What follows belongs to an exercise in optimizing a design on an open flow for small area and a short achievable clock period; a production flow would make more cautious choices. RTL that was checked went through simulation tests only; none was proved equivalent to the original. Some runs may be left out. An edit can pass the tests and still lose a function that they never use. No functional check of the RTL was part of runs 1 to 3.

==> flow/design.v, too long to show whole: its modules and the start of the top module <==
// module fpu_top: 92 lines
// module mant_mul: 1550 lines
module fpu_top(
    input         clk,
    input         rst,
    input  [31:0] a,
    input  [31:0] b,
    input  [2:0]  consig,
    output [31:0] out,
    output [2:0]  cmp_out
);
  // ...
==> flow/flow/run.sh <==
#!/bin/bash
# Standard synthesis, then a netlist pass that removes the inverters Yosys
# leaves around full adders, then the standard layout with a tighter
# timing-repair target.
set -euo pipefail
R=orfs/results/sky130hd/fpu_top/base
MARGIN=$(cat flow/margin.txt)
bash standard.sh synth > log_synth.txt 2>&1
python3 flow/fixinv.py $R/1_2_yosys.v $R/1_2_yosys_fixinv.v > log_fixinv.txt 2>&1
cp $R/1_2_yosys.v $R/1_2_yosys_orig.v
cp $R/1_2_yosys_fixinv.v $R/1_2_yosys.v
rm -f $R/1_synth.odb $R/1_synth.sdc
bash standard.sh SETUP_SLACK_MARGIN=$MARGIN finish > log_layout.txt 2>&1
==> flow/flow/fixinv.py <==
#!/usr/bin/env python3
"""Remove inverters around full adders in a flat Yosys netlist.

A full adder is self-dual: FA(~a, ~b, ~c) = (~cout, ~sum). Yosys's extract_fa
often leaves an inverter on a full adder's input or output. This pass picks,
for every fa cell, whether it computes in true or complemented polarity so
that as few inverters as possible remain, then rewrites the netlist with one
inverter per net that is still needed in complemented form.
usage: fixinv.py in.v out.v
"""
import re, sys

src = open(sys.argv[1]).read()
m = re.search(r'\bmodule\s+(\w+)\s*\((.*?)\);', src, re.S)
body_start = m.end()
end = src.rindex('endmodule')
header = src[:body_start]
body = src[body_start:end]

stmts = []           # (kind, data)
pos = 0
inst_re = re.compile(r'\s*(sky130_fd_sc_hd__\w+)\s+(\S+)\s*\((.*?)\);', re.S)
decl_re = re.compile(r'\s*(input|output|wire|inout)\b([^;]*);', re.S)
while True:
    mm = decl_re.match(body, pos)
    if mm:
        stmts.append(('decl', mm.group(0)))
        pos = mm.end(); continue
    mm = inst_re.match(body, pos)
    if mm:
        pins = []
        for pm in re.finditer(r'\.(\w+)\s*\(\s*([^()]*?)\s*\)', mm.group(3)):
            pins.append([pm.group(1), pm.group(2)])
        stmts.append(('cell', [mm.group(1), mm.group(2), pins]))
        pos = mm.end(); continue
    rest = body[pos:]
    if rest.strip() == '':
        break
    raise SystemExit('cannot parse near: ' + rest[:200])

OUTS = {'X', 'Y', 'Q', 'Q_N', 'SUM', 'COUT', 'HI', 'LO'}
ports_out = set(); ports_in = set()
def expand(decl):
    mm = re.match(r'\s*(input|output|wire|inout)\s*(\[(\d+):(\d+)\])?\s*(.*)', decl, re.S)
    kind, rng, hi, lo, names = mm.groups()
    res = []
    for n in names.split(','):
        n = n.strip()
        if not n: continue
        if rng:
            a, b = int(hi), int(lo)
            for i in range(min(a, b), max(a, b) + 1):
                res.append('%s[%d]' % (n, i))
        else:
            res.append(n)
    return kind, res, (rng is not None)
for k, d in stmts:
    if k == 'decl':
        kind, nets, _ = expand(d[:-1] if d.endswith(';') else d)
        if kind == 'output': ports_out.update(nets)
        if kind == 'input': ports_in.update(nets)

def is_inv(t): return re.match(r'sky130_fd_sc_hd__(clk)?inv_\d+$', t) is not None
def is_fa(t): return re.match(r'sky130_fd_sc_hd__fa_\d+$', t) is not None

cells = [d for k, d in stmts if k == 'cell']
driver = {}
for c in cells:
    for p, n in c[2]:
        if p in OUTS: driver[n] = c
# removable inverters: output not a port
removable = set()
for c in cells:
    if is_inv(c[0]):
        y = dict(c[2])['Y']
        if y not in ports_out:
            removable.add(id(c))
def root(n):
    q = 0
    seen = 0
    while n in driver and id(driver[n]) in removable:
        n = dict(driver[n][2])['A']; q ^= 1
        seen += 1
        if seen > 100: raise SystemExit('inverter loop')
    return n, q

fas = [c for c in cells if is_fa(c[0])]
fa_of_net = {}
for i, c in enumerate(fas):
    for p, n in c[2]:
        if p in ('SUM', 'COUT'): fa_of_net[n] = i
phase = [0] * len(fas)
# consumers: (fa index or -1, root, q)
cons = []
for c in cells:
    if id(c) in removable: continue
    fi = fas.index(c) if is_fa(c[0]) else -1
    for pi, (p, n) in enumerate(c[2]):
        if p in OUTS: continue
        if n.startswith("1'b") or n == '': continue
        r, q = root(n)
        cons.append((fi, r, q, c, pi))
for po in ports_out:
    # an output port driven through removable inverters is not possible (kept)
    pass

def need(fi, r, q):
    pr = phase[fa_of_net[r]] if r in fa_of_net else 0
    return pr ^ q ^ (phase[fi] if fi >= 0 else 0)

from collections import defaultdict
by_root = defaultdict(list)
by_fa = defaultdict(list)
for k, (fi, r, q, c, pi) in enumerate(cons):
    by_root[r].append(k)
    if fi >= 0: by_fa[fi].append(k)
def root_cost(r):
    return 1 if any(need(*cons[k][:3]) for k in by_root[r]) else 0
def fa_roots(i):
    rs = set(cons[k][1] for k in by_fa[i])
    for p, n in fas[i][2]:
        if p in ('SUM', 'COUT'): rs.add(n)
    return rs
total = sum(root_cost(r) for r in by_root)
sys.stderr.write('inverters before: %d removable, cost at phase 0: %d\n' % (len(removable), total))
improved = True
it = 0
while improved and it < 50:
    improved = False; it += 1
    for i in range(len(fas)):
        rs = fa_roots(i)
        before = sum(root_cost(r) for r in rs)
        phase[i] ^= 1
        after = sum(root_cost(r) for r in rs)
        if after < before:
            improved = True
        else:
            phase[i] ^= 1
import random
random.seed(1)
cur = sum(root_cost(r) for r in by_root)
best = cur; bestph = phase[:]
T = 0.6
for step in range(60000):
    i = random.randrange(len(fas))
    rs = fa_roots(i)
    before = sum(root_cost(r) for r in rs)
    phase[i] ^= 1
    after = sum(root_cost(r) for r in rs)
    d = after - before
    if d <= 0 or random.random() < pow(2.718, -d / T):
        cur += d
        if cur < best:
            best = cur; bestph = phase[:]
    else:
        phase[i] ^= 1
    T = max(0.05, T * 0.99995)
phase[:] = bestph
total = sum(root_cost(r) for r in by_root)
sys.stderr.write('after %d passes: %d inverters, %d adders flipped\n' % (it, total, sum(phase)))

# a root whose every consumer wants its complement: use the complementary cell
COMPL = {'nand2_1': 'and2_1', 'and2_1': 'nand2_1', 'nor2_1': 'or2_1', 'or2_1': 'nor2_1',
         'xor2_1': 'xnor2_1', 'xnor2_1': 'xor2_1', 'clkbuf_1': 'clkinv_1', 'buf_1': 'inv_1'}
OUTPIN = {'and2_1': 'X', 'or2_1': 'X', 'nand2_1': 'Y', 'nor2_1': 'Y', 'xor2_1': 'X',
          'xnor2_1': 'Y', 'clkbuf_1': 'X', 'buf_1': 'X', 'inv_1': 'Y', 'clkinv_1': 'Y'}
flipped_roots = set()
for r, ks in by_root.items():
    d = driver.get(r)
    if d is None or id(d) in removable or r in ports_out: continue
    t = d[0].replace('sky130_fd_sc_hd__', '')
    if t not in COMPL or is_fa(d[0]): continue
    if all(need(*cons[k][:3]) for k in ks):
        nt = COMPL[t]
        d[0] = 'sky130_fd_sc_hd__' + nt
        for pin in d[2]:
            if pin[0] == OUTPIN[t]: pin[0] = OUTPIN[nt]
        flipped_roots.add(r)
sys.stderr.write('%d driver cells replaced by their complement\n' % len(flipped_roots))
def need2(fi, r, q):
    return need(fi, r, q) ^ (1 if r in flipped_roots else 0)

# rewrite
comp = {}
newcells = []
cnt = [0]
def compnet(r):
    if r not in comp:
        cnt[0] += 1
        comp[r] = 'fixinv_n%d' % cnt[0]
        newcells.append(('sky130_fd_sc_hd__inv_1', 'fixinv_%d' % cnt[0], [['A', r], ['Y', comp[r]]]))
    return comp[r]
for fi, r, q, c, pi in cons:
    c[2][pi][1] = compnet(r) if need2(fi, r, q) else r
removed_nets = set()
for c in cells:
    if id(c) in removable:
        removed_nets.add(dict(c[2])['Y'])
used = set()
for c in cells:
    if id(c) in removable: continue
    for p, n in c[2]: used.add(n)
def esc(n):
    return n + ' ' if n.startswith('\\') else n
out = [header]
for k, d in stmts:
    if k == 'decl':
        mm = re.match(r'(\s*)wire\s+(\S+)\s*;', d)
        if mm and not mm.group(2).startswith('[') and mm.group(2) in removed_nets and mm.group(2) not in used:
            continue
        out.append(d)
    else:
        if id(d) in removable: continue
        out.append('\n  %s %s (%s);' % (d[0], d[1], ', '.join('.%s(%s)' % (p, esc(n)) for p, n in d[2])))
for n in comp.values():
    out.append('\n  wire %s;' % n)
for t, nm, pins in newcells:
    out.append('\n  %s %s (%s);' % (t, nm, ', '.join('.%s(%s)' % (p, esc(n)) for p, n in pins)))
out.append('\nendmodule\n')
open(sys.argv[2], 'w').write(''.join(out))
==> flow/flow/margin.txt <==
6
==> flow/standard.sh <==
#!/bin/bash
# synth_recipe.tcl (not shown) runs the flow's synth.tcl, then flattens the netlist and writes it again
# the make line also repeats each setting of config.mk as NAME=value (left out here)
make -C /OpenROAD-flow-scripts/flow DESIGN_CONFIG=/design/flow/config.mk WORK_HOME=/design/flow/orfs CLKGATE_MAP_FILE= SYNTH_SCRIPT=/design/flow/synth_recipe.tcl "${@:-finish}"
==> flow/config.mk <==
export PLATFORM = sky130hd
export DESIGN_NAME = fpu_top
export DESIGN_NICKNAME = fpu_top
export VERILOG_FILES = /design/flow/design.v
export SDC_FILE = /design/flow/constraint.sdc
export NUM_CORES = 4
export LEC_CHECK = 0
export CAP_MARGIN = 20
export CORE_MARGIN = 2
export CORE_UTILIZATION = 40
export SLEW_MARGIN = 20
==> flow/constraint.sdc <==
create_clock -name core_clock -period 14.0 [get_ports {clk}]
set_input_delay 2.8000 -clock core_clock [delete_from_list [all_inputs] [get_ports {clk}]]
set_output_delay 2.8000 -clock core_clock [all_outputs]
set_load 0.01 [all_outputs]
**Run 1: floorplan with the power grid**

Pins as bars on the die edge. Tap cells in gray.
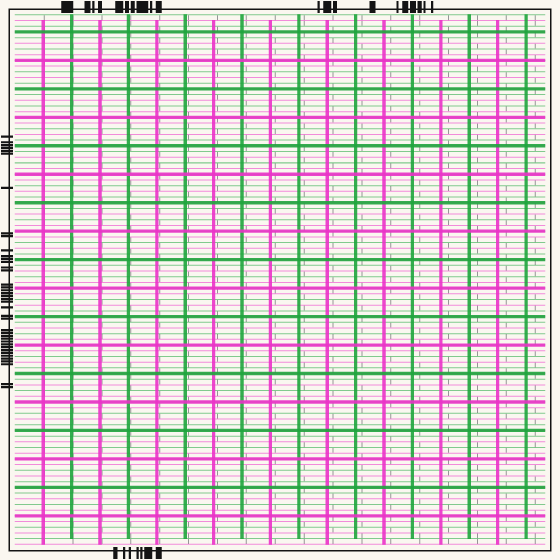
VDD -> green
VSS -> magenta
met5 straps = 18
tap cells = 855

**Run 1: met1 routing**

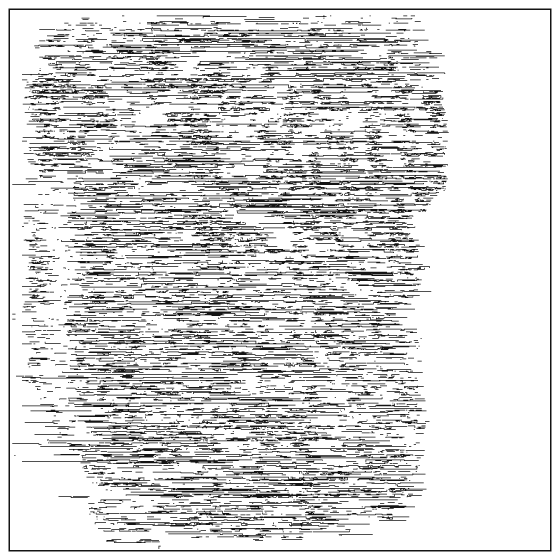
longest straight run = 53.4 microns
main direction = horizontal

**Run 1: zoomed window**

Window x 181 to 206, y 52 to 77 microns. Cells in gray, sequential cells in the stronger gray; small squares are vias.
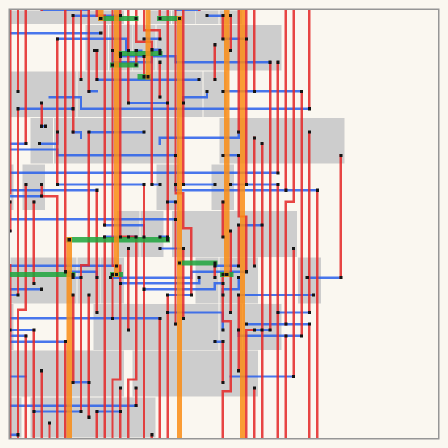
met1 -> blue
met4 -> orange
met3 -> green
met2 -> red
most frequent = nand2_1 (11), fa_1 (11), inv_1 (4)
sequential cells in the window = 0
cells with their middle in the window = 28

==> metrics.csv, run 1 <==
metric,value,unit
status,finished clean,
largest net degree at the start of global routing,80,
initial antenna violation count,2,
pin slew with the least headroom to its limit,1.024,ns
CP Launch Type,input pin,
Area growth syn-to-layout,10.41,%
Fillers,6069,
Nets,3325,
Mapped Avg Cell Area,9.983,sq um
Levels on crit path,7,
H-tree Lvls,4,
Worst-Skew Late Latency,0.49,ns
starting density of the core,40.25,%
DRC,0,
hold crit path type,flop to flop,
GP Congestion,0.9291,
crit-path leading delay family,buffers and inverters,
hold depth,0,
CTS tree,yes,
die area,66560,sq um
number of I/O pins,104,
RSZ-0062 raised after global routing,false,
"Slew Viols, Final",0,
mapped cell area,25810,sq um
CTS Hold Buffers Added,0,
Final Routed Wirelength,81620,microns
setup TNS,0,ns
"commonest non-fill, non-tap cell in the layout",fa_1,
CTS root buffer,clkbuf_16,
most frequent cells in the layout,"495 x fa_1, 323 x nand2_1, 311 x and2_1",
number of port buffers,103,
CP dominant cell by count,clkdlybuf4s50_1,
Synthesis Warnings,1,
CP max FO,36,
die height,258,microns
Max-cap violations,0,
WS Path Type,input pin to primary output,
final setup skew,0.02100,ns
Slew Limit Headroom,31.25,%
ANT nets after route,0,
clk slew on worst S/H paths,0.07,ns
met1 WL,33120,microns
via count,19790,
vias in the first global route,21740,
DR iter-0 viols,1729,
top layer used by detailed routing,met4,
crit-path max cell delay,0.56,ns
total CTS buffers,17,
FF-to-FF setup slack,6.26,ns
final period utilization,56.12,%
post-layout min period,7.856,ns
gr usage total,25.39,%
critical-path cell list,clkdlybuf4s50_1 > buf_4 > nand2_1 > nor2_4 > buf_12 > a22o_1 > clkdlybuf4s50_1,
final hold violation count,0,
syn nets,3293,
Crit. End Element,primary output,
Worst Path Required,11.20,ns
area of the core,64120,sq um
worst reg-to-reg path cell count,22,
"Slowest-stage cell, CP",clkdlybuf4s50_1,
share of cells above drive strength 1,6.046,%
Cells after Synth,2585,
CTS Buffer Depth,2,
met2 WL,39650,microns
CTS Sinks,155,
Max Clk Rate,0.1273,GHz
grt ovf,0,
max FFs per register,32,
first-pass GRT wire length,128200,microns
Critical Path AT,5.06,ns
Cell Rows,93,
hpwl dp,58670,microns
Worst Path Buf+Inv,4,
routed length on met3,6055,microns
1st-pass router iterations,5,
WL/cell,23.41,microns
# setup viols final,0,
vias per inst,5.676,
die width,258,microns
==> run 1: layout make-up <==
cell class | count | area (sq um) | area share (%)
Antenna cell | 1 | 2.502 | 0.008783
Clock buffer | 17 | 425.4 | 1.493
Clock inverter | 15 | 171.4 | 0.6016
Inverter | 195 | 737.0 | 2.587
Multi-Input combinational cell | 2084 | 20650 | 72.46
Sequential cell | 155 | 3886 | 13.64
Tap cell | 855 | 1070 | 3.755
Timing Repair Buffer | 164 | 1554 | 5.454
==> run 1: layer usage <==
layer,up-vias,GRT usage (%)
met3,189,4.437
met1,10280,33.14
met5,-,0
li1,8438,-
met4,0,9.409
met2,883,42.41
==> run 1: what timing repair did <==
item	in CTS	in global routing
pin swaps	2	5
resized for setup	4	9
setup endpoints to repair	63	48
buffers inserted	3	7
cloned	3	0
==> run 1: metrics by stage <==
stage	util, %	cells	instance area, sq um	setup slack [ns]	hold WS [ns]
finish	44.44	3486	28490	6.144	0.3484
global route	44.44	3485	28490	6.001	0.3533
CTS	44.24	3478	28360	5.999	0.3519
detailed placement	43.21	3440	27710	4.759	0.3347
global placement	43.20	3440	27700	5.139	0.3382
floorplan	-	2585	25810	6.884	0.3312
**Run 1: congestion heat map**

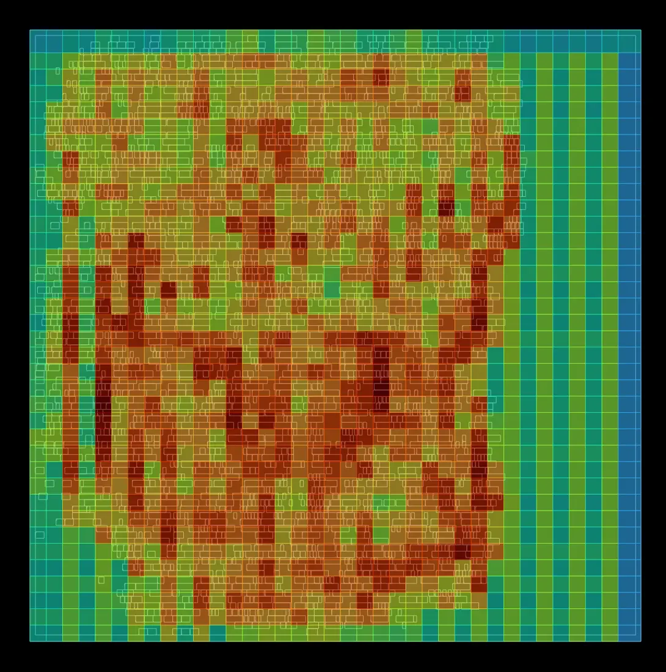

==> inputs of run 2 (changes only) <==
==> flow/flow/margin.txt (replaced) <==
7.5
**Run 2: congestion heat map**

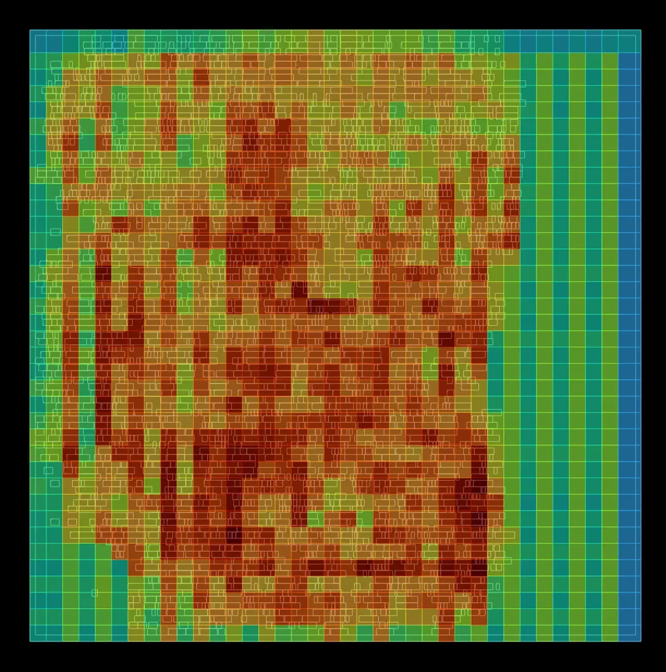
met3 usage in global routing: 6.596%
global routing met1 resource utilization: 35.66%
WL/cell: 24.87 microns
fin util: 48.59%
layer with the highest usage: met2

**Run 2: floorplan with the power grid**

Pins as bars on the die edge. Tap cells in gray.
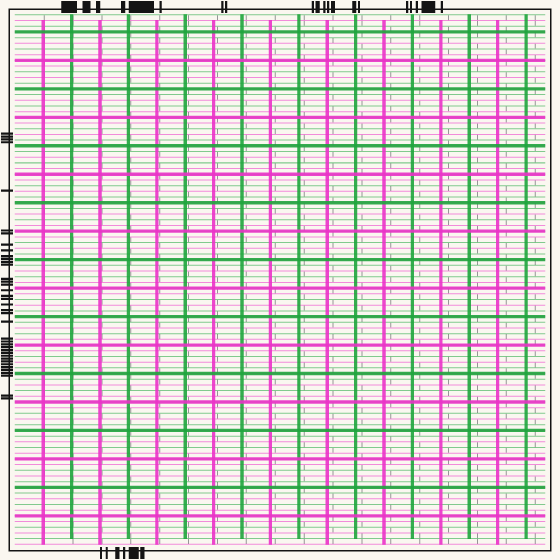
VDD -> green
VSS -> magenta
rows = 93
signal pins = 104
met1 rails = 94
tap cells = 855
met5 straps = 18

**Run 2: met1 routing**

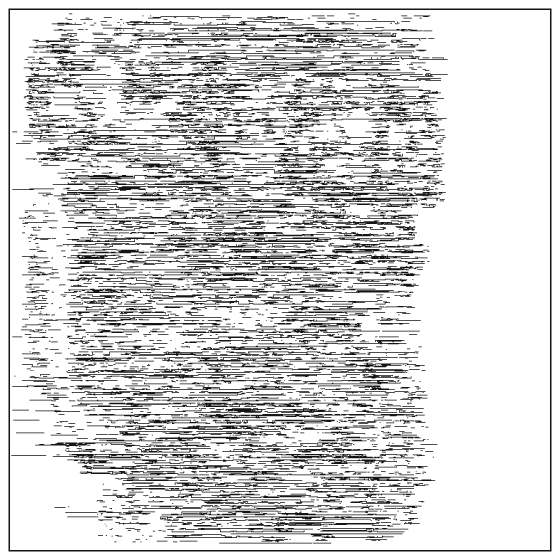
share of all routed wire = 39%
wire length on this layer = 34.9 mm
Final Routed Wirelength: 90140 microns
via count: 20790

==> metrics.csv, run 2 <==
metric,value,unit
status,finished clean,
area of the core,64120,sq um
die width,258,microns
CTS Buffer Depth,2,
CTS root buffer,clkbuf_16,
share of cells above drive strength 1,19.23,%
FF-to-FF setup slack,6.83,ns
"commonest non-fill, non-tap cell in the layout",fa_1,
CTS Sinks,155,
ANT nets after route,0,
first-pass GRT wire length,138800,microns
syn nets,3293,
hpwl dp,58260,microns
crit-path max cell delay,0.56,ns
total CTS buffers,17,
"Slew Viols, Final",0,
Mapped Avg Cell Area,9.983,sq um
WS Path Type,flop to flop,
Register Area,3940,sq um
mapped cell area,25810,sq um
pin slew with the least headroom to its limit,1.028,ns
grt ovf,0,
Cell Rows,93,
final setup skew,0.01232,ns
Synthesis Warnings,1,
Critical Path AT,7.55,ns
CTS tree,yes,
Slew Limit Headroom,31.03,%
Worst Path Buf+Inv,1,
Max Clk Rate,0.1394,GHz
Fillers,5714,
largest net degree at the start of global routing,77,
max FFs per register,32,
DRC,0,
CP dominant cell by count,fa_2,
Worst-Skew Late Latency,0.47,ns
crit-path leading delay family,adder cells,
final period utilization,51.23,%
DR iter-0 viols,1677,
critical-path cell list,buf_8 > and2_1 > fa_1 > fa_2 > fa_2 > fa_2 > fa_2 > fa_1 > fa_1 > ha_4 > ha_4 > a21o_1 > a21o_1 > a221o_1 > a221o_1 > o21ai_2 > o211ai_1 > a221o_1 > xnor2_1 > or3_1 > a21boi_2,
gr usage total,27.91,%
Worst Path Required,14.38,ns
Hold Slack,0.3478,ns
number of port buffers,103,
setup TNS,0,ns
1st-pass router iterations,6,
hold depth,0,
footprint of the multi-input gates,21610,sq um
Area growth syn-to-layout,20.72,%
Crit. End Element,flop,
Cells after Synth,2585,
die area,66560,sq um
starting density of the core,40.25,%
hold crit path type,flop to flop,
number of I/O pins,104,
CTS Hold Buffers Added,0,
Levels on crit path,21,
vias per inst,5.738,
CP max FO,29,
initial antenna violation count,7,
post-layout min period,7.172,ns
final hold violation count,0,
"Slowest-stage cell, CP",fa_1,
GP Congestion,0.9029,
Nets,3457,
H-tree Lvls,4,
die height,258,microns
GR Util met2,44.64,%
Max-cap violations,0,
CP Launch Type,flop,
RSZ-0062 raised after global routing,true,
most frequent cells in the layout,"425 x fa_1, 317 x nand2_1, 302 x and2_1",
clk slew on worst S/H paths,0.07,ns
worst reg-to-reg path cell count,21,
# setup viols final,0,
vias in the first global route,22840,
run 2: final cells by class:
cell class | instances | area share (%)
clock buffer | 17 | 1.366
inverter | 195 | 2.434
antenna | 7 | 0.05623
timing repair buffer | 295 | 10.05
tap | 855 | 3.434
sequential | 155 | 12.65
clock inverter | 15 | 0.6386
multi-input combinational | 2085 | 69.38
run 2: per-layer routing:
layer / routed length [microns] / part of all wire (%) / up-vias
li1: - / - / 8726
met1: 34900 / 39 / 10800
met2: 42480 / 47 / 1000
met3: 8224 / 9.1 / 264
met4: 4537 / 5.0 / 0
met5: 0 / 0 / -
run 2: worst reg2reg max path, stage by stage, from the launching register on:
cell and delay [ns]:
dfrtp_2 0.40, buf_8 0.19, and2_1 0.26, fa_1 0.56, fa_2 0.48, fa_2 0.36, fa_2 0.38, fa_2 0.35
fa_1 0.52, fa_1 0.46, ha_4 0.31, ha_4 0.20, a21o_1 0.17, a21o_1 0.17, a221o_1 0.44, a221o_1 0.37
o21ai_2 0.17, o211ai_1 0.20, a221o_1 0.39, xnor2_1 0.17, or3_1 0.35, a21boi_2 0.18
run 2: stage by stage:
stage	std cells	cell area (sq um)	setup slack (ns)
after floorplan	2585	26210	7.411
after global placement	3430	27790	5.150
after detailed placement	3430	27800	4.800
after CTS	3599	30780	6.958
after global routing	3621	31140	6.736
final	3624	31150	6.828
run 2: timing repair:
action,4_1_cts,5_1_grt
endpoints found under the setup margin,75,70
setup buffers,126,16
gates resized for setup,447,53
hold endpoints to repair,0,0
pin swaps,88,20
gates cloned,11,2
**Run 2: the metal 3 layer**

The bar under the picture is 100 microns long.
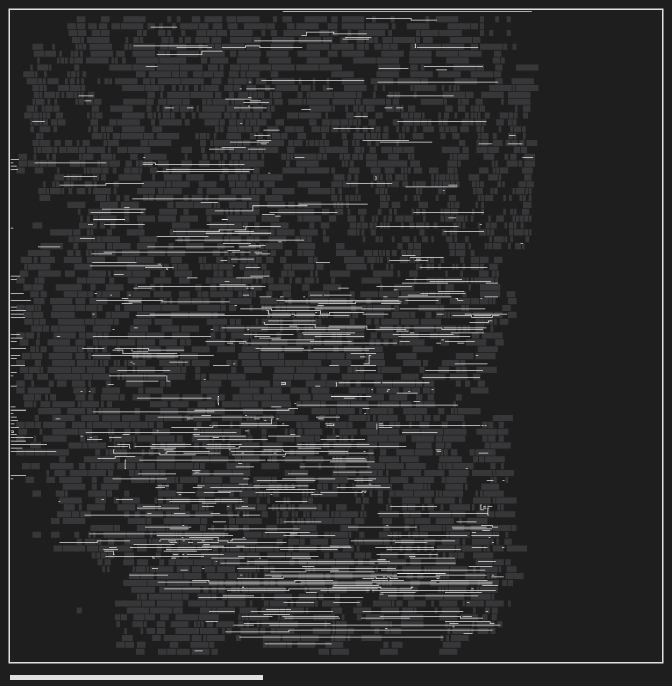

==> inputs of run 3 (changes only) <==
--- a/flow/design.v
+++ b/flow/design.v
@@ -11,51 +11,34 @@
     reg         sa, sb;      
     reg         eq;          
-    reg         gt;          
+    reg  [7:0]  ea, eb;      
     reg  [22:0] ma, mb;      
-    reg  [8:0]  sx;          
     reg         lsel;        
     reg         cz;          
-    reg         dz;          
-    reg  [4:0]  sh;          
-    reg         ez;          
-    reg         eo;          
-    reg  [7:0]  e8;          
-    wire [2:0]  p = {sa, sb, gt};            
+    wire        gt = {ea, ma} > {eb, mb};
+    wire [2:0]  p = {sa, sb, gt};
     wire        psel_a = (p == 3'b001) | (p == 3'b111) | (p == 3'b010);
     wire        pclr   = (p == 3'b011) | (p == 3'b100);
-    wire [7:0]  ea = a[30:23];
-    wire [7:0]  eb = b[30:23];
-    wire [7:0]  diff = psel_a ? (ea - eb) : (eb - ea);
-    wire [8:0]  esum = {1'b0, ea} + {1'b0, eb};
-    wire        in_zero = (ea == 8'd0) | (eb == 8'd0);
-    wire        e_neg = esum < 9'd127;
-    wire        e_big = esum >= 9'd382;
-    wire [7:0]  e_low = esum[7:0] + 8'd129;
     always @(posedge clk or posedge rst) begin
         if (rst) begin
-            sa <= 1'b0; sb <= 1'b0; eq <= 1'b0; gt <= 1'b0;
-            ma <= 23'd0; mb <= 23'd0;
-            sx <= 9'd0; lsel <= 1'b0; cz <= 1'b0; dz <= 1'b0; sh <= 5'd0;
-            ez <= 1'b0; eo <= 1'b0; e8 <= 8'd0;
+            sa <= 1'b0; sb <= 1'b0; eq <= 1'b0;
+            ea <= 8'd0; eb <= 8'd0; ma <= 23'd0; mb <= 23'd0;
+            lsel <= 1'b0; cz <= 1'b0;
         end else begin
             sa <= a[31];
             sb <= b[31];
             eq <= a[30:0] == b[30:0];
-            gt <= a[30:0] > b[30:0];
+            ea <= a[30:23];
+            eb <= b[30:23];
             ma <= a[22:0];
             mb <= b[22:0];
-            sx <= pclr ? 9'd0 : (psel_a ? a[31:23] : b[31:23]);
             lsel <= psel_a;
             cz <= pclr;
-            dz <= pclr | (diff >= 8'd23);
-            sh <= diff[4:0];
-            ez <= in_zero | e_neg;
-            eo <= ~(in_zero | e_neg) & e_big;
-            e8 <= e_low;
         end
     end
+    wire [8:0]  sx = cz ? 9'd0 : (lsel ? {sa, ea} : {sb, eb});
+    wire [7:0]  diff = lsel ? (ea - eb) : (eb - ea);
     wire [22:0] c = cz ? 23'd0 : (lsel ? ma : mb);
     wire [22:0] dsrc = lsel ? mb : ma;
-    wire [22:0] d = dz ? 23'd0 : (dsrc >> sh);
+    wire [22:0] d = (cz | (diff >= 8'd23)) ? 23'd0 : (dsrc >> diff[4:0]);
     wire        x = consig[0];
     wire        aclr = (p == 3'b011) | (p == 3'b101);
@@ -70,7 +53,13 @@
     wire        h = prod[47];
     wire        msign = sa ^ sb;
-    wire        mzero = ez | (~eo & (e8 == 8'd0) & ~h);
-    wire        minf  = ~mzero & (eo | ((e8 == 8'd254) & h));
-    wire [7:0]  mexp  = e8 + {7'd0, h};
+    wire [8:0]  esum = {1'b0, ea} + {1'b0, eb};
+    wire        in_zero = (ea == 8'd0) | (eb == 8'd0);
+    wire        ez = in_zero | (esum < 9'd127);             
+    wire        eo = ~ez & (esum >= 9'd382);                
+    wire [7:0]  e8 = esum[7:0] + 8'd129;                    
+    wire [7:0]  e8p = esum[7:0] + 8'd130;                   
+    wire        mzero = ez | (~eo & (esum == 9'd127) & ~h);
+    wire        minf  = ~mzero & (eo | ((esum == 9'd381) & h));
+    wire [7:0]  mexp  = h ? e8p : e8;
     wire [22:0] mfrac = h ? prod[46:24] : prod[45:23];
     reg  [31:0] mres;
--- a/flow/flow/run.sh
+++ b/flow/flow/run.sh
@@ -2,5 +2,5 @@
 # Standard synthesis, then a netlist pass that removes the inverters Yosys
 # leaves around full adders, then the standard layout with a tighter
-# timing-repair target.
+# timing-repair target and the smallest buffer on the ports.
 set -euo pipefail
 R=orfs/results/sky130hd/fpu_top/base
@@ -11,3 +11,3 @@
 cp $R/1_2_yosys_fixinv.v $R/1_2_yosys.v
 rm -f $R/1_synth.odb $R/1_synth.sdc
-bash standard.sh SETUP_SLACK_MARGIN=$MARGIN finish > log_layout.txt 2>&1
+bash standard.sh SETUP_SLACK_MARGIN=$MARGIN "BUFFER_PORTS_ARGS=-buffer_cell sky130_fd_sc_hd__buf_1" finish > log_layout.txt 2>&1
==> flow/flow/margin.txt (replaced) <==
6.5
--- a/flow/config.mk
+++ b/flow/config.mk
@@ -8,4 +8,4 @@
 export CAP_MARGIN = 20
 export CORE_MARGIN = 2
-export CORE_UTILIZATION = 40
+export CORE_UTILIZATION = 65
 export SLEW_MARGIN = 20
**Run 3: the metal 3 layer**

The bar under the picture is 50 microns long.
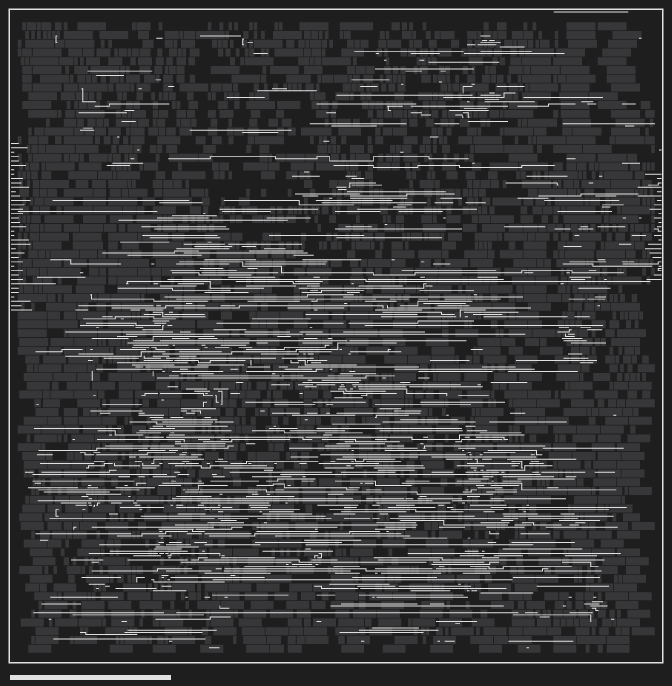
main direction = horizontal
nets with wire on the layer = 459
longest straight run = 106 microns
Final Routed Wirelength: 89980 microns
via count: 21320
met3 usage in global routing: 14.96%

**Run 3: the clock network**

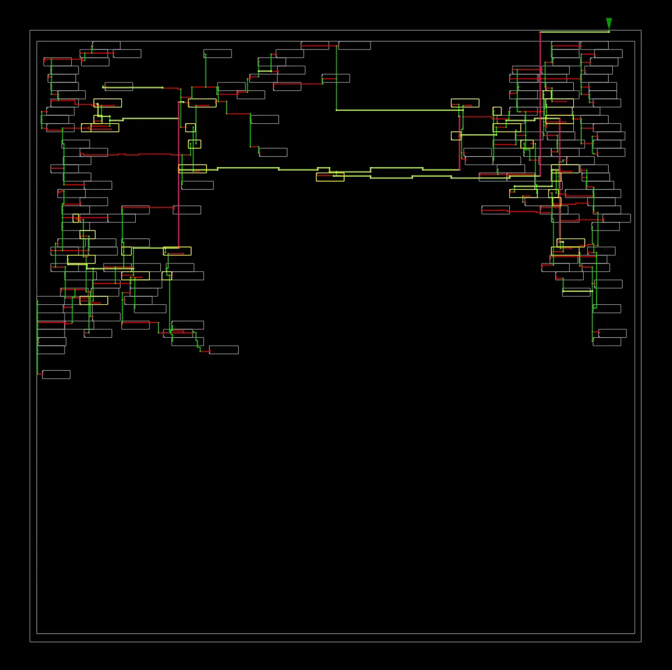
final setup skew: 0.01104 ns
Worst-Skew Late Latency: 0.44 ns
total CTS buffers: 17

**Run 3: floorplan with the power grid**

Pins as bars on the die edge. Tap cells in gray.
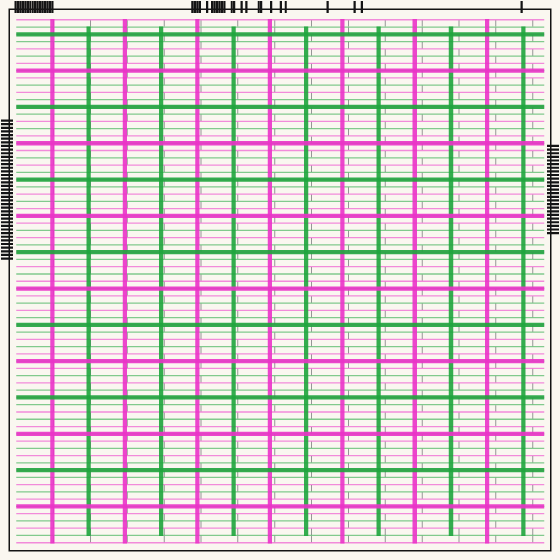
VSS -> magenta
VDD -> green
met4 straps = 14
rows = 72
tap cells = 518
area of the core: 38740 sq um
die height: 202.2 microns
die width: 202.2 microns

==> metrics.csv, run 3 <==
metric,value,unit
die area,40890,sq um
clk slew on worst S/H paths,0.07,ns
Max Clk Rate,0.1338,GHz
setup TNS,0,ns
DRC,0,
Cells after Synth,2588,
pin slew with the least headroom to its limit,1.008,ns
CTS Sinks,145,
vias per inst,6.630,
H-tree Lvls,4,
dpl cells,3106,
CTS root buffer,clkbuf_16,
number of port buffers,103,
GP Congestion,0.9477,
RSZ-0062 raised after global routing,true,
hold crit path type,flop to flop,
largest net degree at the start of global routing,75,
initial antenna violation count,2,
final period utilization,53.38,%
Slew Limit Headroom,31.33,%
Max-cap violations,0,
fin area,28150,sq um
FF-to-FF setup slack,6.53,ns
Synthesis Warnings,1,
max FFs per register,32,
Nets,3390,
status,finished clean,
hpwl dp,62840,microns
CP Launch Type,flop,
Area growth syn-to-layout,10.24,%
first-pass GRT wire length,135600,microns
CP max FO,28,
DP Area,26360,sq um
DR iter-0 viols,2853,
Post-Layout Cell Count,3215,
"commonest non-fill, non-tap cell in the layout",fa_1,
mapped cell area,25540,sq um
WL/cell,27.99,microns
gr usage total,45.14,%
fin util,72.68,%
post-layout min period,7.473,ns
hold depth,0,
number of I/O pins,104,
final hold violation count,0,
Cell Rows,72,
ANT nets after route,0,
CTS tree,yes,
most frequent cells in the layout,"488 x fa_1, 326 x nand2_1, 227 x and2_1",
Worst Path Required,14.33,ns
CTS Buffer Depth,2,
grt ovf,0,
starting density of the core,65.93,%
1st-pass router iterations,7,
Critical Path AT,7.80,ns
Crit. End Element,flop,
"Slew Viols, Final",0,
worst reg-to-reg path cell count,23,
syn nets,3296,
share of cells above drive strength 1,10.83,%
vias in the first global route,22810,
WS Path Type,flop to flop,
# setup viols final,0,
Mapped Avg Cell Area,9.868,sq um
[run 3: through the flow]
step	hold slack [ns]	setup WS (ns)
2_1_floorplan	0.3312	6.922
3_3_place_gp	0.3322	5.235
3_5_place_dp	0.3347	5.135
4_1_cts	0.3472	6.504
5_1_grt	0.3609	6.362
6_report	0.3469	6.527
[run 3: area by class of cell]
type | instances | area, sq um
antenna | 2 | 5.005
multi-input combinational | 2098 | 20740
sequential | 145 | 3666
clock buffer | 18 | 439.2
tap | 518 | 648.1
timing repair buffer | 227 | 1720
fill | 2898 | 10580
inverter | 193 | 815.8
clock inverter | 14 | 118.9
[run 3: layer usage]
layer | wire length (microns) | global-route usage, %
met3 | 12210 | 14.96
met5 | 24 | 0
met4 | 6049 | 23.51
met2 | 39160 | 68.19
met1 | 32540 | 58.50
[run 3: repair_timing]
action,4_1_cts,5_1_grt
buffers inserted,64,6
hold buffers,0,0
endpoints found under the setup margin,31,41
pin swaps,3,4
resized for setup,107,38
gates cloned,3,2
[run 3: critical path, cell delays in order, from the launching register on]
cell and delay, ns:
dfrtp_1 0.37, buf_6 0.35, and2_1 0.22, fa_1 0.42, fa_1 0.53, fa_1 0.45
fa_2 0.39, fa_1 0.43, fa_1 0.51, fa_1 0.41, ha_1 0.31, ha_1 0.36
a21oi_2 0.19, o21bai_1 0.09, a21o_1 0.21, a2bb2oi_2 0.13, o21ai_2 0.11, a22o_2 0.28
a221o_2 0.46, o21ai_4 0.22, buf_12 0.19, mux2i_1 0.09, or3_1 0.36, a31o_2 0.24
**Run 3: zoomed window**

Window x 139 to 164, y 38 to 63 microns. Cells in gray, sequential cells in the stronger gray; small squares are vias.
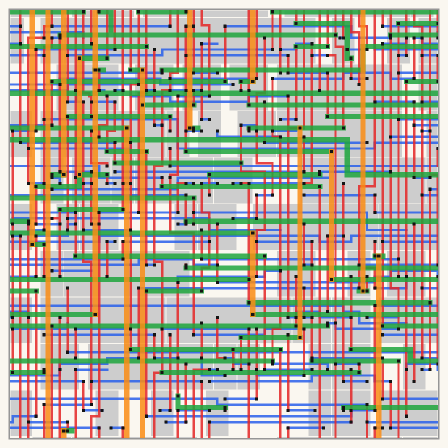

==> inputs of run 4 (changes only) <==
--- a/flow/design.v
+++ b/flow/design.v
@@ -10,10 +10,13 @@
 );
     reg         sa, sb;      
-    reg         eq;          
     reg  [7:0]  ea, eb;      
     reg  [22:0] ma, mb;      
+    reg         vld;         
     reg         lsel;        
     reg         cz;          
-    wire        gt = {ea, ma} > {eb, mb};
+    wire [30:0] ra = {ea, ma};
+    wire [30:0] rb = {eb, mb};
+    wire        gt = ra > rb;
+    wire        eq = vld & (ra == rb);
     wire [2:0]  p = {sa, sb, gt};
     wire        psel_a = (p == 3'b001) | (p == 3'b111) | (p == 3'b010);
@@ -21,5 +24,5 @@
     always @(posedge clk or posedge rst) begin
         if (rst) begin
-            sa <= 1'b0; sb <= 1'b0; eq <= 1'b0;
+            sa <= 1'b0; sb <= 1'b0; vld <= 1'b0;
             ea <= 8'd0; eb <= 8'd0; ma <= 23'd0; mb <= 23'd0;
             lsel <= 1'b0; cz <= 1'b0;
@@ -27,5 +30,5 @@
             sa <= a[31];
             sb <= b[31];
-            eq <= a[30:0] == b[30:0];
+            vld <= 1'b1;
             ea <= a[30:23];
             eb <= b[30:23];
@@ -36,45 +39,53 @@
         end
     end
+    wire        aclr = (p == 3'b011) | (p == 3'b101);
+    wire        swap = (p == 3'b000) | (p == 3'b100) | (p == 3'b110);
     wire [8:0]  sx = cz ? 9'd0 : (lsel ? {sa, ea} : {sb, eb});
     wire [7:0]  diff = lsel ? (ea - eb) : (eb - ea);
-    wire [22:0] c = cz ? 23'd0 : (lsel ? ma : mb);
+    wire [22:0] c = (cz | aclr) ? 23'd0 : (lsel ? ma : mb);
     wire [22:0] dsrc = lsel ? mb : ma;
-    wire [22:0] d = (cz | (diff >= 8'd23)) ? 23'd0 : (dsrc >> diff[4:0]);
+    wire [22:0] d = (cz | aclr | (diff >= 8'd23)) ? 23'd0 : (dsrc >> diff[4:0]);
     wire        x = consig[0];
-    wire        aclr = (p == 3'b011) | (p == 3'b101);
-    wire        swap = (p == 3'b000) | (p == 3'b100) | (p == 3'b110);
-    wire [22:0] opx = (x & swap) ? d : c;
-    wire [22:0] opy = (x & swap) ? c : d;
-    wire [22:0] fsum = opx + (x ? ~opy : opy) + {22'd0, x};
+    wire [22:0] t = c + (x ? ~d : d) + {22'd0, x & ~swap};
+    wire [22:0] fsum = (x & swap) ? ~t : t;
     reg  [22:0] snext;       
     reg  [22:0] afrac;       
     wire [47:0] prod;
     mant_mul mm (.ma(ma), .mb(mb), .p(prod));
-    wire        h = prod[47];
-    wire        msign = sa ^ sb;
     wire [8:0]  esum = {1'b0, ea} + {1'b0, eb};
     wire        in_zero = (ea == 8'd0) | (eb == 8'd0);
-    wire        ez = in_zero | (esum < 9'd127);             
-    wire        eo = ~ez & (esum >= 9'd382);                
-    wire [7:0]  e8 = esum[7:0] + 8'd129;                    
-    wire [7:0]  e8p = esum[7:0] + 8'd130;                   
-    wire        mzero = ez | (~eo & (esum == 9'd127) & ~h);
-    wire        minf  = ~mzero & (eo | ((esum == 9'd381) & h));
-    wire [7:0]  mexp  = h ? e8p : e8;
-    wire [22:0] mfrac = h ? prod[46:24] : prod[45:23];
-    reg  [31:0] mres;
+    wire        ez_n = in_zero | (esum < 9'd127);           
+    wire        eo_n = ~ez_n & (esum >= 9'd382);            
+    reg         ms;          
+    reg  [24:0] mp;          
+    reg  [7:0]  me;          
+    reg         mz, mo;      
+    reg         mz0, mo1;    
     always @(posedge clk or posedge rst) begin
         if (rst) begin
             snext <= 23'd0;
             afrac <= 23'd0;
-            mres  <= 32'd0;
+            ms <= 1'b0; mp <= 25'd0; me <= 8'd0;
+            mz <= 1'b0; mo <= 1'b0; mz0 <= 1'b0; mo1 <= 1'b0;
         end else begin
-            snext <= aclr ? 23'd0 : fsum;
+            snext <= fsum;
             afrac <= snext;
-            mres  <= mzero ? {msign, 31'd0} :
-                     minf  ? {msign, 8'hff, 23'd0} :
-                             {msign, mexp, mfrac};
+            ms  <= sa ^ sb;
+            mp  <= prod[47:23];
+            me  <= esum[7:0] + 8'd129;
+            mz  <= ez_n;
+            mo  <= eo_n;
+            mz0 <= ~ez_n & (esum == 9'd127);
+            mo1 <= ~ez_n & (esum == 9'd381);
         end
     end
+    wire        h = mp[24];
+    wire        mzero = mz | (mz0 & ~h);
+    wire        minf  = ~mzero & (mo | (mo1 & h));
+    wire [7:0]  mexp  = me + {7'd0, h};
+    wire [22:0] mfrac = h ? mp[23:1] : mp[22:0];
+    wire [31:0] mres  = mzero ? {ms, 31'd0} :
+                        minf  ? {ms, 8'hff, 23'd0} :
+                                {ms, mexp, mfrac};
     assign cmp_out = (consig == 3'b000) ? {sa, sb, eq} : 3'b000;
     assign out = (consig == 3'b001 || consig == 3'b010) ? {sx, afrac} :
--- a/flow/flow/fixinv.py
+++ b/flow/flow/fixinv.py
@@ -115,6 +115,26 @@
     by_root[r].append(k)
     if fi >= 0: by_fa[fi].append(k)
+COMPL = {'nand2_1': 'and2_1', 'and2_1': 'nand2_1', 'nor2_1': 'or2_1', 'or2_1': 'nor2_1',
+         'xor2_1': 'xnor2_1', 'xnor2_1': 'xor2_1', 'clkbuf_1': 'clkinv_1', 'buf_1': 'inv_1'}
+OUTPIN = {'and2_1': 'X', 'or2_1': 'X', 'nand2_1': 'Y', 'nor2_1': 'Y', 'xor2_1': 'X',
+          'xnor2_1': 'Y', 'clkbuf_1': 'X', 'buf_1': 'X', 'inv_1': 'Y', 'clkinv_1': 'Y'}
+AREA = {'nand2_1': 3.754, 'and2_1': 6.256, 'nor2_1': 3.754, 'or2_1': 6.256, 'xor2_1': 8.758,
+        'xnor2_1': 8.758, 'clkbuf_1': 3.754, 'clkinv_1': 3.754, 'buf_1': 3.754, 'inv_1': 3.754}
+INV_AREA = 3.754
+def compl_delta(r):
+    d = driver.get(r)
+    if d is None or id(d) in removable or r in ports_out or is_fa(d[0]): return None
+    t = d[0].replace('sky130_fd_sc_hd__', '')
+    if t not in COMPL: return None
+    return AREA[COMPL[t]] - AREA[t]
+delta_of = {}
 def root_cost(r):
-    return 1 if any(need(*cons[k][:3]) for k in by_root[r]) else 0
+    ns = [need(*cons[k][:3]) for k in by_root[r]]
+    if not any(ns): return 0.0
+    if all(ns):
+        if r not in delta_of: delta_of[r] = compl_delta(r)
+        dl = delta_of[r]
+        if dl is not None and dl < INV_AREA: return dl
+    return INV_AREA
 def fa_roots(i):
     rs = set(cons[k][1] for k in by_fa[i])
@@ -123,5 +143,5 @@
     return rs
 total = sum(root_cost(r) for r in by_root)
-sys.stderr.write('inverters before: %d removable, cost at phase 0: %d\n' % (len(removable), total))
+sys.stderr.write('inverters before: %d removable, cost at phase 0: %.1f\n' % (len(removable), total))
 improved = True
 it = 0
@@ -139,30 +159,32 @@
 import random
 random.seed(1)
-cur = sum(root_cost(r) for r in by_root)
-best = cur; bestph = phase[:]
-T = 0.6
-for step in range(60000):
-    i = random.randrange(len(fas))
-    rs = fa_roots(i)
-    before = sum(root_cost(r) for r in rs)
-    phase[i] ^= 1
-    after = sum(root_cost(r) for r in rs)
-    d = after - before
-    if d <= 0 or random.random() < pow(2.718, -d / T):
-        cur += d
-        if cur < best:
-            best = cur; bestph = phase[:]
-    else:
+def anneal(init):
+    global phase
+    phase[:] = init
+    cur = sum(root_cost(r) for r in by_root)
+    best = cur; bestph = phase[:]
+    T = 2.0
+    for step in range(150000):
+        i = random.randrange(len(fas))
+        rs = fa_roots(i)
+        before = sum(root_cost(r) for r in rs)
         phase[i] ^= 1
-    T = max(0.05, T * 0.99995)
+        after = sum(root_cost(r) for r in rs)
+        d = after - before
+        if d <= 0 or random.random() < pow(2.718, -d / T):
+            cur += d
+            if cur < best - 1e-9:
+                best = cur; bestph = phase[:]
+        else:
+            phase[i] ^= 1
+        T = max(0.1, T * 0.99996)
+    return best, bestph
+res = [anneal([0] * len(fas)), anneal([1] * len(fas))]
+sys.stderr.write('anneal from 0: %.1f, from 1: %.1f\n' % (res[0][0], res[1][0]))
+best, bestph = min(res, key=lambda x: x[0])
 phase[:] = bestph
 total = sum(root_cost(r) for r in by_root)
-sys.stderr.write('after %d passes: %d inverters, %d adders flipped\n' % (it, total, sum(phase)))
-
-# a root whose every consumer wants its complement: use the complementary cell
-COMPL = {'nand2_1': 'and2_1', 'and2_1': 'nand2_1', 'nor2_1': 'or2_1', 'or2_1': 'nor2_1',
-         'xor2_1': 'xnor2_1', 'xnor2_1': 'xor2_1', 'clkbuf_1': 'clkinv_1', 'buf_1': 'inv_1'}
-OUTPIN = {'and2_1': 'X', 'or2_1': 'X', 'nand2_1': 'Y', 'nor2_1': 'Y', 'xor2_1': 'X',
-          'xnor2_1': 'Y', 'clkbuf_1': 'X', 'buf_1': 'X', 'inv_1': 'Y', 'clkinv_1': 'Y'}
+sys.stderr.write('after %d passes: cost %.1f um2, %d adders flipped\n' % (it, total, sum(phase)))
+
 flipped_roots = set()
 for r, ks in by_root.items():
==> flow/flow/margin.txt (replaced) <==
7
**Run 4: zoomed window**

Window x 136 to 161, y 37 to 62 microns. Cells in gray, sequential cells in the stronger gray; small squares are vias.
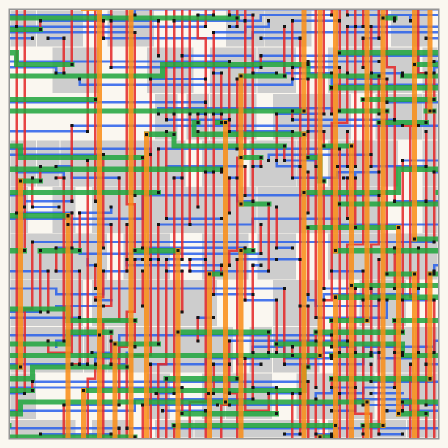
met2 -> red
met3 -> green
met1 -> blue
met4 -> orange
sequential cells in the window = 0
cells with their middle in the window = 55
most frequent = buf_4 (14), fa_1 (9), nand2_1 (8)

**Run 4: the clock network**

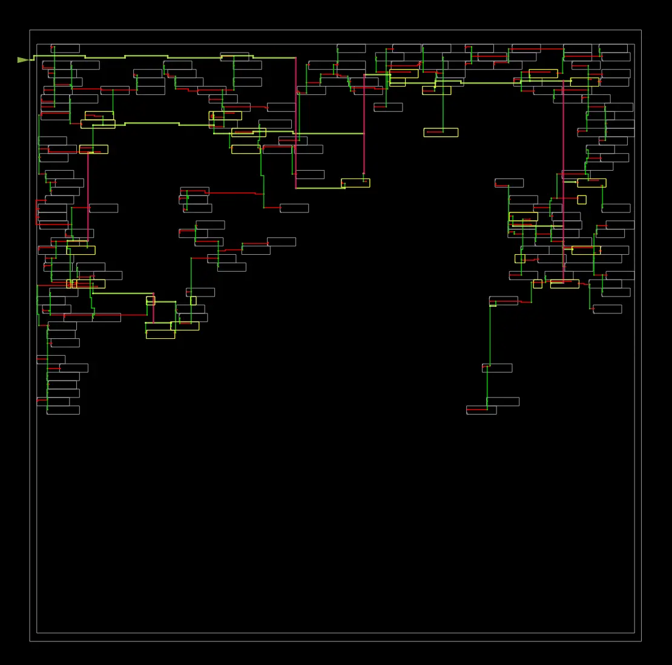
final setup skew: 0.01035 ns
# clk buffers: 21
CTS Sinks: 151

==> metrics.csv, run 4 <==
metric,value,unit
die width,197.7,microns
via count,19600,
Worst-Skew Late Latency,0.44,ns
DP Area,25230,sq um
gr usage total,43.86,%
post-layout min period,6.996,ns
Max Clk Rate,0.1429,GHz
worst reg-to-reg path cell count,25,
largest net degree at the start of global routing,86,
max FFs per register,25,
final period utilization,49.97,%
Cell Rows,70,
DRC,0,
syn nets,3102,
# setup viols final,0,
Slew Limit Headroom,31.28,%
grt ovf,0,
CP Launch Type,input pin,
die height,197.7,microns
CTS Buffer Depth,2,
Crit. End Element,primary output,
ANT nets after route,0,
dpl ws,6.122,ns
Mapped Avg Cell Area,10.20,sq um
Levels on crit path,5,
most frequent cells in the layout,"492 x fa_1, 288 x nand2_1, 218 x nor2_1",
FF-to-FF setup slack,7.16,ns
1st-pass router iterations,9,
WL/cell,27.04,microns
Nets,3260,
H-tree Lvls,4,
Final Routed Wirelength,81940,microns
CTS Hold Buffers Added,0,
crit-path leading delay family,simple AND/OR/NAND/NOR gates,
CTS root buffer,clkbuf_16,
Setup WS post-layout,7.004,ns
crit-path max cell delay,0.43,ns
hold depth,0,
hold crit path type,flop to flop,
status,finished clean,
global routing met1 resource utilization,57.24,%
WS Path Type,input pin to primary output,
vias per inst,6.470,
CTS tree,yes,
Cells after Synth,2392,
GP Congestion,1.028,
RSZ-0062 raised after global routing,true,
vias in the first global route,20500,
"Slowest-stage cell, CP",nor4_2,
Worst Path Buf+Inv,2,
first-pass GRT wire length,123000,microns
DR iter-0 viols,2212,
CP max FO,30,
setup TNS,0,ns
number of port buffers,103,
share of cells above drive strength 1,11.88,%
GR Util met2,64.40,%
fin area,27210,sq um
layer with the highest usage,met2,
initial antenna violation count,2,
mapped cell area,24390,sq um
starting density of the core,66.31,%
"commonest non-fill, non-tap cell in the layout",fa_1,
met3 usage in global routing,15.64,%
final hold violation count,0,
clk slew on worst S/H paths,0.06,ns
Max-cap violations,0,
critical-path cell list,clkbuf_8 > nor3_2 > nand3_1 > nor4_2 > buf_1,
fin util,73.98,%
total CTS buffers,17,
die area,39090,sq um
Area growth syn-to-layout,11.57,%
Critical Path AT,4.20,ns
area of the core,36790,sq um
Synthesis Warnings,1,
"Slew Viols, Final",0,
hpwl dp,57980,microns
pin slew with the least headroom to its limit,1.009,ns
number of I/O pins,104,
Worst Path Required,11.20,ns
**Run 4: floorplan with the power grid**

Pins as bars on the die edge. Tap cells in gray.
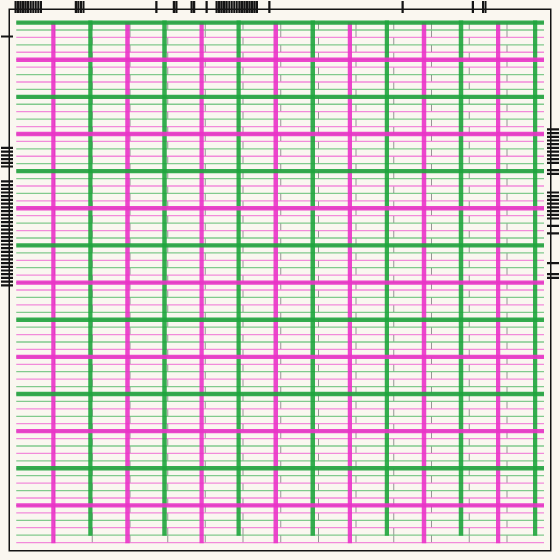
VSS -> magenta
VDD -> green
met1 rails = 71
tap cells = 468
signal pins = 104
rows = 70
met4 straps = 14

run 4: changes by cell type in the layout (fill, tap and decap cells not counted), moves of 19 or more:
cell      previous run  this run
a21oi_1             99        59
a22o_1              23         0
and2_1             227       120
buf_4               82       139
inv_1              169       147
mux2i_1             62        97
nand2_1            326       288
nor2_1             198       218
o211ai_1            24         4
o21ai_0             88        69
or2_1                1        89
xnor2_1             41        76
run 4: layout make-up:
class | instances | area (sq um)
Multi-Input combinational cell | 1930 | 19580
Antenna cell | 2 | 5.005
Inverter | 183 | 823.3
Clock buffer | 21 | 450.4
Tap cell | 468 | 585.6
Clock inverter | 8 | 126.4
Sequential cell | 151 | 3807
Timing Repair Buffer | 267 | 1838
Fill cell | 2701 | 9570
run 4: stage by stage:
step / hold slack (ns) / std cells
after floorplan: 0.3312 / 2392
after global placement: 0.3321 / 2882
after detailed placement: 0.3347 / 2882
after CTS: 0.3477 / 2975
after global routing: 0.3510 / 3029
final: 0.3453 / 3030
run 4: timing repair:
item,CTS,global route
resized for setup,66,71
cloned,1,1
pin swaps,2,7
endpoints found under the setup margin,61,40
buffers inserted,63,52
run 4: per-layer routing:
layer | up-vias | wire, microns
met5 | - | 0
met4 | 0 | 5727
met3 | 409 | 11300
met2 | 1517 | 35030
met1 | 9762 | 29890
li1 | 7916 | -
run 4: worst reg2reg max path, cell delays in order (launching register included):
cell and delay (ns):
dfrtp_1 0.39, buf_12 0.19, clkinvlp_4 0.19, buf_4 0.16
buf_4 0.14, or2_1 0.23, fa_1 0.45, fa_1 0.50
inv_1 0.05, fa_1 0.38, fa_1 0.41, fa_1 0.51
fa_1 0.45, ha_1 0.31, ha_1 0.33, nand4_1 0.10
nor3_1 0.20, a221oi_2 0.09, buf_4 0.19, a21oi_4 0.24
o21ai_2 0.12, o21bai_1 0.26, a21o_1 0.20, a21o_1 0.15
a21oi_1 0.09, xnor2_1 0.35
**Run 4: met1 routing**

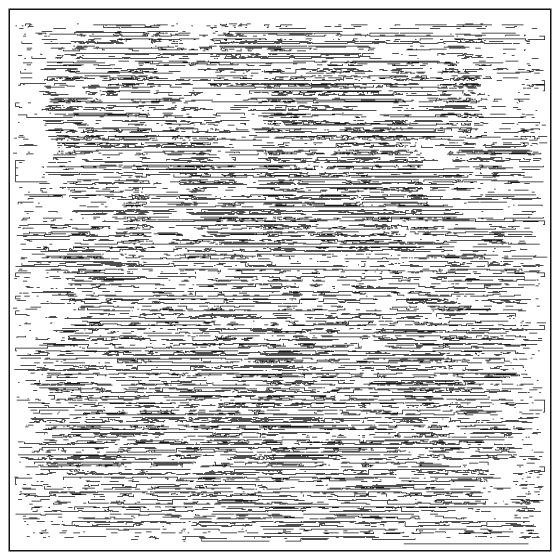

==> inputs of run 5 (changes only) <==
==> flow/flow/margin.txt (replaced) <==
7.5
**Run 5: met1 routing**

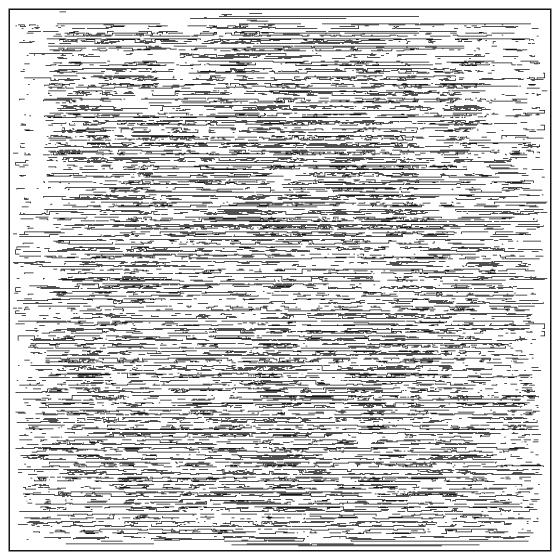
share of all routed wire = 35%
nets with wire on the layer = 2945
wire length on this layer = 31.5 mm
longest straight run = 73.1 microns

**Run 5: the clock network**

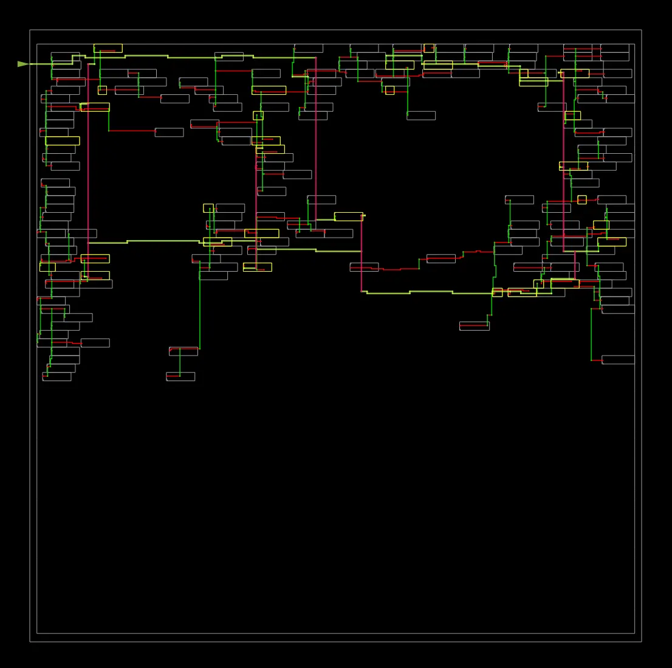
# clk buffers: 20
seq_cells: 151

==> metrics.csv, run 5 <==
metric,value,unit
starting density of the core,66.31,%
Critical Path AT,3.94,ns
"commonest non-fill, non-tap cell in the layout",fa_1,
pin slew with the least headroom to its limit,1.128,ns
CTS tree,yes,
critical-path cell list,buf_8 > buf_12 > nor3_4 > nand3_1 > nor4_4 > buf_1,
H-tree Lvls,4,
Register Area,3815,sq um
Mapped Avg Cell Area,10.20,sq um
Cell Rows,70,
clk slew on worst S/H paths,0.06,ns
Worst-Skew Late Latency,0.46,ns
WS Path Type,input pin to primary output,
CP Launch Type,input pin,
"Slew Viols, Final",0,
final hold violation count,0,
number of I/O pins,104,
die area,39090,sq um
hold crit path type,flop to flop,
Max Clk Rate,0.1483,GHz
Nets,3335,
CTS root buffer,clkbuf_16,
"Slowest-stage cell, CP",nor4_4,
CP max FO,5,
CTS Sinks,151,
fin area,28970,sq um
DP Area,25400,sq um
FF-to-FF setup slack,7.38,ns
hold depth,0,
area of the core,36790,sq um
Area growth syn-to-layout,18.75,%
first-pass GRT wire length,134400,microns
CTS Buffer Depth,2,
DRC,0,
total CTS buffers,17,
Worst Path Required,11.20,ns
via count,20560,
Crit. End Element,primary output,
most frequent cells in the layout,"466 x fa_1, 276 x nand2_1, 211 x nor2_1",
ANT nets after route,0,
die width,197.7,microns
WL/cell,29.19,microns
Max-cap violations,0,
Synthesis Warnings,1,
vias per inst,6.607,
die height,197.7,microns
max FFs per register,25,
syn nets,3102,
status,finished clean,
hpwl dp,56900,microns
Slew Limit Headroom,24.02,%
gr usage total,48.52,%
final period utilization,48.16,%
RSZ-0062 raised after global routing,true,
DR iter-0 viols,2450,
crit-path max cell delay,0.27,ns
1st-pass router iterations,5,
share of cells above drive strength 1,20.02,%
setup TNS,0,ns
largest net degree at the start of global routing,71,
fin util,78.75,%
vias in the first global route,22000,
number of port buffers,103,
Fillers,2400,
mapped cell area,24390,sq um
Cells after Synth,2392,
GP Congestion,0.9936,
worst reg-to-reg path cell count,25,
# setup viols final,0,
**Run 5: zoomed window**

Window x 136 to 161, y 37 to 62 microns. Cells in gray, sequential cells in the stronger gray; small squares are vias.
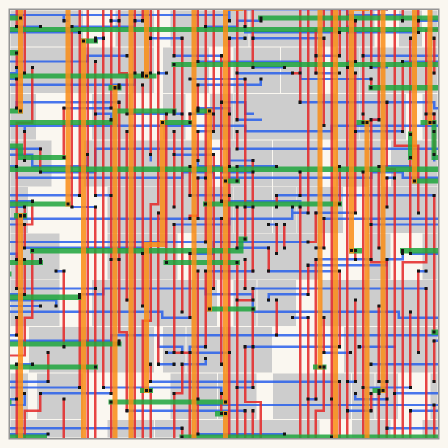
met2 -> red
met1 -> blue
met4 -> orange
met3 -> green
sequential cells in the window = 0
cells with their middle in the window = 50
most frequent = fa_1 (12), buf_4 (11), nand2_1 (8)

## run 5: cell count changes in the layout (fill, tap and decap cells not counted), moves of 12 or more
cell     before  now
nand2_1     288  276
buf_12       12   35
buf_1       102   68
o21ai_2       3   20
fa_2          3   29
buf_6        10   24
buf_2         0   26
fa_1        492  466
o21ai_0      69   44
buf_4       139  177
## run 5: routing by layer
metal	part of all wire, %	global-route usage, %	vias up
met5	0.011	0	-
met4	8.5	32.66	2
met3	15	20.08	556
met2	42	69.81	1756
met1	35	60.15	10160
li1	-	-	8089
## run 5: area by class of cell
cell class | instances | area share (%)
clock inverters | 12 | 0.5658
diodes | 6 | 0.05183
well taps | 468 | 2.021
repair buffers | 338 | 9.926
clock buffers | 20 | 1.611
flip-flops and latches | 151 | 13.17
inverters | 183 | 2.838
multi-input cells | 1934 | 69.82
## run 5: per-stage QoR
| stage | setup slack, ns | instances | hold slack, ns |
|---|---|---|---|
| 6_report | 7.257 | 3112 | 0.3475 |
| 5_1_grt | 7.246 | 3106 | 0.3511 |
| 3_5_place_dp | 6.211 | 2881 | 0.3347 |
| 2_1_floorplan | 7.468 | 2392 | 0.3312 |
| 4_1_cts | 7.283 | 3085 | 0.3467 |
| 3_3_place_gp | 6.244 | 2881 | 0.3316 |
## run 5: worst max-delay path, delay by kind of cell
family / cells / cell delay (ns)
and+or+nand+nor: 3 / 0.71
buffers and inverters: 3 / 0.43
## run 5: repair_timing
item / in CTS / in global routing
hold buffers: 0 / 0
endpoints found under the setup margin: 67 / 54
cloned: 10 / 0
setup buffers: 162 / 21
pin swaps: 58 / 37
gates resized for setup: 258 / 74
**Run 5: congestion heat map**

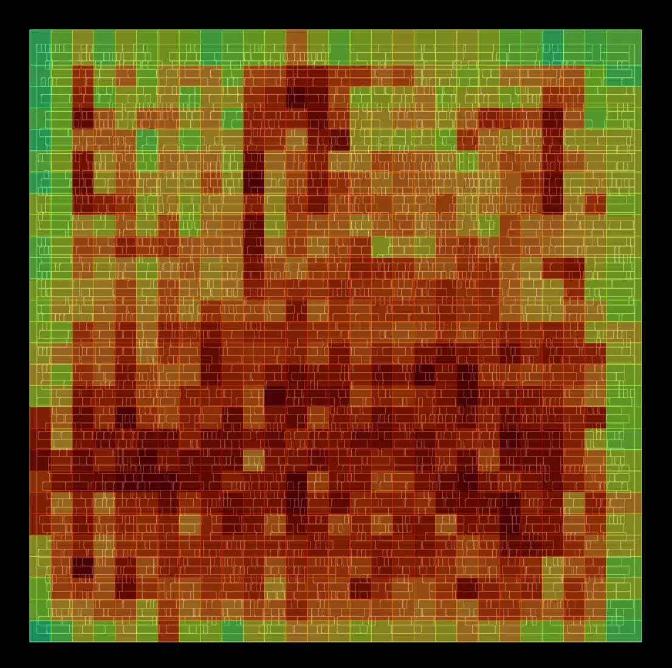

==> inputs of run 6 (changes only) <==
==> flow/flow/margin.txt (replaced) <==
7
--- a/flow/config.mk
+++ b/flow/config.mk
@@ -9,3 +9,4 @@
 export CORE_MARGIN = 2
 export CORE_UTILIZATION = 65
+export CTS_BUF_LIST = sky130_fd_sc_hd__clkbuf_4 sky130_fd_sc_hd__clkbuf_8
 export SLEW_MARGIN = 20
**Run 6: congestion heat map**

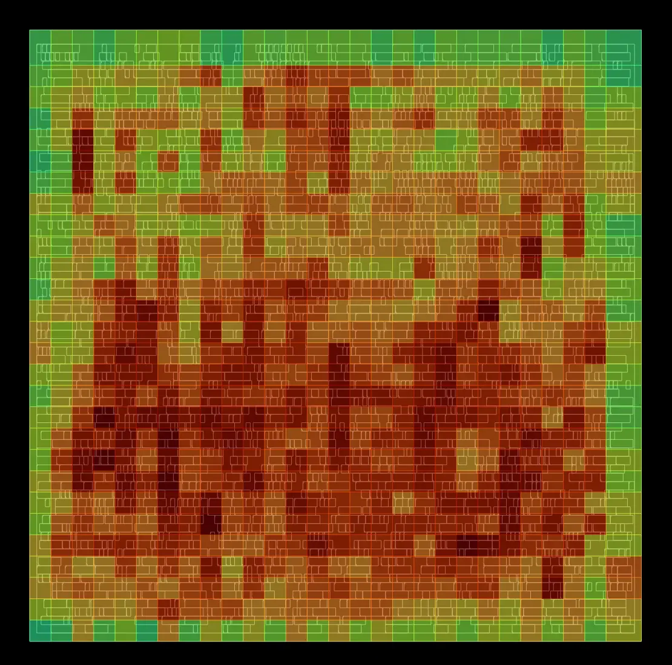
gr usage total: 43.72%
WL/cell: 27.05 microns

**Run 6: the clock network**

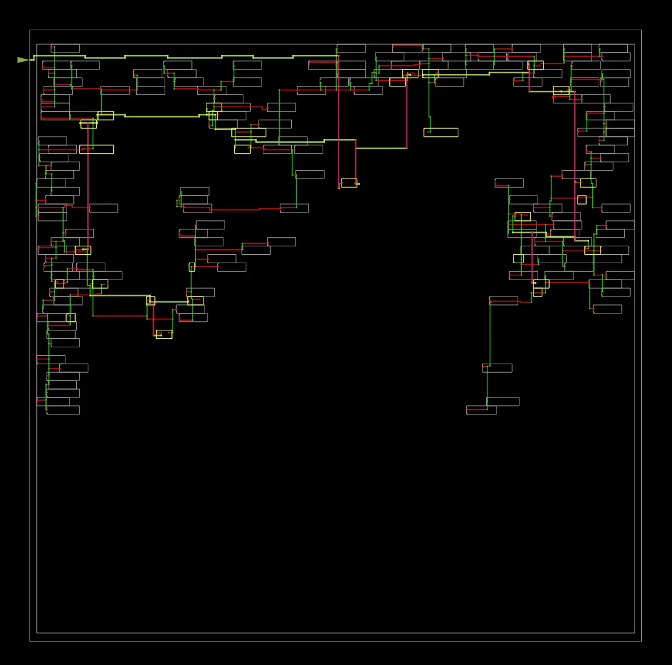
Worst-Skew Late Latency: 0.48 ns

**Run 6: met1 routing**

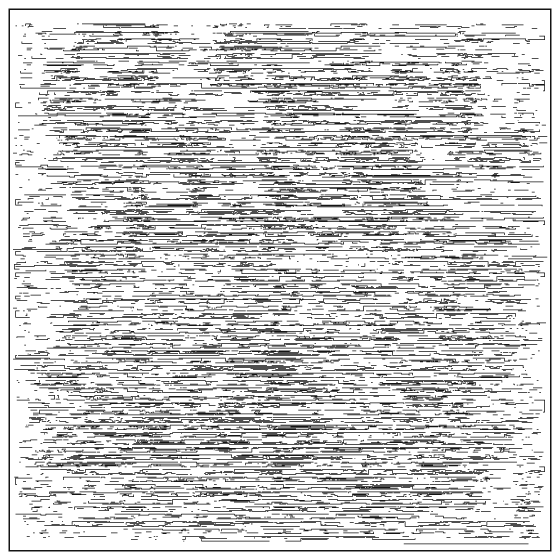
wire length on this layer = 29.6 mm
nets with wire on the layer = 2865
share of all routed wire = 36%
main direction = horizontal

==> metrics.csv, run 6 <==
metric,value,unit
status,finished clean,
vias in the first global route,20360,
Worst Path Required,11.20,ns
Hold Slack,0.3503,ns
fin util,73.55,%
hold crit path type,flop to flop,
CTS root buffer,clkbuf_8,
WS Path Type,input pin to primary output,
Synthesis Warnings,1,
Mapped Avg Cell Area,10.20,sq um
dpl cells,2882,
first-pass GRT wire length,122500,microns
FF-to-FF setup slack,7.20,ns
die width,197.7,microns
mapped cell area,24390,sq um
CTS Hold Buffers Added,0,
grt ovf,0,
GP Congestion,1.028,
final setup skew,0.009863,ns
pin slew with the least headroom to its limit,1.029,ns
Nets,3262,
DR iter-0 viols,2162,
initial antenna violation count,1,
hold depth,0,
CTS tree,yes,
starting density of the core,66.31,%
Slew Limit Headroom,30.65,%
Cell Rows,70,
CP max FO,30,
DRC,0,
Max-cap violations,0,
setup TNS,0,ns
Cells after Synth,2392,
max FFs per register,25,
CTS Buffer Depth,2,
total CTS buffers,17,
Post-Layout Cell Count,3034,
"Slew Viols, Final",0,
fin area,27060,sq um
RSZ-0062 raised after global routing,true,
most frequent cells in the layout,"491 x fa_1, 288 x nand2_1, 218 x nor2_1",
largest net degree at the start of global routing,86,
Final Routed Wirelength,82060,microns
area of the core,36790,sq um
"commonest non-fill, non-tap cell in the layout",fa_1,
ANT nets after route,0,
syn nets,3102,
number of I/O pins,104,
Max Clk Rate,0.1431,GHz
Critical Path AT,4.19,ns
CP Launch Type,input pin,
worst reg-to-reg path cell count,25,
share of cells above drive strength 1,12.14,%
CTS Sinks,151,
post-layout min period,6.989,ns
die height,197.7,microns
Fillers,2737,
final period utilization,49.92,%
via count,19590,
final hold violation count,0,
dpl ws,6.122,ns
Area growth syn-to-layout,10.92,%
hpwl dp,57980,microns
clk slew on worst S/H paths,0.07,ns
die area,39090,sq um
Crit. End Element,primary output,
vias per inst,6.456,
# setup viols final,0,
H-tree Lvls,4,
1st-pass router iterations,7,
Setup WS post-layout,7.011,ns
number of port buffers,103,
DP Area,25230,sq um
==> run 6: what timing repair did <==
item | CTS | global route
pin swaps | 2 | 10
resized for setup | 66 | 70
buffers inserted | 63 | 54
endpoints found under the setup margin | 61 | 40
cloned | 1 | 1
==> run 6: routing by layer <==
metal	track usage (%)	share of wire [%]	vias up
met5	0	0	-
met4	23.17	7.1	0
met3	15.18	14	409
met2	64.36	42	1457
met1	57.53	36	9813
li1	-	-	7910
==> run 6: final cells by class <==
| cell class | instances | area [sq um] | area share, % |
|---|---|---|---|
| Multi-Input combinational cell | 1930 | 19590 | 72.42 |
| Sequential cell | 151 | 3807 | 14.07 |
| Timing Repair Buffer | 269 | 1841 | 6.802 |
| Inverter | 183 | 823.3 | 3.043 |
| Tap cell | 468 | 585.6 | 2.164 |
| Clock buffer | 21 | 270.3 | 0.9988 |
| Clock inverter | 8 | 126.4 | 0.4671 |
| Antenna cell | 4 | 10.01 | 0.03699 |
==> run 6: worst max-delay path, stage by stage <==
cell and delay [ns]:
clkbuf_8 0.22, nor3_2 0.36, nand3_1 0.17, nor4_2 0.40
buf_1 0.22
**Run 6: the metal 3 layer**

The bar under the picture is 50 microns long.
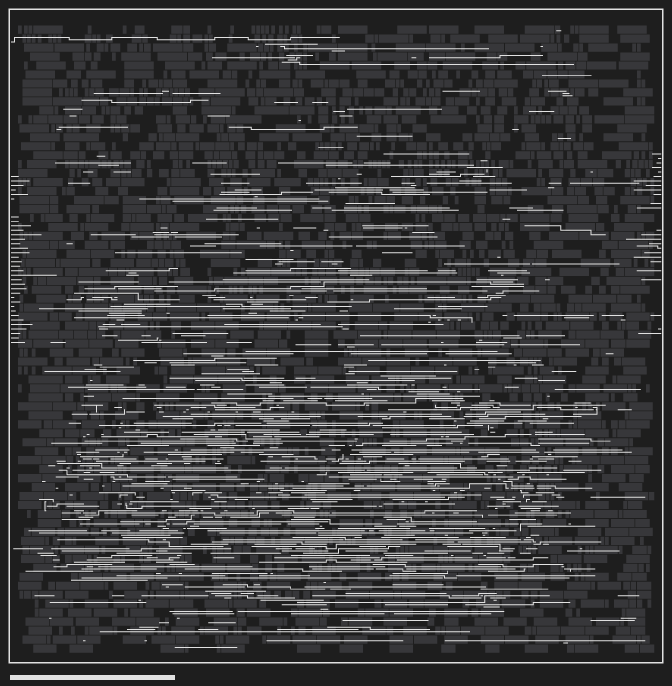

==> inputs of run 7 (changes only) <==
--- a/flow/design.v
+++ b/flow/design.v
@@ -12,11 +12,8 @@
     reg  [7:0]  ea, eb;      
     reg  [22:0] ma, mb;      
-    reg         vld;         
+    reg         eq;          
+    reg         gt;          
     reg         lsel;        
     reg         cz;          
-    wire [30:0] ra = {ea, ma};
-    wire [30:0] rb = {eb, mb};
-    wire        gt = ra > rb;
-    wire        eq = vld & (ra == rb);
     wire [2:0]  p = {sa, sb, gt};
     wire        psel_a = (p == 3'b001) | (p == 3'b111) | (p == 3'b010);
@@ -24,5 +21,5 @@
     always @(posedge clk or posedge rst) begin
         if (rst) begin
-            sa <= 1'b0; sb <= 1'b0; vld <= 1'b0;
+            sa <= 1'b0; sb <= 1'b0; eq <= 1'b0; gt <= 1'b0;
             ea <= 8'd0; eb <= 8'd0; ma <= 23'd0; mb <= 23'd0;
             lsel <= 1'b0; cz <= 1'b0;
@@ -30,5 +27,6 @@
             sa <= a[31];
             sb <= b[31];
-            vld <= 1'b1;
+            eq <= a[30:0] == b[30:0];
+            gt <= a[30:0] > b[30:0];
             ea <= a[30:23];
             eb <= b[30:23];
@@ -1640,4 +1638,287 @@
   wire [47:0] r0 = {1'b0, 1'b1, c1539, c1535, c1529, c1521, c1511, c1499, c1485, c1469, c1451, c1431, c1409, c1385, c1359, c1331, c1301, c1269, c1235, c1199, c1161, c1121, c1079, c1035, c991, c949, c909, c871, c835, c801, c769, c739, c711, c685, c661, c639, c619, s618, c585, s584, s570, s558, s548, s540, s534, s530, pp2, pp1};
   wire [47:0] r1 = {1'b0, c1541, s1540, s1538, s1534, s1528, s1520, s1510, s1498, s1484, s1468, s1450, s1430, s1408, s1384, s1358, s1330, s1300, s1268, s1234, s1198, s1160, s1120, s1078, s1034, s990, s948, s908, s870, s834, s800, s768, s738, s710, s684, s660, s638, 1'b0, s600, 1'b0, 1'b0, 1'b0, 1'b0, 1'b0, 1'b0, 1'b0, pp24, 1'b0};
-  assign p = r0 + r1;
+  wire [47:0] g0 = r0 & r1;
+  wire [47:0] p0 = r0 ^ r1;
+  wire sg1 = g0[1] | (p0[1] & g0[0]);
+  wire sp1 = p0[1] & p0[0];
+  wire sg2 = g0[3] | (p0[3] & g0[2]);
+  wire sp2 = p0[3] & p0[2];
+  wire sg3 = g0[5] | (p0[5] & g0[4]);
+  wire sp3 = p0[5] & p0[4];
+  wire sg4 = g0[7] | (p0[7] & g0[6]);
+  wire sp4 = p0[7] & p0[6];
+  wire sg5 = g0[9] | (p0[9] & g0[8]);
+  wire sp5 = p0[9] & p0[8];
+  wire sg6 = g0[11] | (p0[11] & g0[10]);
+  wire sp6 = p0[11] & p0[10];
+  wire sg7 = g0[13] | (p0[13] & g0[12]);
+  wire sp7 = p0[13] & p0[12];
+  wire sg8 = g0[15] | (p0[15] & g0[14]);
+  wire sp8 = p0[15] & p0[14];
+  wire sg9 = g0[17] | (p0[17] & g0[16]);
+  wire sp9 = p0[17] & p0[16];
+  wire sg10 = g0[19] | (p0[19] & g0[18]);
+  wire sp10 = p0[19] & p0[18];
+  wire sg11 = g0[21] | (p0[21] & g0[20]);
+  wire sp11 = p0[21] & p0[20];
+  wire sg12 = g0[23] | (p0[23] & g0[22]);
+  wire sp12 = p0[23] & p0[22];
+  wire sg13 = g0[25] | (p0[25] & g0[24]);
+  wire sp13 = p0[25] & p0[24];
+  wire sg14 = g0[27] | (p0[27] & g0[26]);
+  wire sp14 = p0[27] & p0[26];
+  wire sg15 = g0[29] | (p0[29] & g0[28]);
+  wire sp15 = p0[29] & p0[28];
+  wire sg16 = g0[31] | (p0[31] & g0[30]);
+  wire sp16 = p0[31] & p0[30];
+  wire sg17 = g0[33] | (p0[33] & g0[32]);
+  wire sp17 = p0[33] & p0[32];
+  wire sg18 = g0[35] | (p0[35] & g0[34]);
+  wire sp18 = p0[35] & p0[34];
+  wire sg19 = g0[37] | (p0[37] & g0[36]);
+  wire sp19 = p0[37] & p0[36];
+  wire sg20 = g0[39] | (p0[39] & g0[38]);
+  wire sp20 = p0[39] & p0[38];
+  wire sg21 = g0[41] | (p0[41] & g0[40]);
+  wire sp21 = p0[41] & p0[40];
+  wire sg22 = g0[43] | (p0[43] & g0[42]);
+  wire sp22 = p0[43] & p0[42];
+  wire sg23 = g0[45] | (p0[45] & g0[44]);
+  wire sp23 = p0[45] & p0[44];
+  wire sg24 = g0[47] | (p0[47] & g0[46]);
+  wire sp24 = p0[47] & p0[46];
+  wire sg25 = g0[2] | (p0[2] & sg1);
+  wire sp25 = p0[2] & sp1;
+  wire sg26 = sg2 | (sp2 & sg1);
+  wire sp26 = sp2 & sp1;
+  wire sg27 = g0[6] | (p0[6] & sg3);
+  wire sp27 = p0[6] & sp3;
+  wire sg28 = sg4 | (sp4 & sg3);
+  wire sp28 = sp4 & sp3;
+  wire sg29 = g0[10] | (p0[10] & sg5);
+  wire sp29 = p0[10] & sp5;
+  wire sg30 = sg6 | (sp6 & sg5);
+  wire sp30 = sp6 & sp5;
+  wire sg31 = g0[14] | (p0[14] & sg7);
+  wire sp31 = p0[14] & sp7;
+  wire sg32 = sg8 | (sp8 & sg7);
+  wire sp32 = sp8 & sp7;
+  wire sg33 = g0[18] | (p0[18] & sg9);
+  wire sp33 = p0[18] & sp9;
+  wire sg34 = sg10 | (sp10 & sg9);
+  wire sp34 = sp10 & sp9;
+  wire sg35 = g0[22] | (p0[22] & sg11);
+  wire sp35 = p0[22] & sp11;
+  wire sg36 = sg12 | (sp12 & sg11);
+  wire sp36 = sp12 & sp11;
+  wire sg37 = g0[26] | (p0[26] & sg13);
+  wire sp37 = p0[26] & sp13;
+  wire sg38 = sg14 | (sp14 & sg13);
+  wire sp38 = sp14 & sp13;
+  wire sg39 = g0[30] | (p0[30] & sg15);
+  wire sp39 = p0[30] & sp15;
+  wire sg40 = sg16 | (sp16 & sg15);
+  wire sp40 = sp16 & sp15;
+  wire sg41 = g0[34] | (p0[34] & sg17);
+  wire sp41 = p0[34] & sp17;
+  wire sg42 = sg18 | (sp18 & sg17);
+  wire sp42 = sp18 & sp17;
+  wire sg43 = g0[38] | (p0[38] & sg19);
+  wire sp43 = p0[38] & sp19;
+  wire sg44 = sg20 | (sp20 & sg19);
+  wire sp44 = sp20 & sp19;
+  wire sg45 = g0[42] | (p0[42] & sg21);
+  wire sp45 = p0[42] & sp21;
+  wire sg46 = sg22 | (sp22 & sg21);
+  wire sp46 = sp22 & sp21;
+  wire sg47 = g0[46] | (p0[46] & sg23);
+  wire sp47 = p0[46] & sp23;
+  wire sg48 = sg24 | (sp24 & sg23);
+  wire sp48 = sp24 & sp23;
+  wire sg49 = g0[4] | (p0[4] & sg26);
+  wire sp49 = p0[4] & sp26;
+  wire sg50 = sg3 | (sp3 & sg26);
+  wire sp50 = sp3 & sp26;
+  wire sg51 = sg27 | (sp27 & sg26);
+  wire sp51 = sp27 & sp26;
+  wire sg52 = sg28 | (sp28 & sg26);
+  wire sp52 = sp28 & sp26;
+  wire sg53 = g0[12] | (p0[12] & sg30);
+  wire sp53 = p0[12] & sp30;
+  wire sg54 = sg7 | (sp7 & sg30);
+  wire sp54 = sp7 & sp30;
+  wire sg55 = sg31 | (sp31 & sg30);
+  wire sp55 = sp31 & sp30;
+  wire sg56 = sg32 | (sp32 & sg30);
+  wire sp56 = sp32 & sp30;
+  wire sg57 = g0[20] | (p0[20] & sg34);
+  wire sp57 = p0[20] & sp34;
+  wire sg58 = sg11 | (sp11 & sg34);
+  wire sp58 = sp11 & sp34;
+  wire sg59 = sg35 | (sp35 & sg34);
+  wire sp59 = sp35 & sp34;
+  wire sg60 = sg36 | (sp36 & sg34);
+  wire sp60 = sp36 & sp34;
+  wire sg61 = g0[28] | (p0[28] & sg38);
+  wire sp61 = p0[28] & sp38;
+  wire sg62 = sg15 | (sp15 & sg38);
+  wire sp62 = sp15 & sp38;
+  wire sg63 = sg39 | (sp39 & sg38);
+  wire sp63 = sp39 & sp38;
+  wire sg64 = sg40 | (sp40 & sg38);
+  wire sp64 = sp40 & sp38;
+  wire sg65 = g0[36] | (p0[36] & sg42);
+  wire sp65 = p0[36] & sp42;
+  wire sg66 = sg19 | (sp19 & sg42);
+  wire sp66 = sp19 & sp42;
+  wire sg67 = sg43 | (sp43 & sg42);
+  wire sp67 = sp43 & sp42;
+  wire sg68 = sg44 | (sp44 & sg42);
+  wire sp68 = sp44 & sp42;
+  wire sg69 = g0[44] | (p0[44] & sg46);
+  wire sp69 = p0[44] & sp46;
+  wire sg70 = sg23 | (sp23 & sg46);
+  wire sp70 = sp23 & sp46;
+  wire sg71 = sg47 | (sp47 & sg46);
+  wire sp71 = sp47 & sp46;
+  wire sg72 = sg48 | (sp48 & sg46);
+  wire sp72 = sp48 & sp46;
+  wire sg73 = g0[8] | (p0[8] & sg52);
+  wire sp73 = p0[8] & sp52;
+  wire sg74 = sg5 | (sp5 & sg52);
+  wire sp74 = sp5 & sp52;
+  wire sg75 = sg29 | (sp29 & sg52);
+  wire sp75 = sp29 & sp52;
+  wire sg76 = sg30 | (sp30 & sg52);
+  wire sp76 = sp30 & sp52;
+  wire sg77 = sg53 | (sp53 & sg52);
+  wire sp77 = sp53 & sp52;
+  wire sg78 = sg54 | (sp54 & sg52);
+  wire sp78 = sp54 & sp52;
+  wire sg79 = sg55 | (sp55 & sg52);
+  wire sp79 = sp55 & sp52;
+  wire sg80 = sg56 | (sp56 & sg52);
+  wire sp80 = sp56 & sp52;
+  wire sg81 = g0[24] | (p0[24] & sg60);
+  wire sp81 = p0[24] & sp60;
+  wire sg82 = sg13 | (sp13 & sg60);
+  wire sp82 = sp13 & sp60;
+  wire sg83 = sg37 | (sp37 & sg60);
+  wire sp83 = sp37 & sp60;
+  wire sg84 = sg38 | (sp38 & sg60);
+  wire sp84 = sp38 & sp60;
+  wire sg85 = sg61 | (sp61 & sg60);
+  wire sp85 = sp61 & sp60;
+  wire sg86 = sg62 | (sp62 & sg60);
+  wire sp86 = sp62 & sp60;
+  wire sg87 = sg63 | (sp63 & sg60);
+  wire sp87 = sp63 & sp60;
+  wire sg88 = sg64 | (sp64 & sg60);
+  wire sp88 = sp64 & sp60;
+  wire sg89 = g0[40] | (p0[40] & sg68);
+  wire sp89 = p0[40] & sp68;
+  wire sg90 = sg21 | (sp21 & sg68);
+  wire sp90 = sp21 & sp68;
+  wire sg91 = sg45 | (sp45 & sg68);
+  wire sp91 = sp45 & sp68;
+  wire sg92 = sg46 | (sp46 & sg68);
+  wire sp92 = sp46 & sp68;
+  wire sg93 = sg69 | (sp69 & sg68);
+  wire sp93 = sp69 & sp68;
+  wire sg94 = sg70 | (sp70 & sg68);
+  wire sp94 = sp70 & sp68;
+  wire sg95 = sg71 | (sp71 & sg68);
+  wire sp95 = sp71 & sp68;
+  wire sg96 = sg72 | (sp72 & sg68);
+  wire sp96 = sp72 & sp68;
+  wire sg97 = g0[16] | (p0[16] & sg80);
+  wire sp97 = p0[16] & sp80;
+  wire sg98 = sg9 | (sp9 & sg80);
+  wire sp98 = sp9 & sp80;
+  wire sg99 = sg33 | (sp33 & sg80);
+  wire sp99 = sp33 & sp80;
+  wire sg100 = sg34 | (sp34 & sg80);
+  wire sp100 = sp34 & sp80;
+  wire sg101 = sg57 | (sp57 & sg80);
+  wire sp101 = sp57 & sp80;
+  wire sg102 = sg58 | (sp58 & sg80);
+  wire sp102 = sp58 & sp80;
+  wire sg103 = sg59 | (sp59 & sg80);
+  wire sp103 = sp59 & sp80;
+  wire sg104 = sg60 | (sp60 & sg80);
+  wire sp104 = sp60 & sp80;
+  wire sg105 = sg81 | (sp81 & sg80);
+  wire sp105 = sp81 & sp80;
+  wire sg106 = sg82 | (sp82 & sg80);
+  wire sp106 = sp82 & sp80;
+  wire sg107 = sg83 | (sp83 & sg80);
+  wire sp107 = sp83 & sp80;
+  wire sg108 = sg84 | (sp84 & sg80);
+  wire sp108 = sp84 & sp80;
+  wire sg109 = sg85 | (sp85 & sg80);
+  wire sp109 = sp85 & sp80;
+  wire sg110 = sg86 | (sp86 & sg80);
+  wire sp110 = sp86 & sp80;
+  wire sg111 = sg87 | (sp87 & sg80);
+  wire sp111 = sp87 & sp80;
+  wire sg112 = sg88 | (sp88 & sg80);
+  wire sp112 = sp88 & sp80;
+  wire sg113 = g0[32] | (p0[32] & sg112);
+  wire sp113 = p0[32] & sp112;
+  wire sg114 = sg17 | (sp17 & sg112);
+  wire sp114 = sp17 & sp112;
+  wire sg115 = sg41 | (sp41 & sg112);
+  wire sp115 = sp41 & sp112;
+  wire sg116 = sg42 | (sp42 & sg112);
+  wire sp116 = sp42 & sp112;
+  wire sg117 = sg65 | (sp65 & sg112);
+  wire sp117 = sp65 & sp112;
+  wire sg118 = sg66 | (sp66 & sg112);
+  wire sp118 = sp66 & sp112;
+  wire sg119 = sg67 | (sp67 & sg112);
+  wire sp119 = sp67 & sp112;
+  wire sg120 = sg68 | (sp68 & sg112);
+  wire sp120 = sp68 & sp112;
+  wire sg121 = sg89 | (sp89 & sg112);
+  wire sp121 = sp89 & sp112;
+  wire sg122 = sg90 | (sp90 & sg112);
+  wire sp122 = sp90 & sp112;
+  wire sg123 = sg91 | (sp91 & sg112);
+  wire sp123 = sp91 & sp112;
+  wire sg124 = sg92 | (sp92 & sg112);
+  wire sp124 = sp92 & sp112;
+  wire sg125 = sg93 | (sp93 & sg112);
+  wire sp125 = sp93 & sp112;
+  wire sg126 = sg94 | (sp94 & sg112);
+  wire sp126 = sp94 & sp112;
+  wire sg127 = sg95 | (sp95 & sg112);
+  wire sp127 = sp95 & sp112;
+  wire sg128 = sg96 | (sp96 & sg112);
+  wire sp128 = sp96 & sp112;
+  assign p[22:0] = 23'd0;
+  assign p[23] = p0[23] ^ sg103;
+  assign p[24] = p0[24] ^ sg104;
+  assign p[25] = p0[25] ^ sg105;
+  assign p[26] = p0[26] ^ sg106;
+  assign p[27] = p0[27] ^ sg107;
+  assign p[28] = p0[28] ^ sg108;
+  assign p[29] = p0[29] ^ sg109;
+  assign p[30] = p0[30] ^ sg110;
+  assign p[31] = p0[31] ^ sg111;
+  assign p[32] = p0[32] ^ sg112;
+  assign p[33] = p0[33] ^ sg113;
+  assign p[34] = p0[34] ^ sg114;
+  assign p[35] = p0[35] ^ sg115;
+  assign p[36] = p0[36] ^ sg116;
+  assign p[37] = p0[37] ^ sg117;
+  assign p[38] = p0[38] ^ sg118;
+  assign p[39] = p0[39] ^ sg119;
+  assign p[40] = p0[40] ^ sg120;
+  assign p[41] = p0[41] ^ sg121;
+  assign p[42] = p0[42] ^ sg122;
+  assign p[43] = p0[43] ^ sg123;
+  assign p[44] = p0[44] ^ sg124;
+  assign p[45] = p0[45] ^ sg125;
+  assign p[46] = p0[46] ^ sg126;
+  assign p[47] = p0[47] ^ sg127;
 endmodule
--- a/flow/config.mk
+++ b/flow/config.mk
@@ -9,4 +9,3 @@
 export CORE_MARGIN = 2
 export CORE_UTILIZATION = 65
-export CTS_BUF_LIST = sky130_fd_sc_hd__clkbuf_4 sky130_fd_sc_hd__clkbuf_8
 export SLEW_MARGIN = 20
**Run 7: the metal 3 layer**

The bar under the picture is 50 microns long.
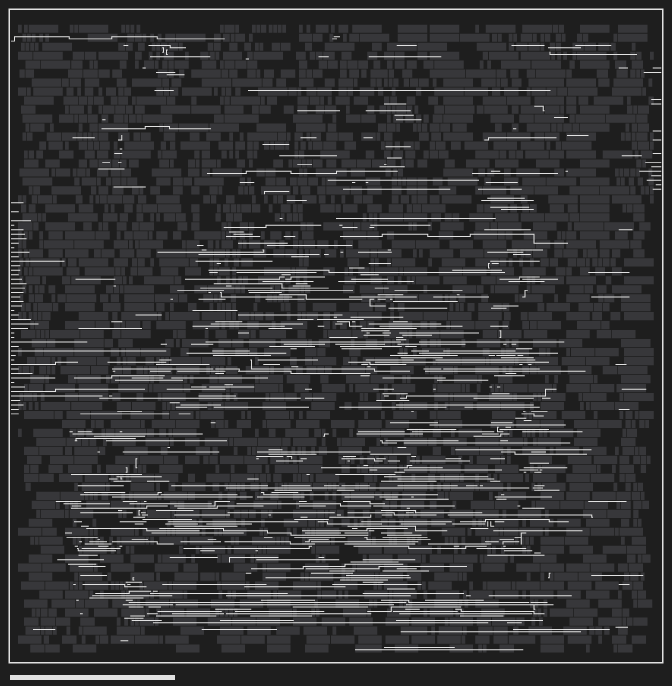
nets with wire on the layer = 277
wire length on this layer = 8210 microns

**Run 7: met1 routing**

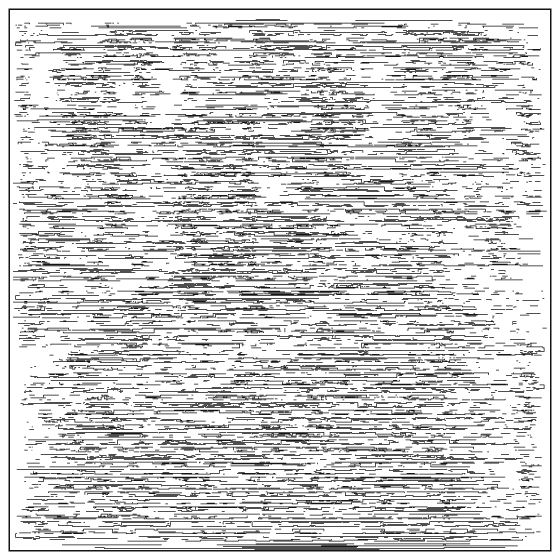
nets with wire on the layer = 2797
share of all routed wire = 39%

**Run 7: the clock network**

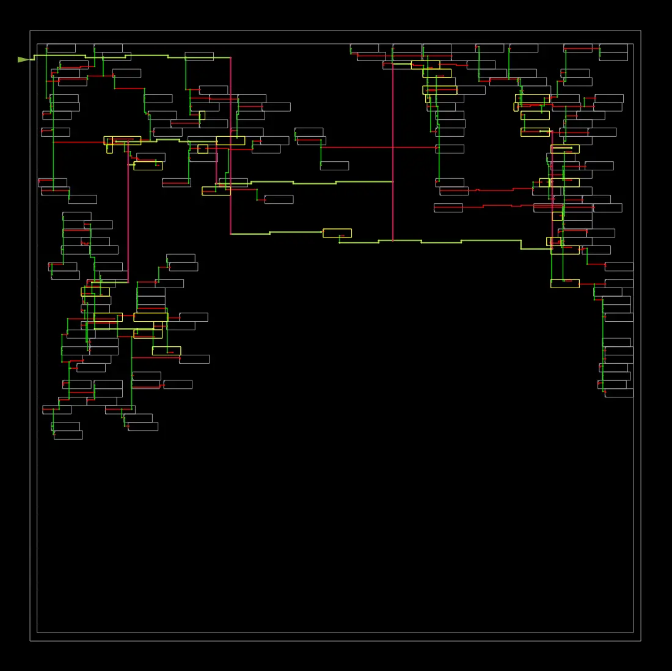
final setup skew: 0.01172 ns
CTS Sinks: 152

==> metrics.csv, run 7 <==
metric,value,unit
status,finished clean,
most frequent cells in the layout,"493 x fa_1, 446 x nand2_1, 192 x inv_1",
Cell Rows,70,
grt ovf,0,
H-tree Lvls,4,
Register Area,3812,sq um
Worst-Skew Late Latency,0.45,ns
vias per inst,6.267,
hpwl dp,53230,microns
syn nets,3120,
worst reg-to-reg path cell count,18,
Nets,3182,
DR iter-0 viols,1567,
DRC,0,
Crit. End Element,primary output,
gr usage total,40.28,%
Worst Path Required,11.20,ns
Mapped Avg Cell Area,10.13,sq um
footprint of the multi-input gates,19330,sq um
1st-pass router iterations,6,
Fillers,2788,
critical-path cell list,clkbuf_16 > nor4bb_4 > o21ai_4 > or2_4 > o21ai_0 > clkbuf_2,
CP max FO,31,
Max-cap violations,0,
ANT cells,0,
Max Clk Rate,0.1435,GHz
total CTS buffers,17,
Setup WS post-layout,7.030,ns
WL/cell,25.06,microns
Cells after Synth,2402,
"Slowest-stage cell, CP",or2_4,
clk slew on worst S/H paths,0.06,ns
DP Area,25200,sq um
CP Launch Type,input pin,
share of cells above drive strength 1,6.422,%
die area,38980,sq um
"commonest non-fill, non-tap cell in the layout",fa_1,
WS Path Type,input pin to primary output,
GP Congestion,0.9836,
dpl cells,2896,
max FFs per register,25,
Area growth syn-to-layout,7.495,%
number of I/O pins,104,
Critical Path AT,4.17,ns
Hold Slack,0.3443,ns
# setup viols final,0,
CTS tree,yes,
die width,197.4,microns
hold depth,0,
hold crit path type,flop to flop,
"Slew Viols, Final",0,
setup TNS,0,ns
CTS Hold Buffers Added,0,
Synthesis Warnings,1,
number of port buffers,103,
Final Routed Wirelength,73780,microns
final period utilization,49.79,%
crit-path max cell delay,0.34,ns
CTS Buffer Depth,2,
pin slew with the least headroom to its limit,1.077,ns
CTS root buffer,clkbuf_16,
dpl ws,6.277,ns
FF-to-FF setup slack,7.20,ns
fin util,71.25,%
final hold violation count,0,
initial antenna violation count,1,
starting density of the core,66.28,%
die height,197.4,microns
largest net degree at the start of global routing,82,
mapped cell area,24320,sq um
Post-Layout Cell Count,2944,
ANT nets after route,0,
first-pass GRT wire length,115100,microns
fin area,26150,sq um
RSZ-0062 raised after global routing,true,
Slew Limit Headroom,28.17,%
via count,18450,
area of the core,36700,sq um
vias in the first global route,20070,
post-layout min period,6.970,ns
## run 7: what timing repair did
action | CTS | global route
endpoints found under the setup margin | 45 | 37
gates cloned | 1 | 1
pin swaps | 1 | 3
setup buffers | 2 | 13
gates resized for setup | 28 | 42
## run 7: layout make-up
cell class	count	area share [%]
timing repair buffer	174	4.087
inverter	198	2.933
sequential	152	14.58
clock buffer	20	1.670
multi-input combinational	1921	73.91
tap	468	2.240
clock inverter	11	0.5742
## run 7: critical path, delay by kind of cell
| kind | cells | cell delay (ns) |
|---|---|---|
| buffers and inverters | 2 | 0.38 |
| AOI/OAI and AO/OA | 2 | 0.36 |
| and+or+nand+nor | 2 | 0.62 |
## run 7: per-layer routing
metal,wire length (microns),global-route usage [%],part of all wire (%),up-vias
li1,-,-,-,7732
met1,28660,54.60,39,9319
met2,33320,62.31,45,1152
met3,8213,10.16,11,245
met4,3576,17.52,4.8,2
met5,11,0,0.015,-
**Run 7: congestion heat map**

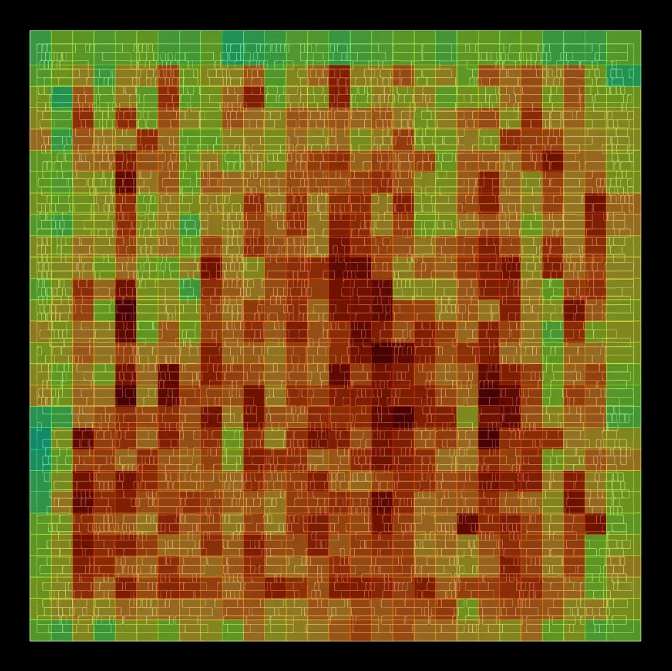

==> inputs of run 8 (changes only) <==
==> flow/flow/margin.txt (replaced) <==
6.75
--- a/flow/config.mk
+++ b/flow/config.mk
@@ -9,3 +9,4 @@
 export CORE_MARGIN = 2
 export CORE_UTILIZATION = 65
+export CTS_BUF_LIST = sky130_fd_sc_hd__clkbuf_4 sky130_fd_sc_hd__clkbuf_8
 export SLEW_MARGIN = 20
**Run 8: congestion heat map**

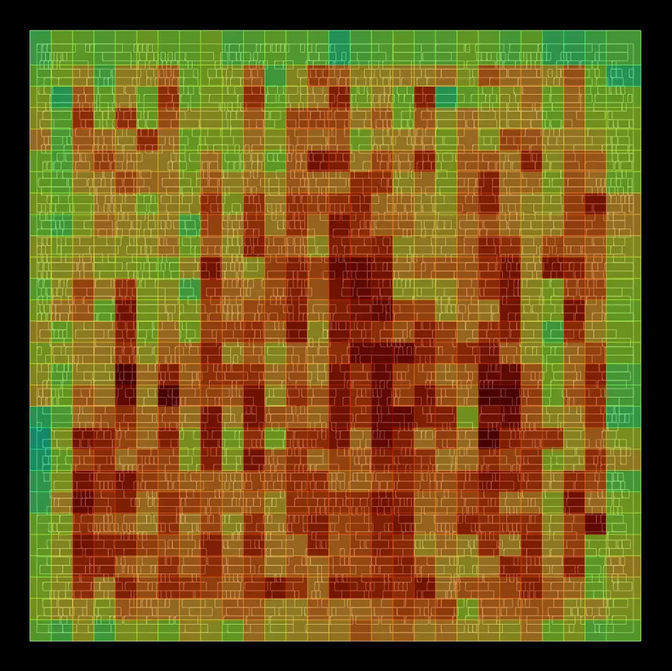
global routing met1 resource utilization: 54.34%
met3 usage in global routing: 9.783%

**Run 8: met1 routing**

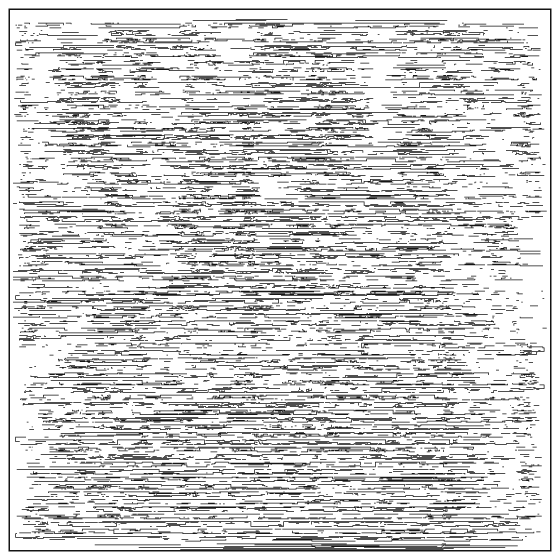
share of all routed wire = 38%
nets with wire on the layer = 2789
longest straight run = 96.1 microns
main direction = horizontal
wire length on this layer = 27.8 mm

==> metrics.csv, run 8 <==
metric,value,unit
Synthesis Warnings,1,
H-tree Lvls,4,
Max-cap violations,0,
CTS root buffer,clkbuf_8,
Worst Path Required,11.20,ns
Cells after Synth,2402,
1st-pass router iterations,6,
vias in the first global route,19960,
max FFs per register,25,
Hold Slack,0.3482,ns
mapped cell area,24320,sq um
die height,197.4,microns
final hold violation count,0,
Crit. End Element,primary output,
die area,38980,sq um
grt ovf,0,
ANT nets after route,0,
top layer used by detailed routing,met5,
Cell Rows,70,
WL/cell,24.72,microns
syn nets,3120,
hpwl dp,53230,microns
first-pass GRT wire length,113900,microns
share of cells above drive strength 1,5.556,%
footprint of the multi-input gates,19280,sq um
die width,197.4,microns
status,finished clean,
Worst-Skew Late Latency,0.48,ns
CTS tree,yes,
largest net degree at the start of global routing,82,
CP max FO,31,
FF-to-FF setup slack,6.96,ns
CTS Hold Buffers Added,0,
worst reg-to-reg path cell count,20,
ANT cells,0,
RSZ-0062 raised after global routing,false,
initial antenna violation count,1,
number of port buffers,103,
Nets,3172,
gr usage total,39.81,%
CTS Buffer Depth,2,
Slew Limit Headroom,37.12,%
CTS Sinks,152,
pin slew with the least headroom to its limit,0.9365,ns
GP Congestion,0.9836,
met1 WL,27810,microns
"commonest non-fill, non-tap cell in the layout",fa_1,
final period utilization,50.57,%
DRC,0,
vias per inst,6.282,
starting density of the core,66.28,%
routed length on met3,8444,microns
final setup skew,0.01452,ns
Post-Layout Cell Count,2934,
setup TNS,0,ns
WS Path Type,input pin to primary output,
DP Area,25200,sq um
hold crit path type,flop to flop,
Final Routed Wirelength,72530,microns
# setup viols final,0,
CP Launch Type,input pin,
met2 WL,32660,microns
Area growth syn-to-layout,5.931,%
Fillers,2842,
most frequent cells in the layout,"496 x fa_1, 446 x nand2_1, 194 x inv_1",
DR iter-0 viols,1453,
"Slew Viols, Final",0,
via count,18430,
Critical Path AT,4.28,ns
number of I/O pins,104,
hold depth,0,
clk slew on worst S/H paths,0.08,ns
total CTS buffers,17,
dpl cells,2896,
Register Area,3810,sq um
area of the core,36700,sq um
Mapped Avg Cell Area,10.13,sq um
fin area,25770,sq um
Max Clk Rate,0.1413,GHz
post-layout min period,7.079,ns
**Run 8: zoomed window**

Window x 136 to 161, y 37 to 62 microns. Cells in gray, sequential cells in the stronger gray; small squares are vias.
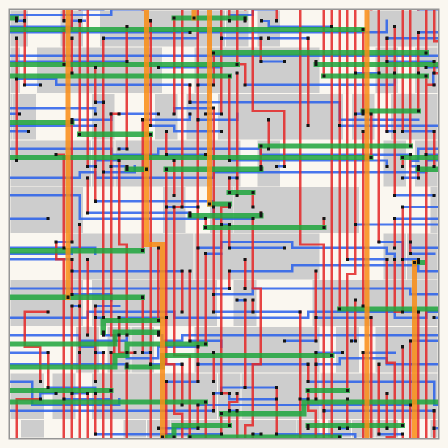
met2 -> red
met4 -> orange
met1 -> blue
met3 -> green
most frequent = nand2_1 (23), fa_1 (17), inv_1 (2)
cells with their middle in the window = 43
sequential cells in the window = 0

[run 8: metrics by stage]
step                      utilization, %  setup slack, ns
final                              70.21            6.921
after global routing               70.21            6.749
after CTS                          69.82            6.818
after detailed placement           68.67            6.277
after global placement             68.67            6.379
after floorplan                        -            7.107
[run 8: repair_timing]
action / CTS / global route
setup endpoints to repair: 28 / 32
setup buffers: 0 / 7
gates cloned: 0 / 0
pin swaps: 0 / 0
gates resized for setup: 4 / 24
endpoints found under the hold margin: 0 / 0
[run 8: layout make-up]
cell class	count	share of cell area, %
repair buffers	166	3.589
clock buffers	20	0.9955
clock inverters	11	0.5827
flip-flops and latches	152	14.79
multi-input cells	1919	74.83
inverters	198	2.948
well taps	468	2.273
[run 8: per-layer routing]
| metal | up-vias | global-route usage, % |
|---|---|---|
| li1 | 7702 | - |
| met1 | 9319 | 54.34 |
| met2 | 1162 | 61.36 |
| met3 | 247 | 9.783 |
| met4 | 2 | 17.35 |
| met5 | - | 0 |
[run 8: worst max-delay path, stage by stage]
cell	delay, ns
buf_8	0.23
nor4bb_2	0.30
o21ai_2	0.18
or2_4	0.36
o21ai_0	0.21
buf_1	0.17
**Run 8: the metal 3 layer**

The bar under the picture is 50 microns long.
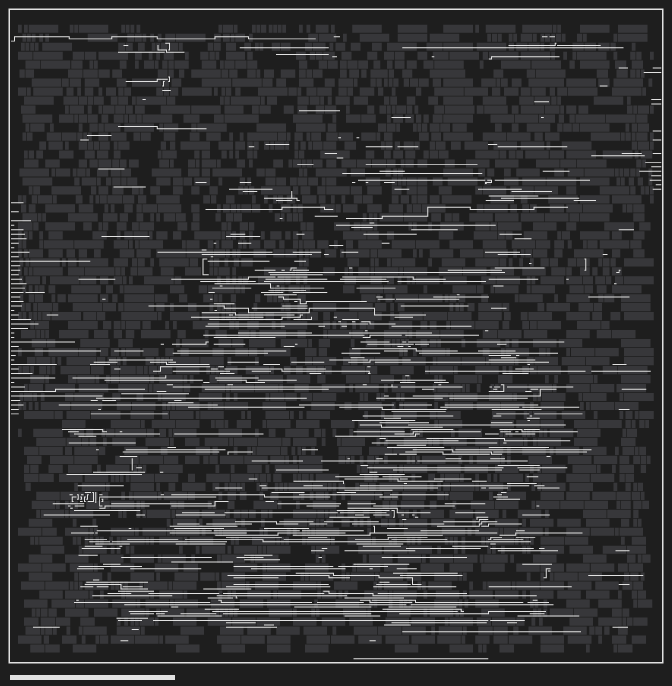

==> inputs of run 9 (changes only) <==
==> flow/flow/margin.txt (replaced) <==
7
**Run 9: the metal 3 layer**

The bar under the picture is 50 microns long.
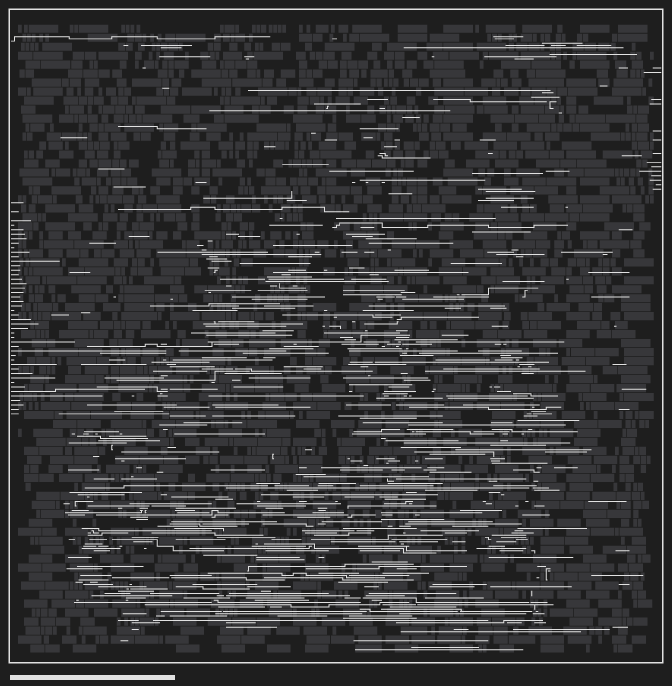
share of all routed wire = 12%
wire length on this layer = 8650 microns

**Run 9: zoomed window**

Window x 136 to 161, y 37 to 62 microns. Cells in gray, sequential cells in the stronger gray; small squares are vias.
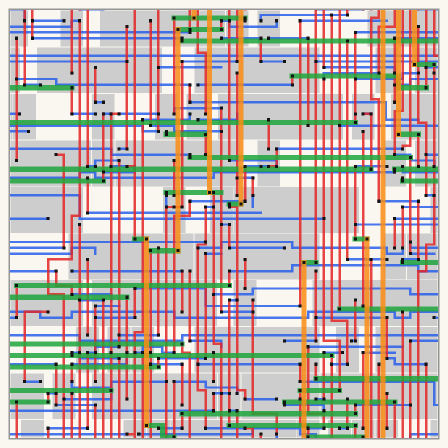
met3 -> green
met1 -> blue
met4 -> orange
met2 -> red
sequential cells in the window = 0
most frequent = nand2_1 (23), fa_1 (17), inv_1 (2)
cells with their middle in the window = 43

==> metrics.csv, run 9 <==
metric,value,unit
dpl ws,6.277,ns
RSZ-0062 raised after global routing,true,
crit-path max cell delay,0.34,ns
final hold violation count,0,
worst reg-to-reg path cell count,22,
starting density of the core,66.28,%
final period utilization,49.79,%
Max-cap violations,0,
"commonest non-fill, non-tap cell in the layout",fa_1,
H-tree Lvls,4,
"Slowest-stage cell, CP",or2_4,
1st-pass router iterations,6,
die width,197.4,microns
CP Launch Type,input pin,
GP Congestion,0.9836,
"Slew Viols, Final",0,
most frequent cells in the layout,"492 x fa_1, 446 x nand2_1, 189 x inv_1",
setup TNS,0,ns
hold crit path type,flop to flop,
DRC,0,
Final Routed Wirelength,73500,microns
Worst Path Required,11.20,ns
CP max FO,31,
post-layout min period,6.971,ns
FF-to-FF setup slack,7.14,ns
initial antenna violation count,0,
Max Clk Rate,0.1434,GHz
CTS tree,yes,
critical-path cell list,clkbuf_16 > nor4bb_4 > o21ai_4 > or2_4 > o21ai_0 > buf_1,
via count,18550,
clk slew on worst S/H paths,0.08,ns
Hold Slack,0.3504,ns
syn nets,3120,
Worst-Skew Late Latency,0.48,ns
DR iter-0 viols,1440,
DP Area,25200,sq um
number of port buffers,103,
hpwl dp,53230,microns
Setup WS post-layout,7.029,ns
die area,38980,sq um
ANT nets after route,0,
Cell Rows,70,
Critical Path AT,4.17,ns
pin slew with the least headroom to its limit,1.034,ns
mapped cell area,24320,sq um
share of cells above drive strength 1,7.134,%
CTS Buffer Depth,2,
Mapped Avg Cell Area,10.13,sq um
Nets,3187,
total CTS buffers,17,
max FFs per register,25,
Synthesis Warnings,1,
fin area,26080,sq um
CTS Sinks,152,
gr usage total,40.05,%
area of the core,36700,sq um
Fillers,2806,
CTS Hold Buffers Added,0,
grt ovf,0,
first-pass GRT wire length,114500,microns
vias in the first global route,20010,
Slew Limit Headroom,31.05,%
largest net degree at the start of global routing,82,
Cells after Synth,2402,
Crit. End Element,primary output,
fin util,71.06,%
WS Path Type,input pin to primary output,
ANT cells,0,
number of I/O pins,104,
status,finished clean,
vias per inst,6.289,
hold depth,0,
die height,197.4,microns
Area growth syn-to-layout,7.207,%
WL/cell,24.92,microns
CTS root buffer,clkbuf_8,
# setup viols final,0,
**Run 9: the clock network**

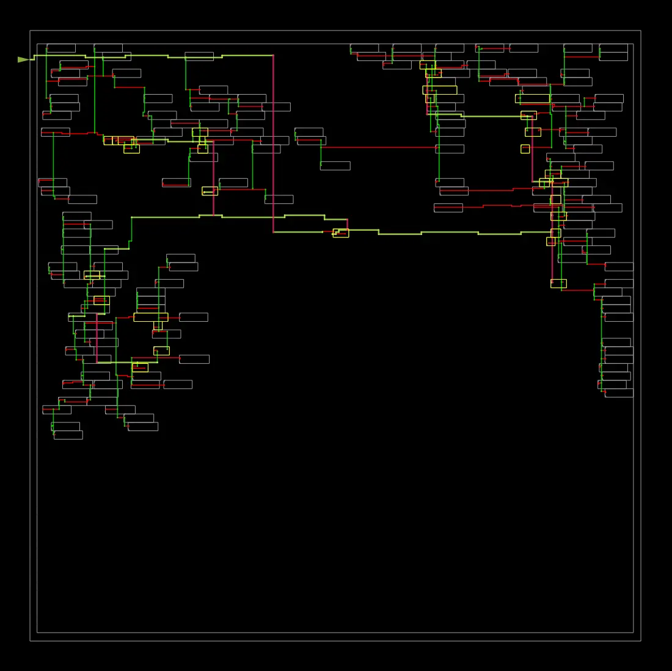
final setup skew: 0.01534 ns
seq_cells: 152

-- run 9: cell types whose count changed in the layout (fill, tap and decap cells not counted), moves of 5 or more --
cell,previous run,this run
buf_1,101,92
buf_12,0,6
clkbuf_2,1,9
clkinvlp_4,5,10
dfrtp_1,149,144
dfrtp_2,2,7
inv_1,194,189
-- run 9: routing by layer --
layer / up-vias / track usage, % / part of all wire [%]
li1: 7747 / - / -
met1: 9340 / 54.55 / 38
met2: 1198 / 61.63 / 45
met3: 261 / 9.937 / 12
met4: 0 / 17.74 / 5.0
met5: - / 0 / 0
-- run 9: timing repair --
item,4_1_cts,5_1_grt
resized for setup,25,62
pin swaps,1,3
setup buffers,2,17
cloned,1,2
endpoints found under the hold margin,0,0
setup endpoints to repair,45,39
-- run 9: critical path, delay by kind of cell --
family          cells  cell delay (ns)
buf+inv             2             0.39
simple gates        2             0.62
compound gates      2             0.36
-- run 9: final cells by class --
type                            instances  area [sq um]  share of cell area [%]
Sequential cell                       152          3816                   14.63
Multi-Input combinational cell       1921         19330                   74.13
Timing Repair Buffer                  179          1159                   4.443
Inverter                              198         778.2                   2.984
Tap cell                              468         585.6                   2.246
Clock inverter                         11         150.1                  0.5758
Clock buffer                           20         256.5                  0.9836
-- run 9: stage by stage --
stage	cells
CTS	2930
global route	2949
floorplan	2402
global placement	2896
finish	2949
detailed placement	2896
**Run 9: floorplan with the power grid**

Pins as bars on the die edge. Tap cells in gray.
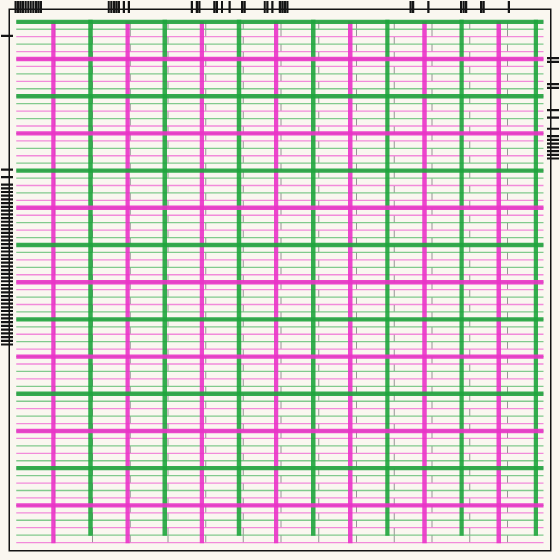

==> inputs of run 10 (changes only) <==
--- a/flow/config.mk
+++ b/flow/config.mk
@@ -8,5 +8,5 @@
 export CAP_MARGIN = 20
 export CORE_MARGIN = 2
-export CORE_UTILIZATION = 65
+export CORE_UTILIZATION = 72
 export CTS_BUF_LIST = sky130_fd_sc_hd__clkbuf_4 sky130_fd_sc_hd__clkbuf_8
 export SLEW_MARGIN = 20
**Run 10: floorplan with the power grid**

Pins as bars on the die edge. Tap cells in gray.
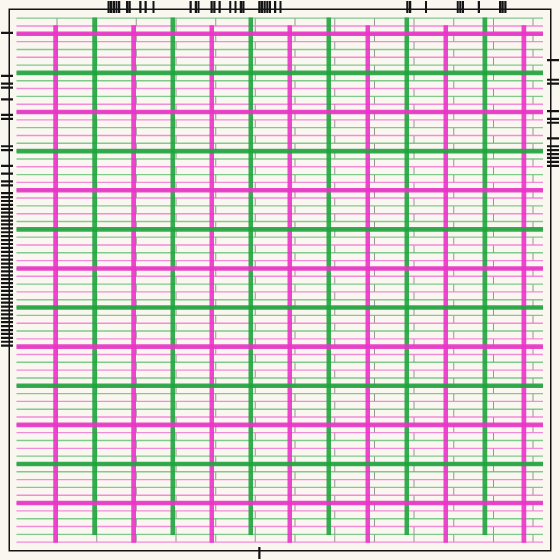
VDD -> green
VSS -> magenta
rows = 67
signal pins = 104
met5 straps = 13

**Run 10: the clock network**

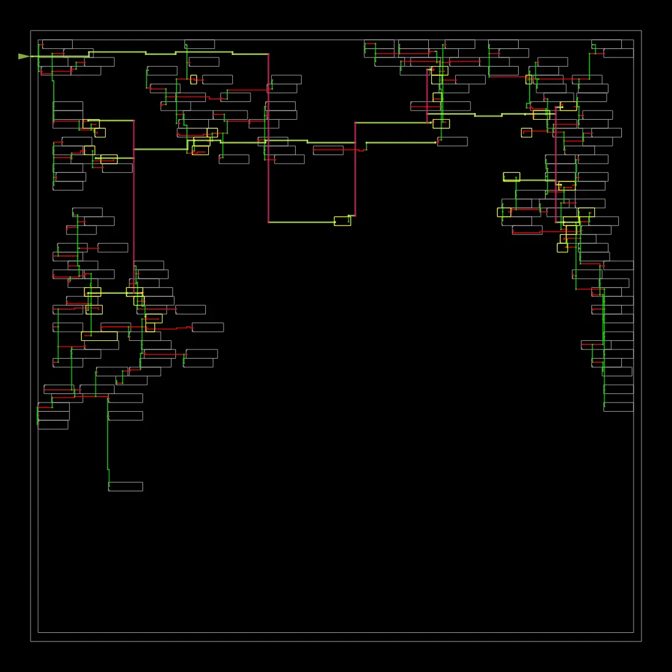
# clk buffers: 17
final setup skew: 0.02292 ns
Worst-Skew Late Latency: 0.49 ns

==> metrics.csv, run 10 <==
metric,value,unit
CTS Buffer Depth,2,
Cell Rows,67,
WS Path Type,input pin to primary output,
die width,187.8,microns
mapped cell area,24320,sq um
most frequent cells in the layout,"491 x fa_1, 446 x nand2_1, 185 x inv_1",
Setup WS post-layout,7.044,ns
clk slew on worst S/H paths,0.09,ns
Nets,3202,
final period utilization,49.69,%
dpl ws,6.184,ns
"commonest non-fill, non-tap cell in the layout",fa_1,
pin slew with the least headroom to its limit,1.174,ns
Max Clk Rate,0.1438,GHz
syn nets,3120,
CTS Hold Buffers Added,0,
CP Launch Type,input pin,
first-pass GRT wire length,115300,microns
post-layout min period,6.956,ns
crit-path max cell delay,0.32,ns
hold depth,0,
Worst Path Required,11.20,ns
gr usage total,43.74,%
Slew Limit Headroom,21.74,%
initial antenna violation count,1,
Max-cap violations,0,
CP max FO,31,
worst reg-to-reg path cell count,22,
Hold Slack,0.3496,ns
largest net degree at the start of global routing,81,
Fillers,2221,
DR iter-0 viols,2128,
Synthesis Warnings,1,
Critical Path AT,4.16,ns
number of I/O pins,104,
CTS root buffer,clkbuf_8,
ANT nets after route,0,
share of cells above drive strength 1,8.570,%
vias per inst,6.428,
via count,18930,
Cells after Synth,2402,
DP Area,25150,sq um
Post-Layout Cell Count,2945,
Crit. End Element,primary output,
final hold violation count,0,
GP Congestion,0.9506,
Mapped Avg Cell Area,10.13,sq um
total CTS buffers,17,
H-tree Lvls,4,
vias in the first global route,20420,
"Slew Viols, Final",0,
critical-path cell list,clkbuf_16 > nor4bb_4 > o21ai_4 > or2_4 > o21ai_0 > clkbuf_2,
dpl cells,2873,
status,finished clean,
CTS Sinks,152,
die height,187.8,microns
starting density of the core,72.90,%
# setup viols final,0,
Area growth syn-to-layout,8.179,%
ANT cells,0,
Final Routed Wirelength,74480,microns
die area,35270,sq um
CTS tree,yes,
setup TNS,0,ns
number of port buffers,103,
"Slowest-stage cell, CP",or2_4,
max FFs per register,25,
grt ovf,0,
1st-pass router iterations,6,
FF-to-FF setup slack,7.07,ns
hold crit path type,flop to flop,
RSZ-0062 raised after global routing,true,
hpwl dp,53360,microns
area of the core,33360,sq um
DRC,0,
fin area,26310,sq um
**Run 10: congestion heat map**

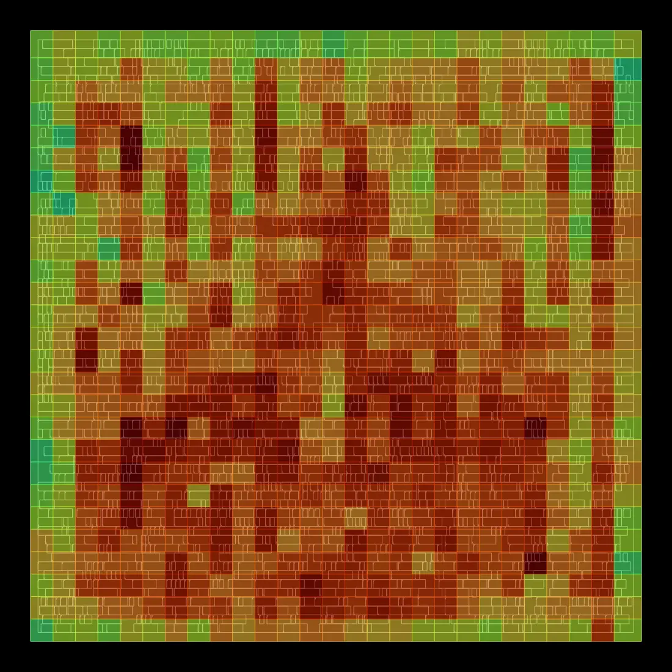
GR Util met2: 66.77%
WL/cell: 25.29 microns
fin util: 78.86%
global routing met1 resource utilization: 58.32%
met3 usage in global routing: 14.34%

-- run 10: cell types whose count changed in the layout (fill, tap and decap cells not counted), sizes merged --
| cell | previous run | this run |
|---|---|---|
| bufinv | 3 | 1 |
| inv | 191 | 192 |
| clkbuf | 31 | 35 |
| buf | 168 | 175 |
| clkinvlp | 10 | 14 |
| clkinv | 5 | 6 |
| bufbuf | 0 | 1 |
-- run 10: metal layers --
metal	track usage (%)	routed length [microns]	share of wire, %
met3	14.34	10540	14
met2	66.77	32990	44
met1	58.32	27140	36
met5	0	0	0
met4	18.63	3818	5.1
-- run 10: worst max-delay path, delay by kind of cell --
kind	cells	cell delay [ns]
buffers and inverters	2	0.36
AO/OA/AOI/OAI	2	0.35
AND/OR/NAND/NOR	2	0.62
-- run 10: final cells by class --
class / instances / area [sq um] / area share, %
clock buffers: 17 / 234.0 / 0.8892
flip-flops and latches: 152 / 3842 / 14.60
clock inverters: 15 / 141.4 / 0.5373
multi-input cells: 1921 / 19340 / 73.49
repair buffers: 194 / 1404 / 5.335
inverters: 198 / 793.3 / 3.015
well taps: 448 / 560.5 / 2.130
-- run 10: repair_timing --
action                     4_1_cts  5_1_grt
pin swaps                        3        3
cloned                           3        6
setup endpoints to repair       48       38
resized for setup               60       61
buffers inserted                19       12

==> layout pictures side by side <==
Congestion heat map.
panel A
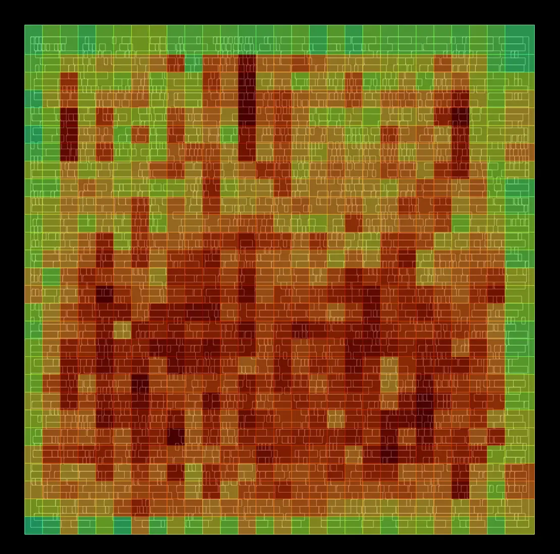
panel B
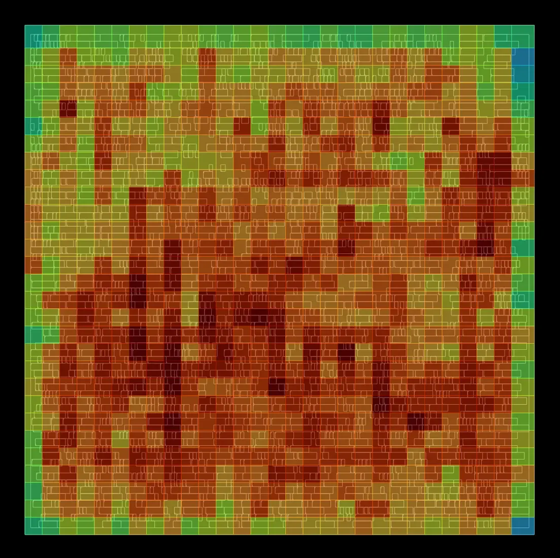
panel C
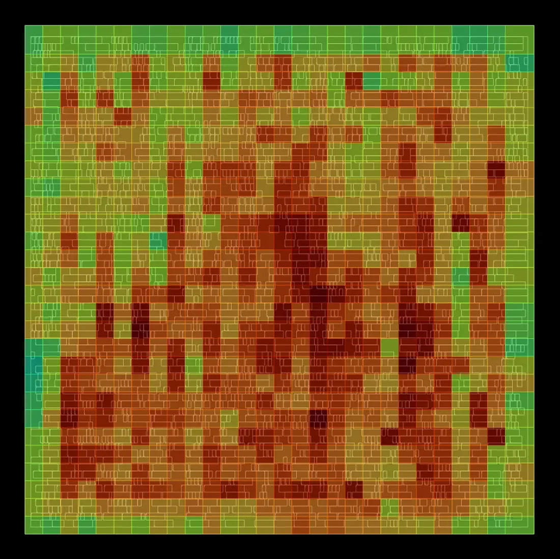
| picture | from |
|---|---|
| panel C | run 9 |
| panel B | run 3 |
| panel A | run 4 |


==> layout pictures side by side <==
Met1 routing.
image #1
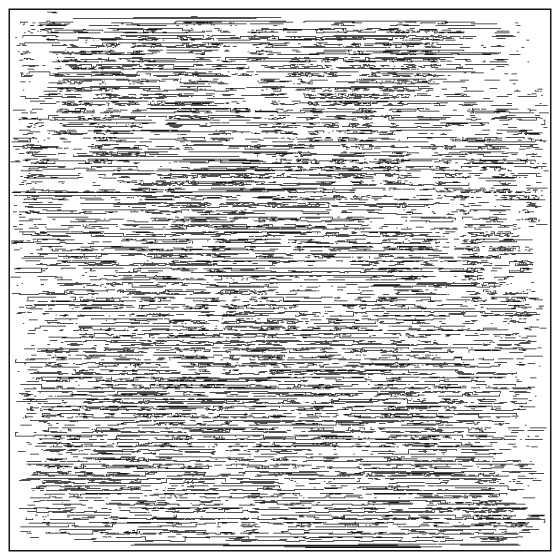
image #2
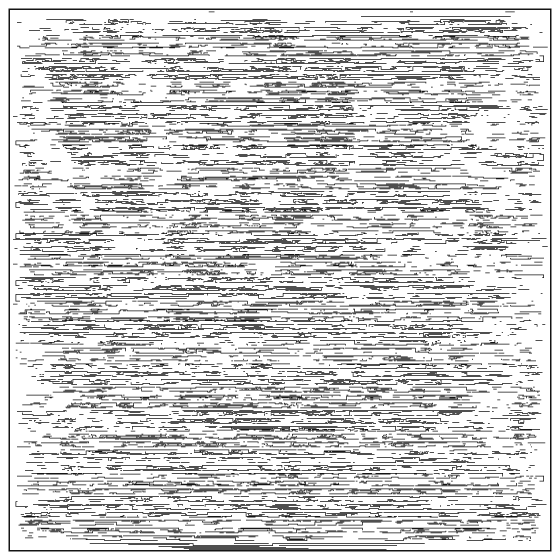
| from | picture |
|---|---|
| run 10 | image #2 |
| run 3 | image #1 |

Key to image #2:
main direction = horizontal
share of all routed wire = 36%
longest straight run = 68.5 microns

[static timing again, ports no longer ideal]
The flow's constraints put no driver on any port. The routed layouts listed below were extracted and timed again, unchanged, in two steps.
Step 1, drivers: a clkbuf_16 drives clk and a buf_2 each remaining input, both assumed.
Step 2 moves the port delays by t, midway between the first and last clock arrival at a register: inputs arrive t later, outputs are due t later. That takes back most of the time a late clock gives input paths.
Slacks: no drivers / after step 1 / after step 2; pairs: no drivers / after step 1.
| run | shift t [ns] | setup WS [ns] | clock arrival spread, ns |
|---|---|---|---|
| run 1 | 0.542 | 6.144 / 6.116 / 6.116 | 0.021 / 0.021 |
| run 2 | 0.518 | 6.828 / 6.828 / 6.828 | 0.012 / 0.013 |
| run 3 | 0.483 | 6.527 / 6.527 / 6.527 | 0.012 / 0.011 |
| run 4 | 0.486 | 7.004 / 6.971 / 6.971 | 0.011 / 0.011 |
| run 5 | 0.502 | 7.257 / 7.212 / 7.212 | 0.013 / 0.013 |
| run 6 | 0.525 | 7.011 / 6.978 / 6.978 | 0.010 / 0.010 |
| run 7 | 0.491 | 7.030 / 6.973 / 6.973 | 0.012 / 0.012 |
| run 8 | 0.520 | 6.921 / 6.867 / 6.867 | 0.014 / 0.014 |
| run 9 | 0.524 | 7.029 / 6.972 / 6.972 | 0.017 / 0.017 |
| run 10 | 0.520 | 7.044 / 6.990 / 6.990 | 0.026 / 0.026 |
After both steps setup and hold are still met in every run listed.
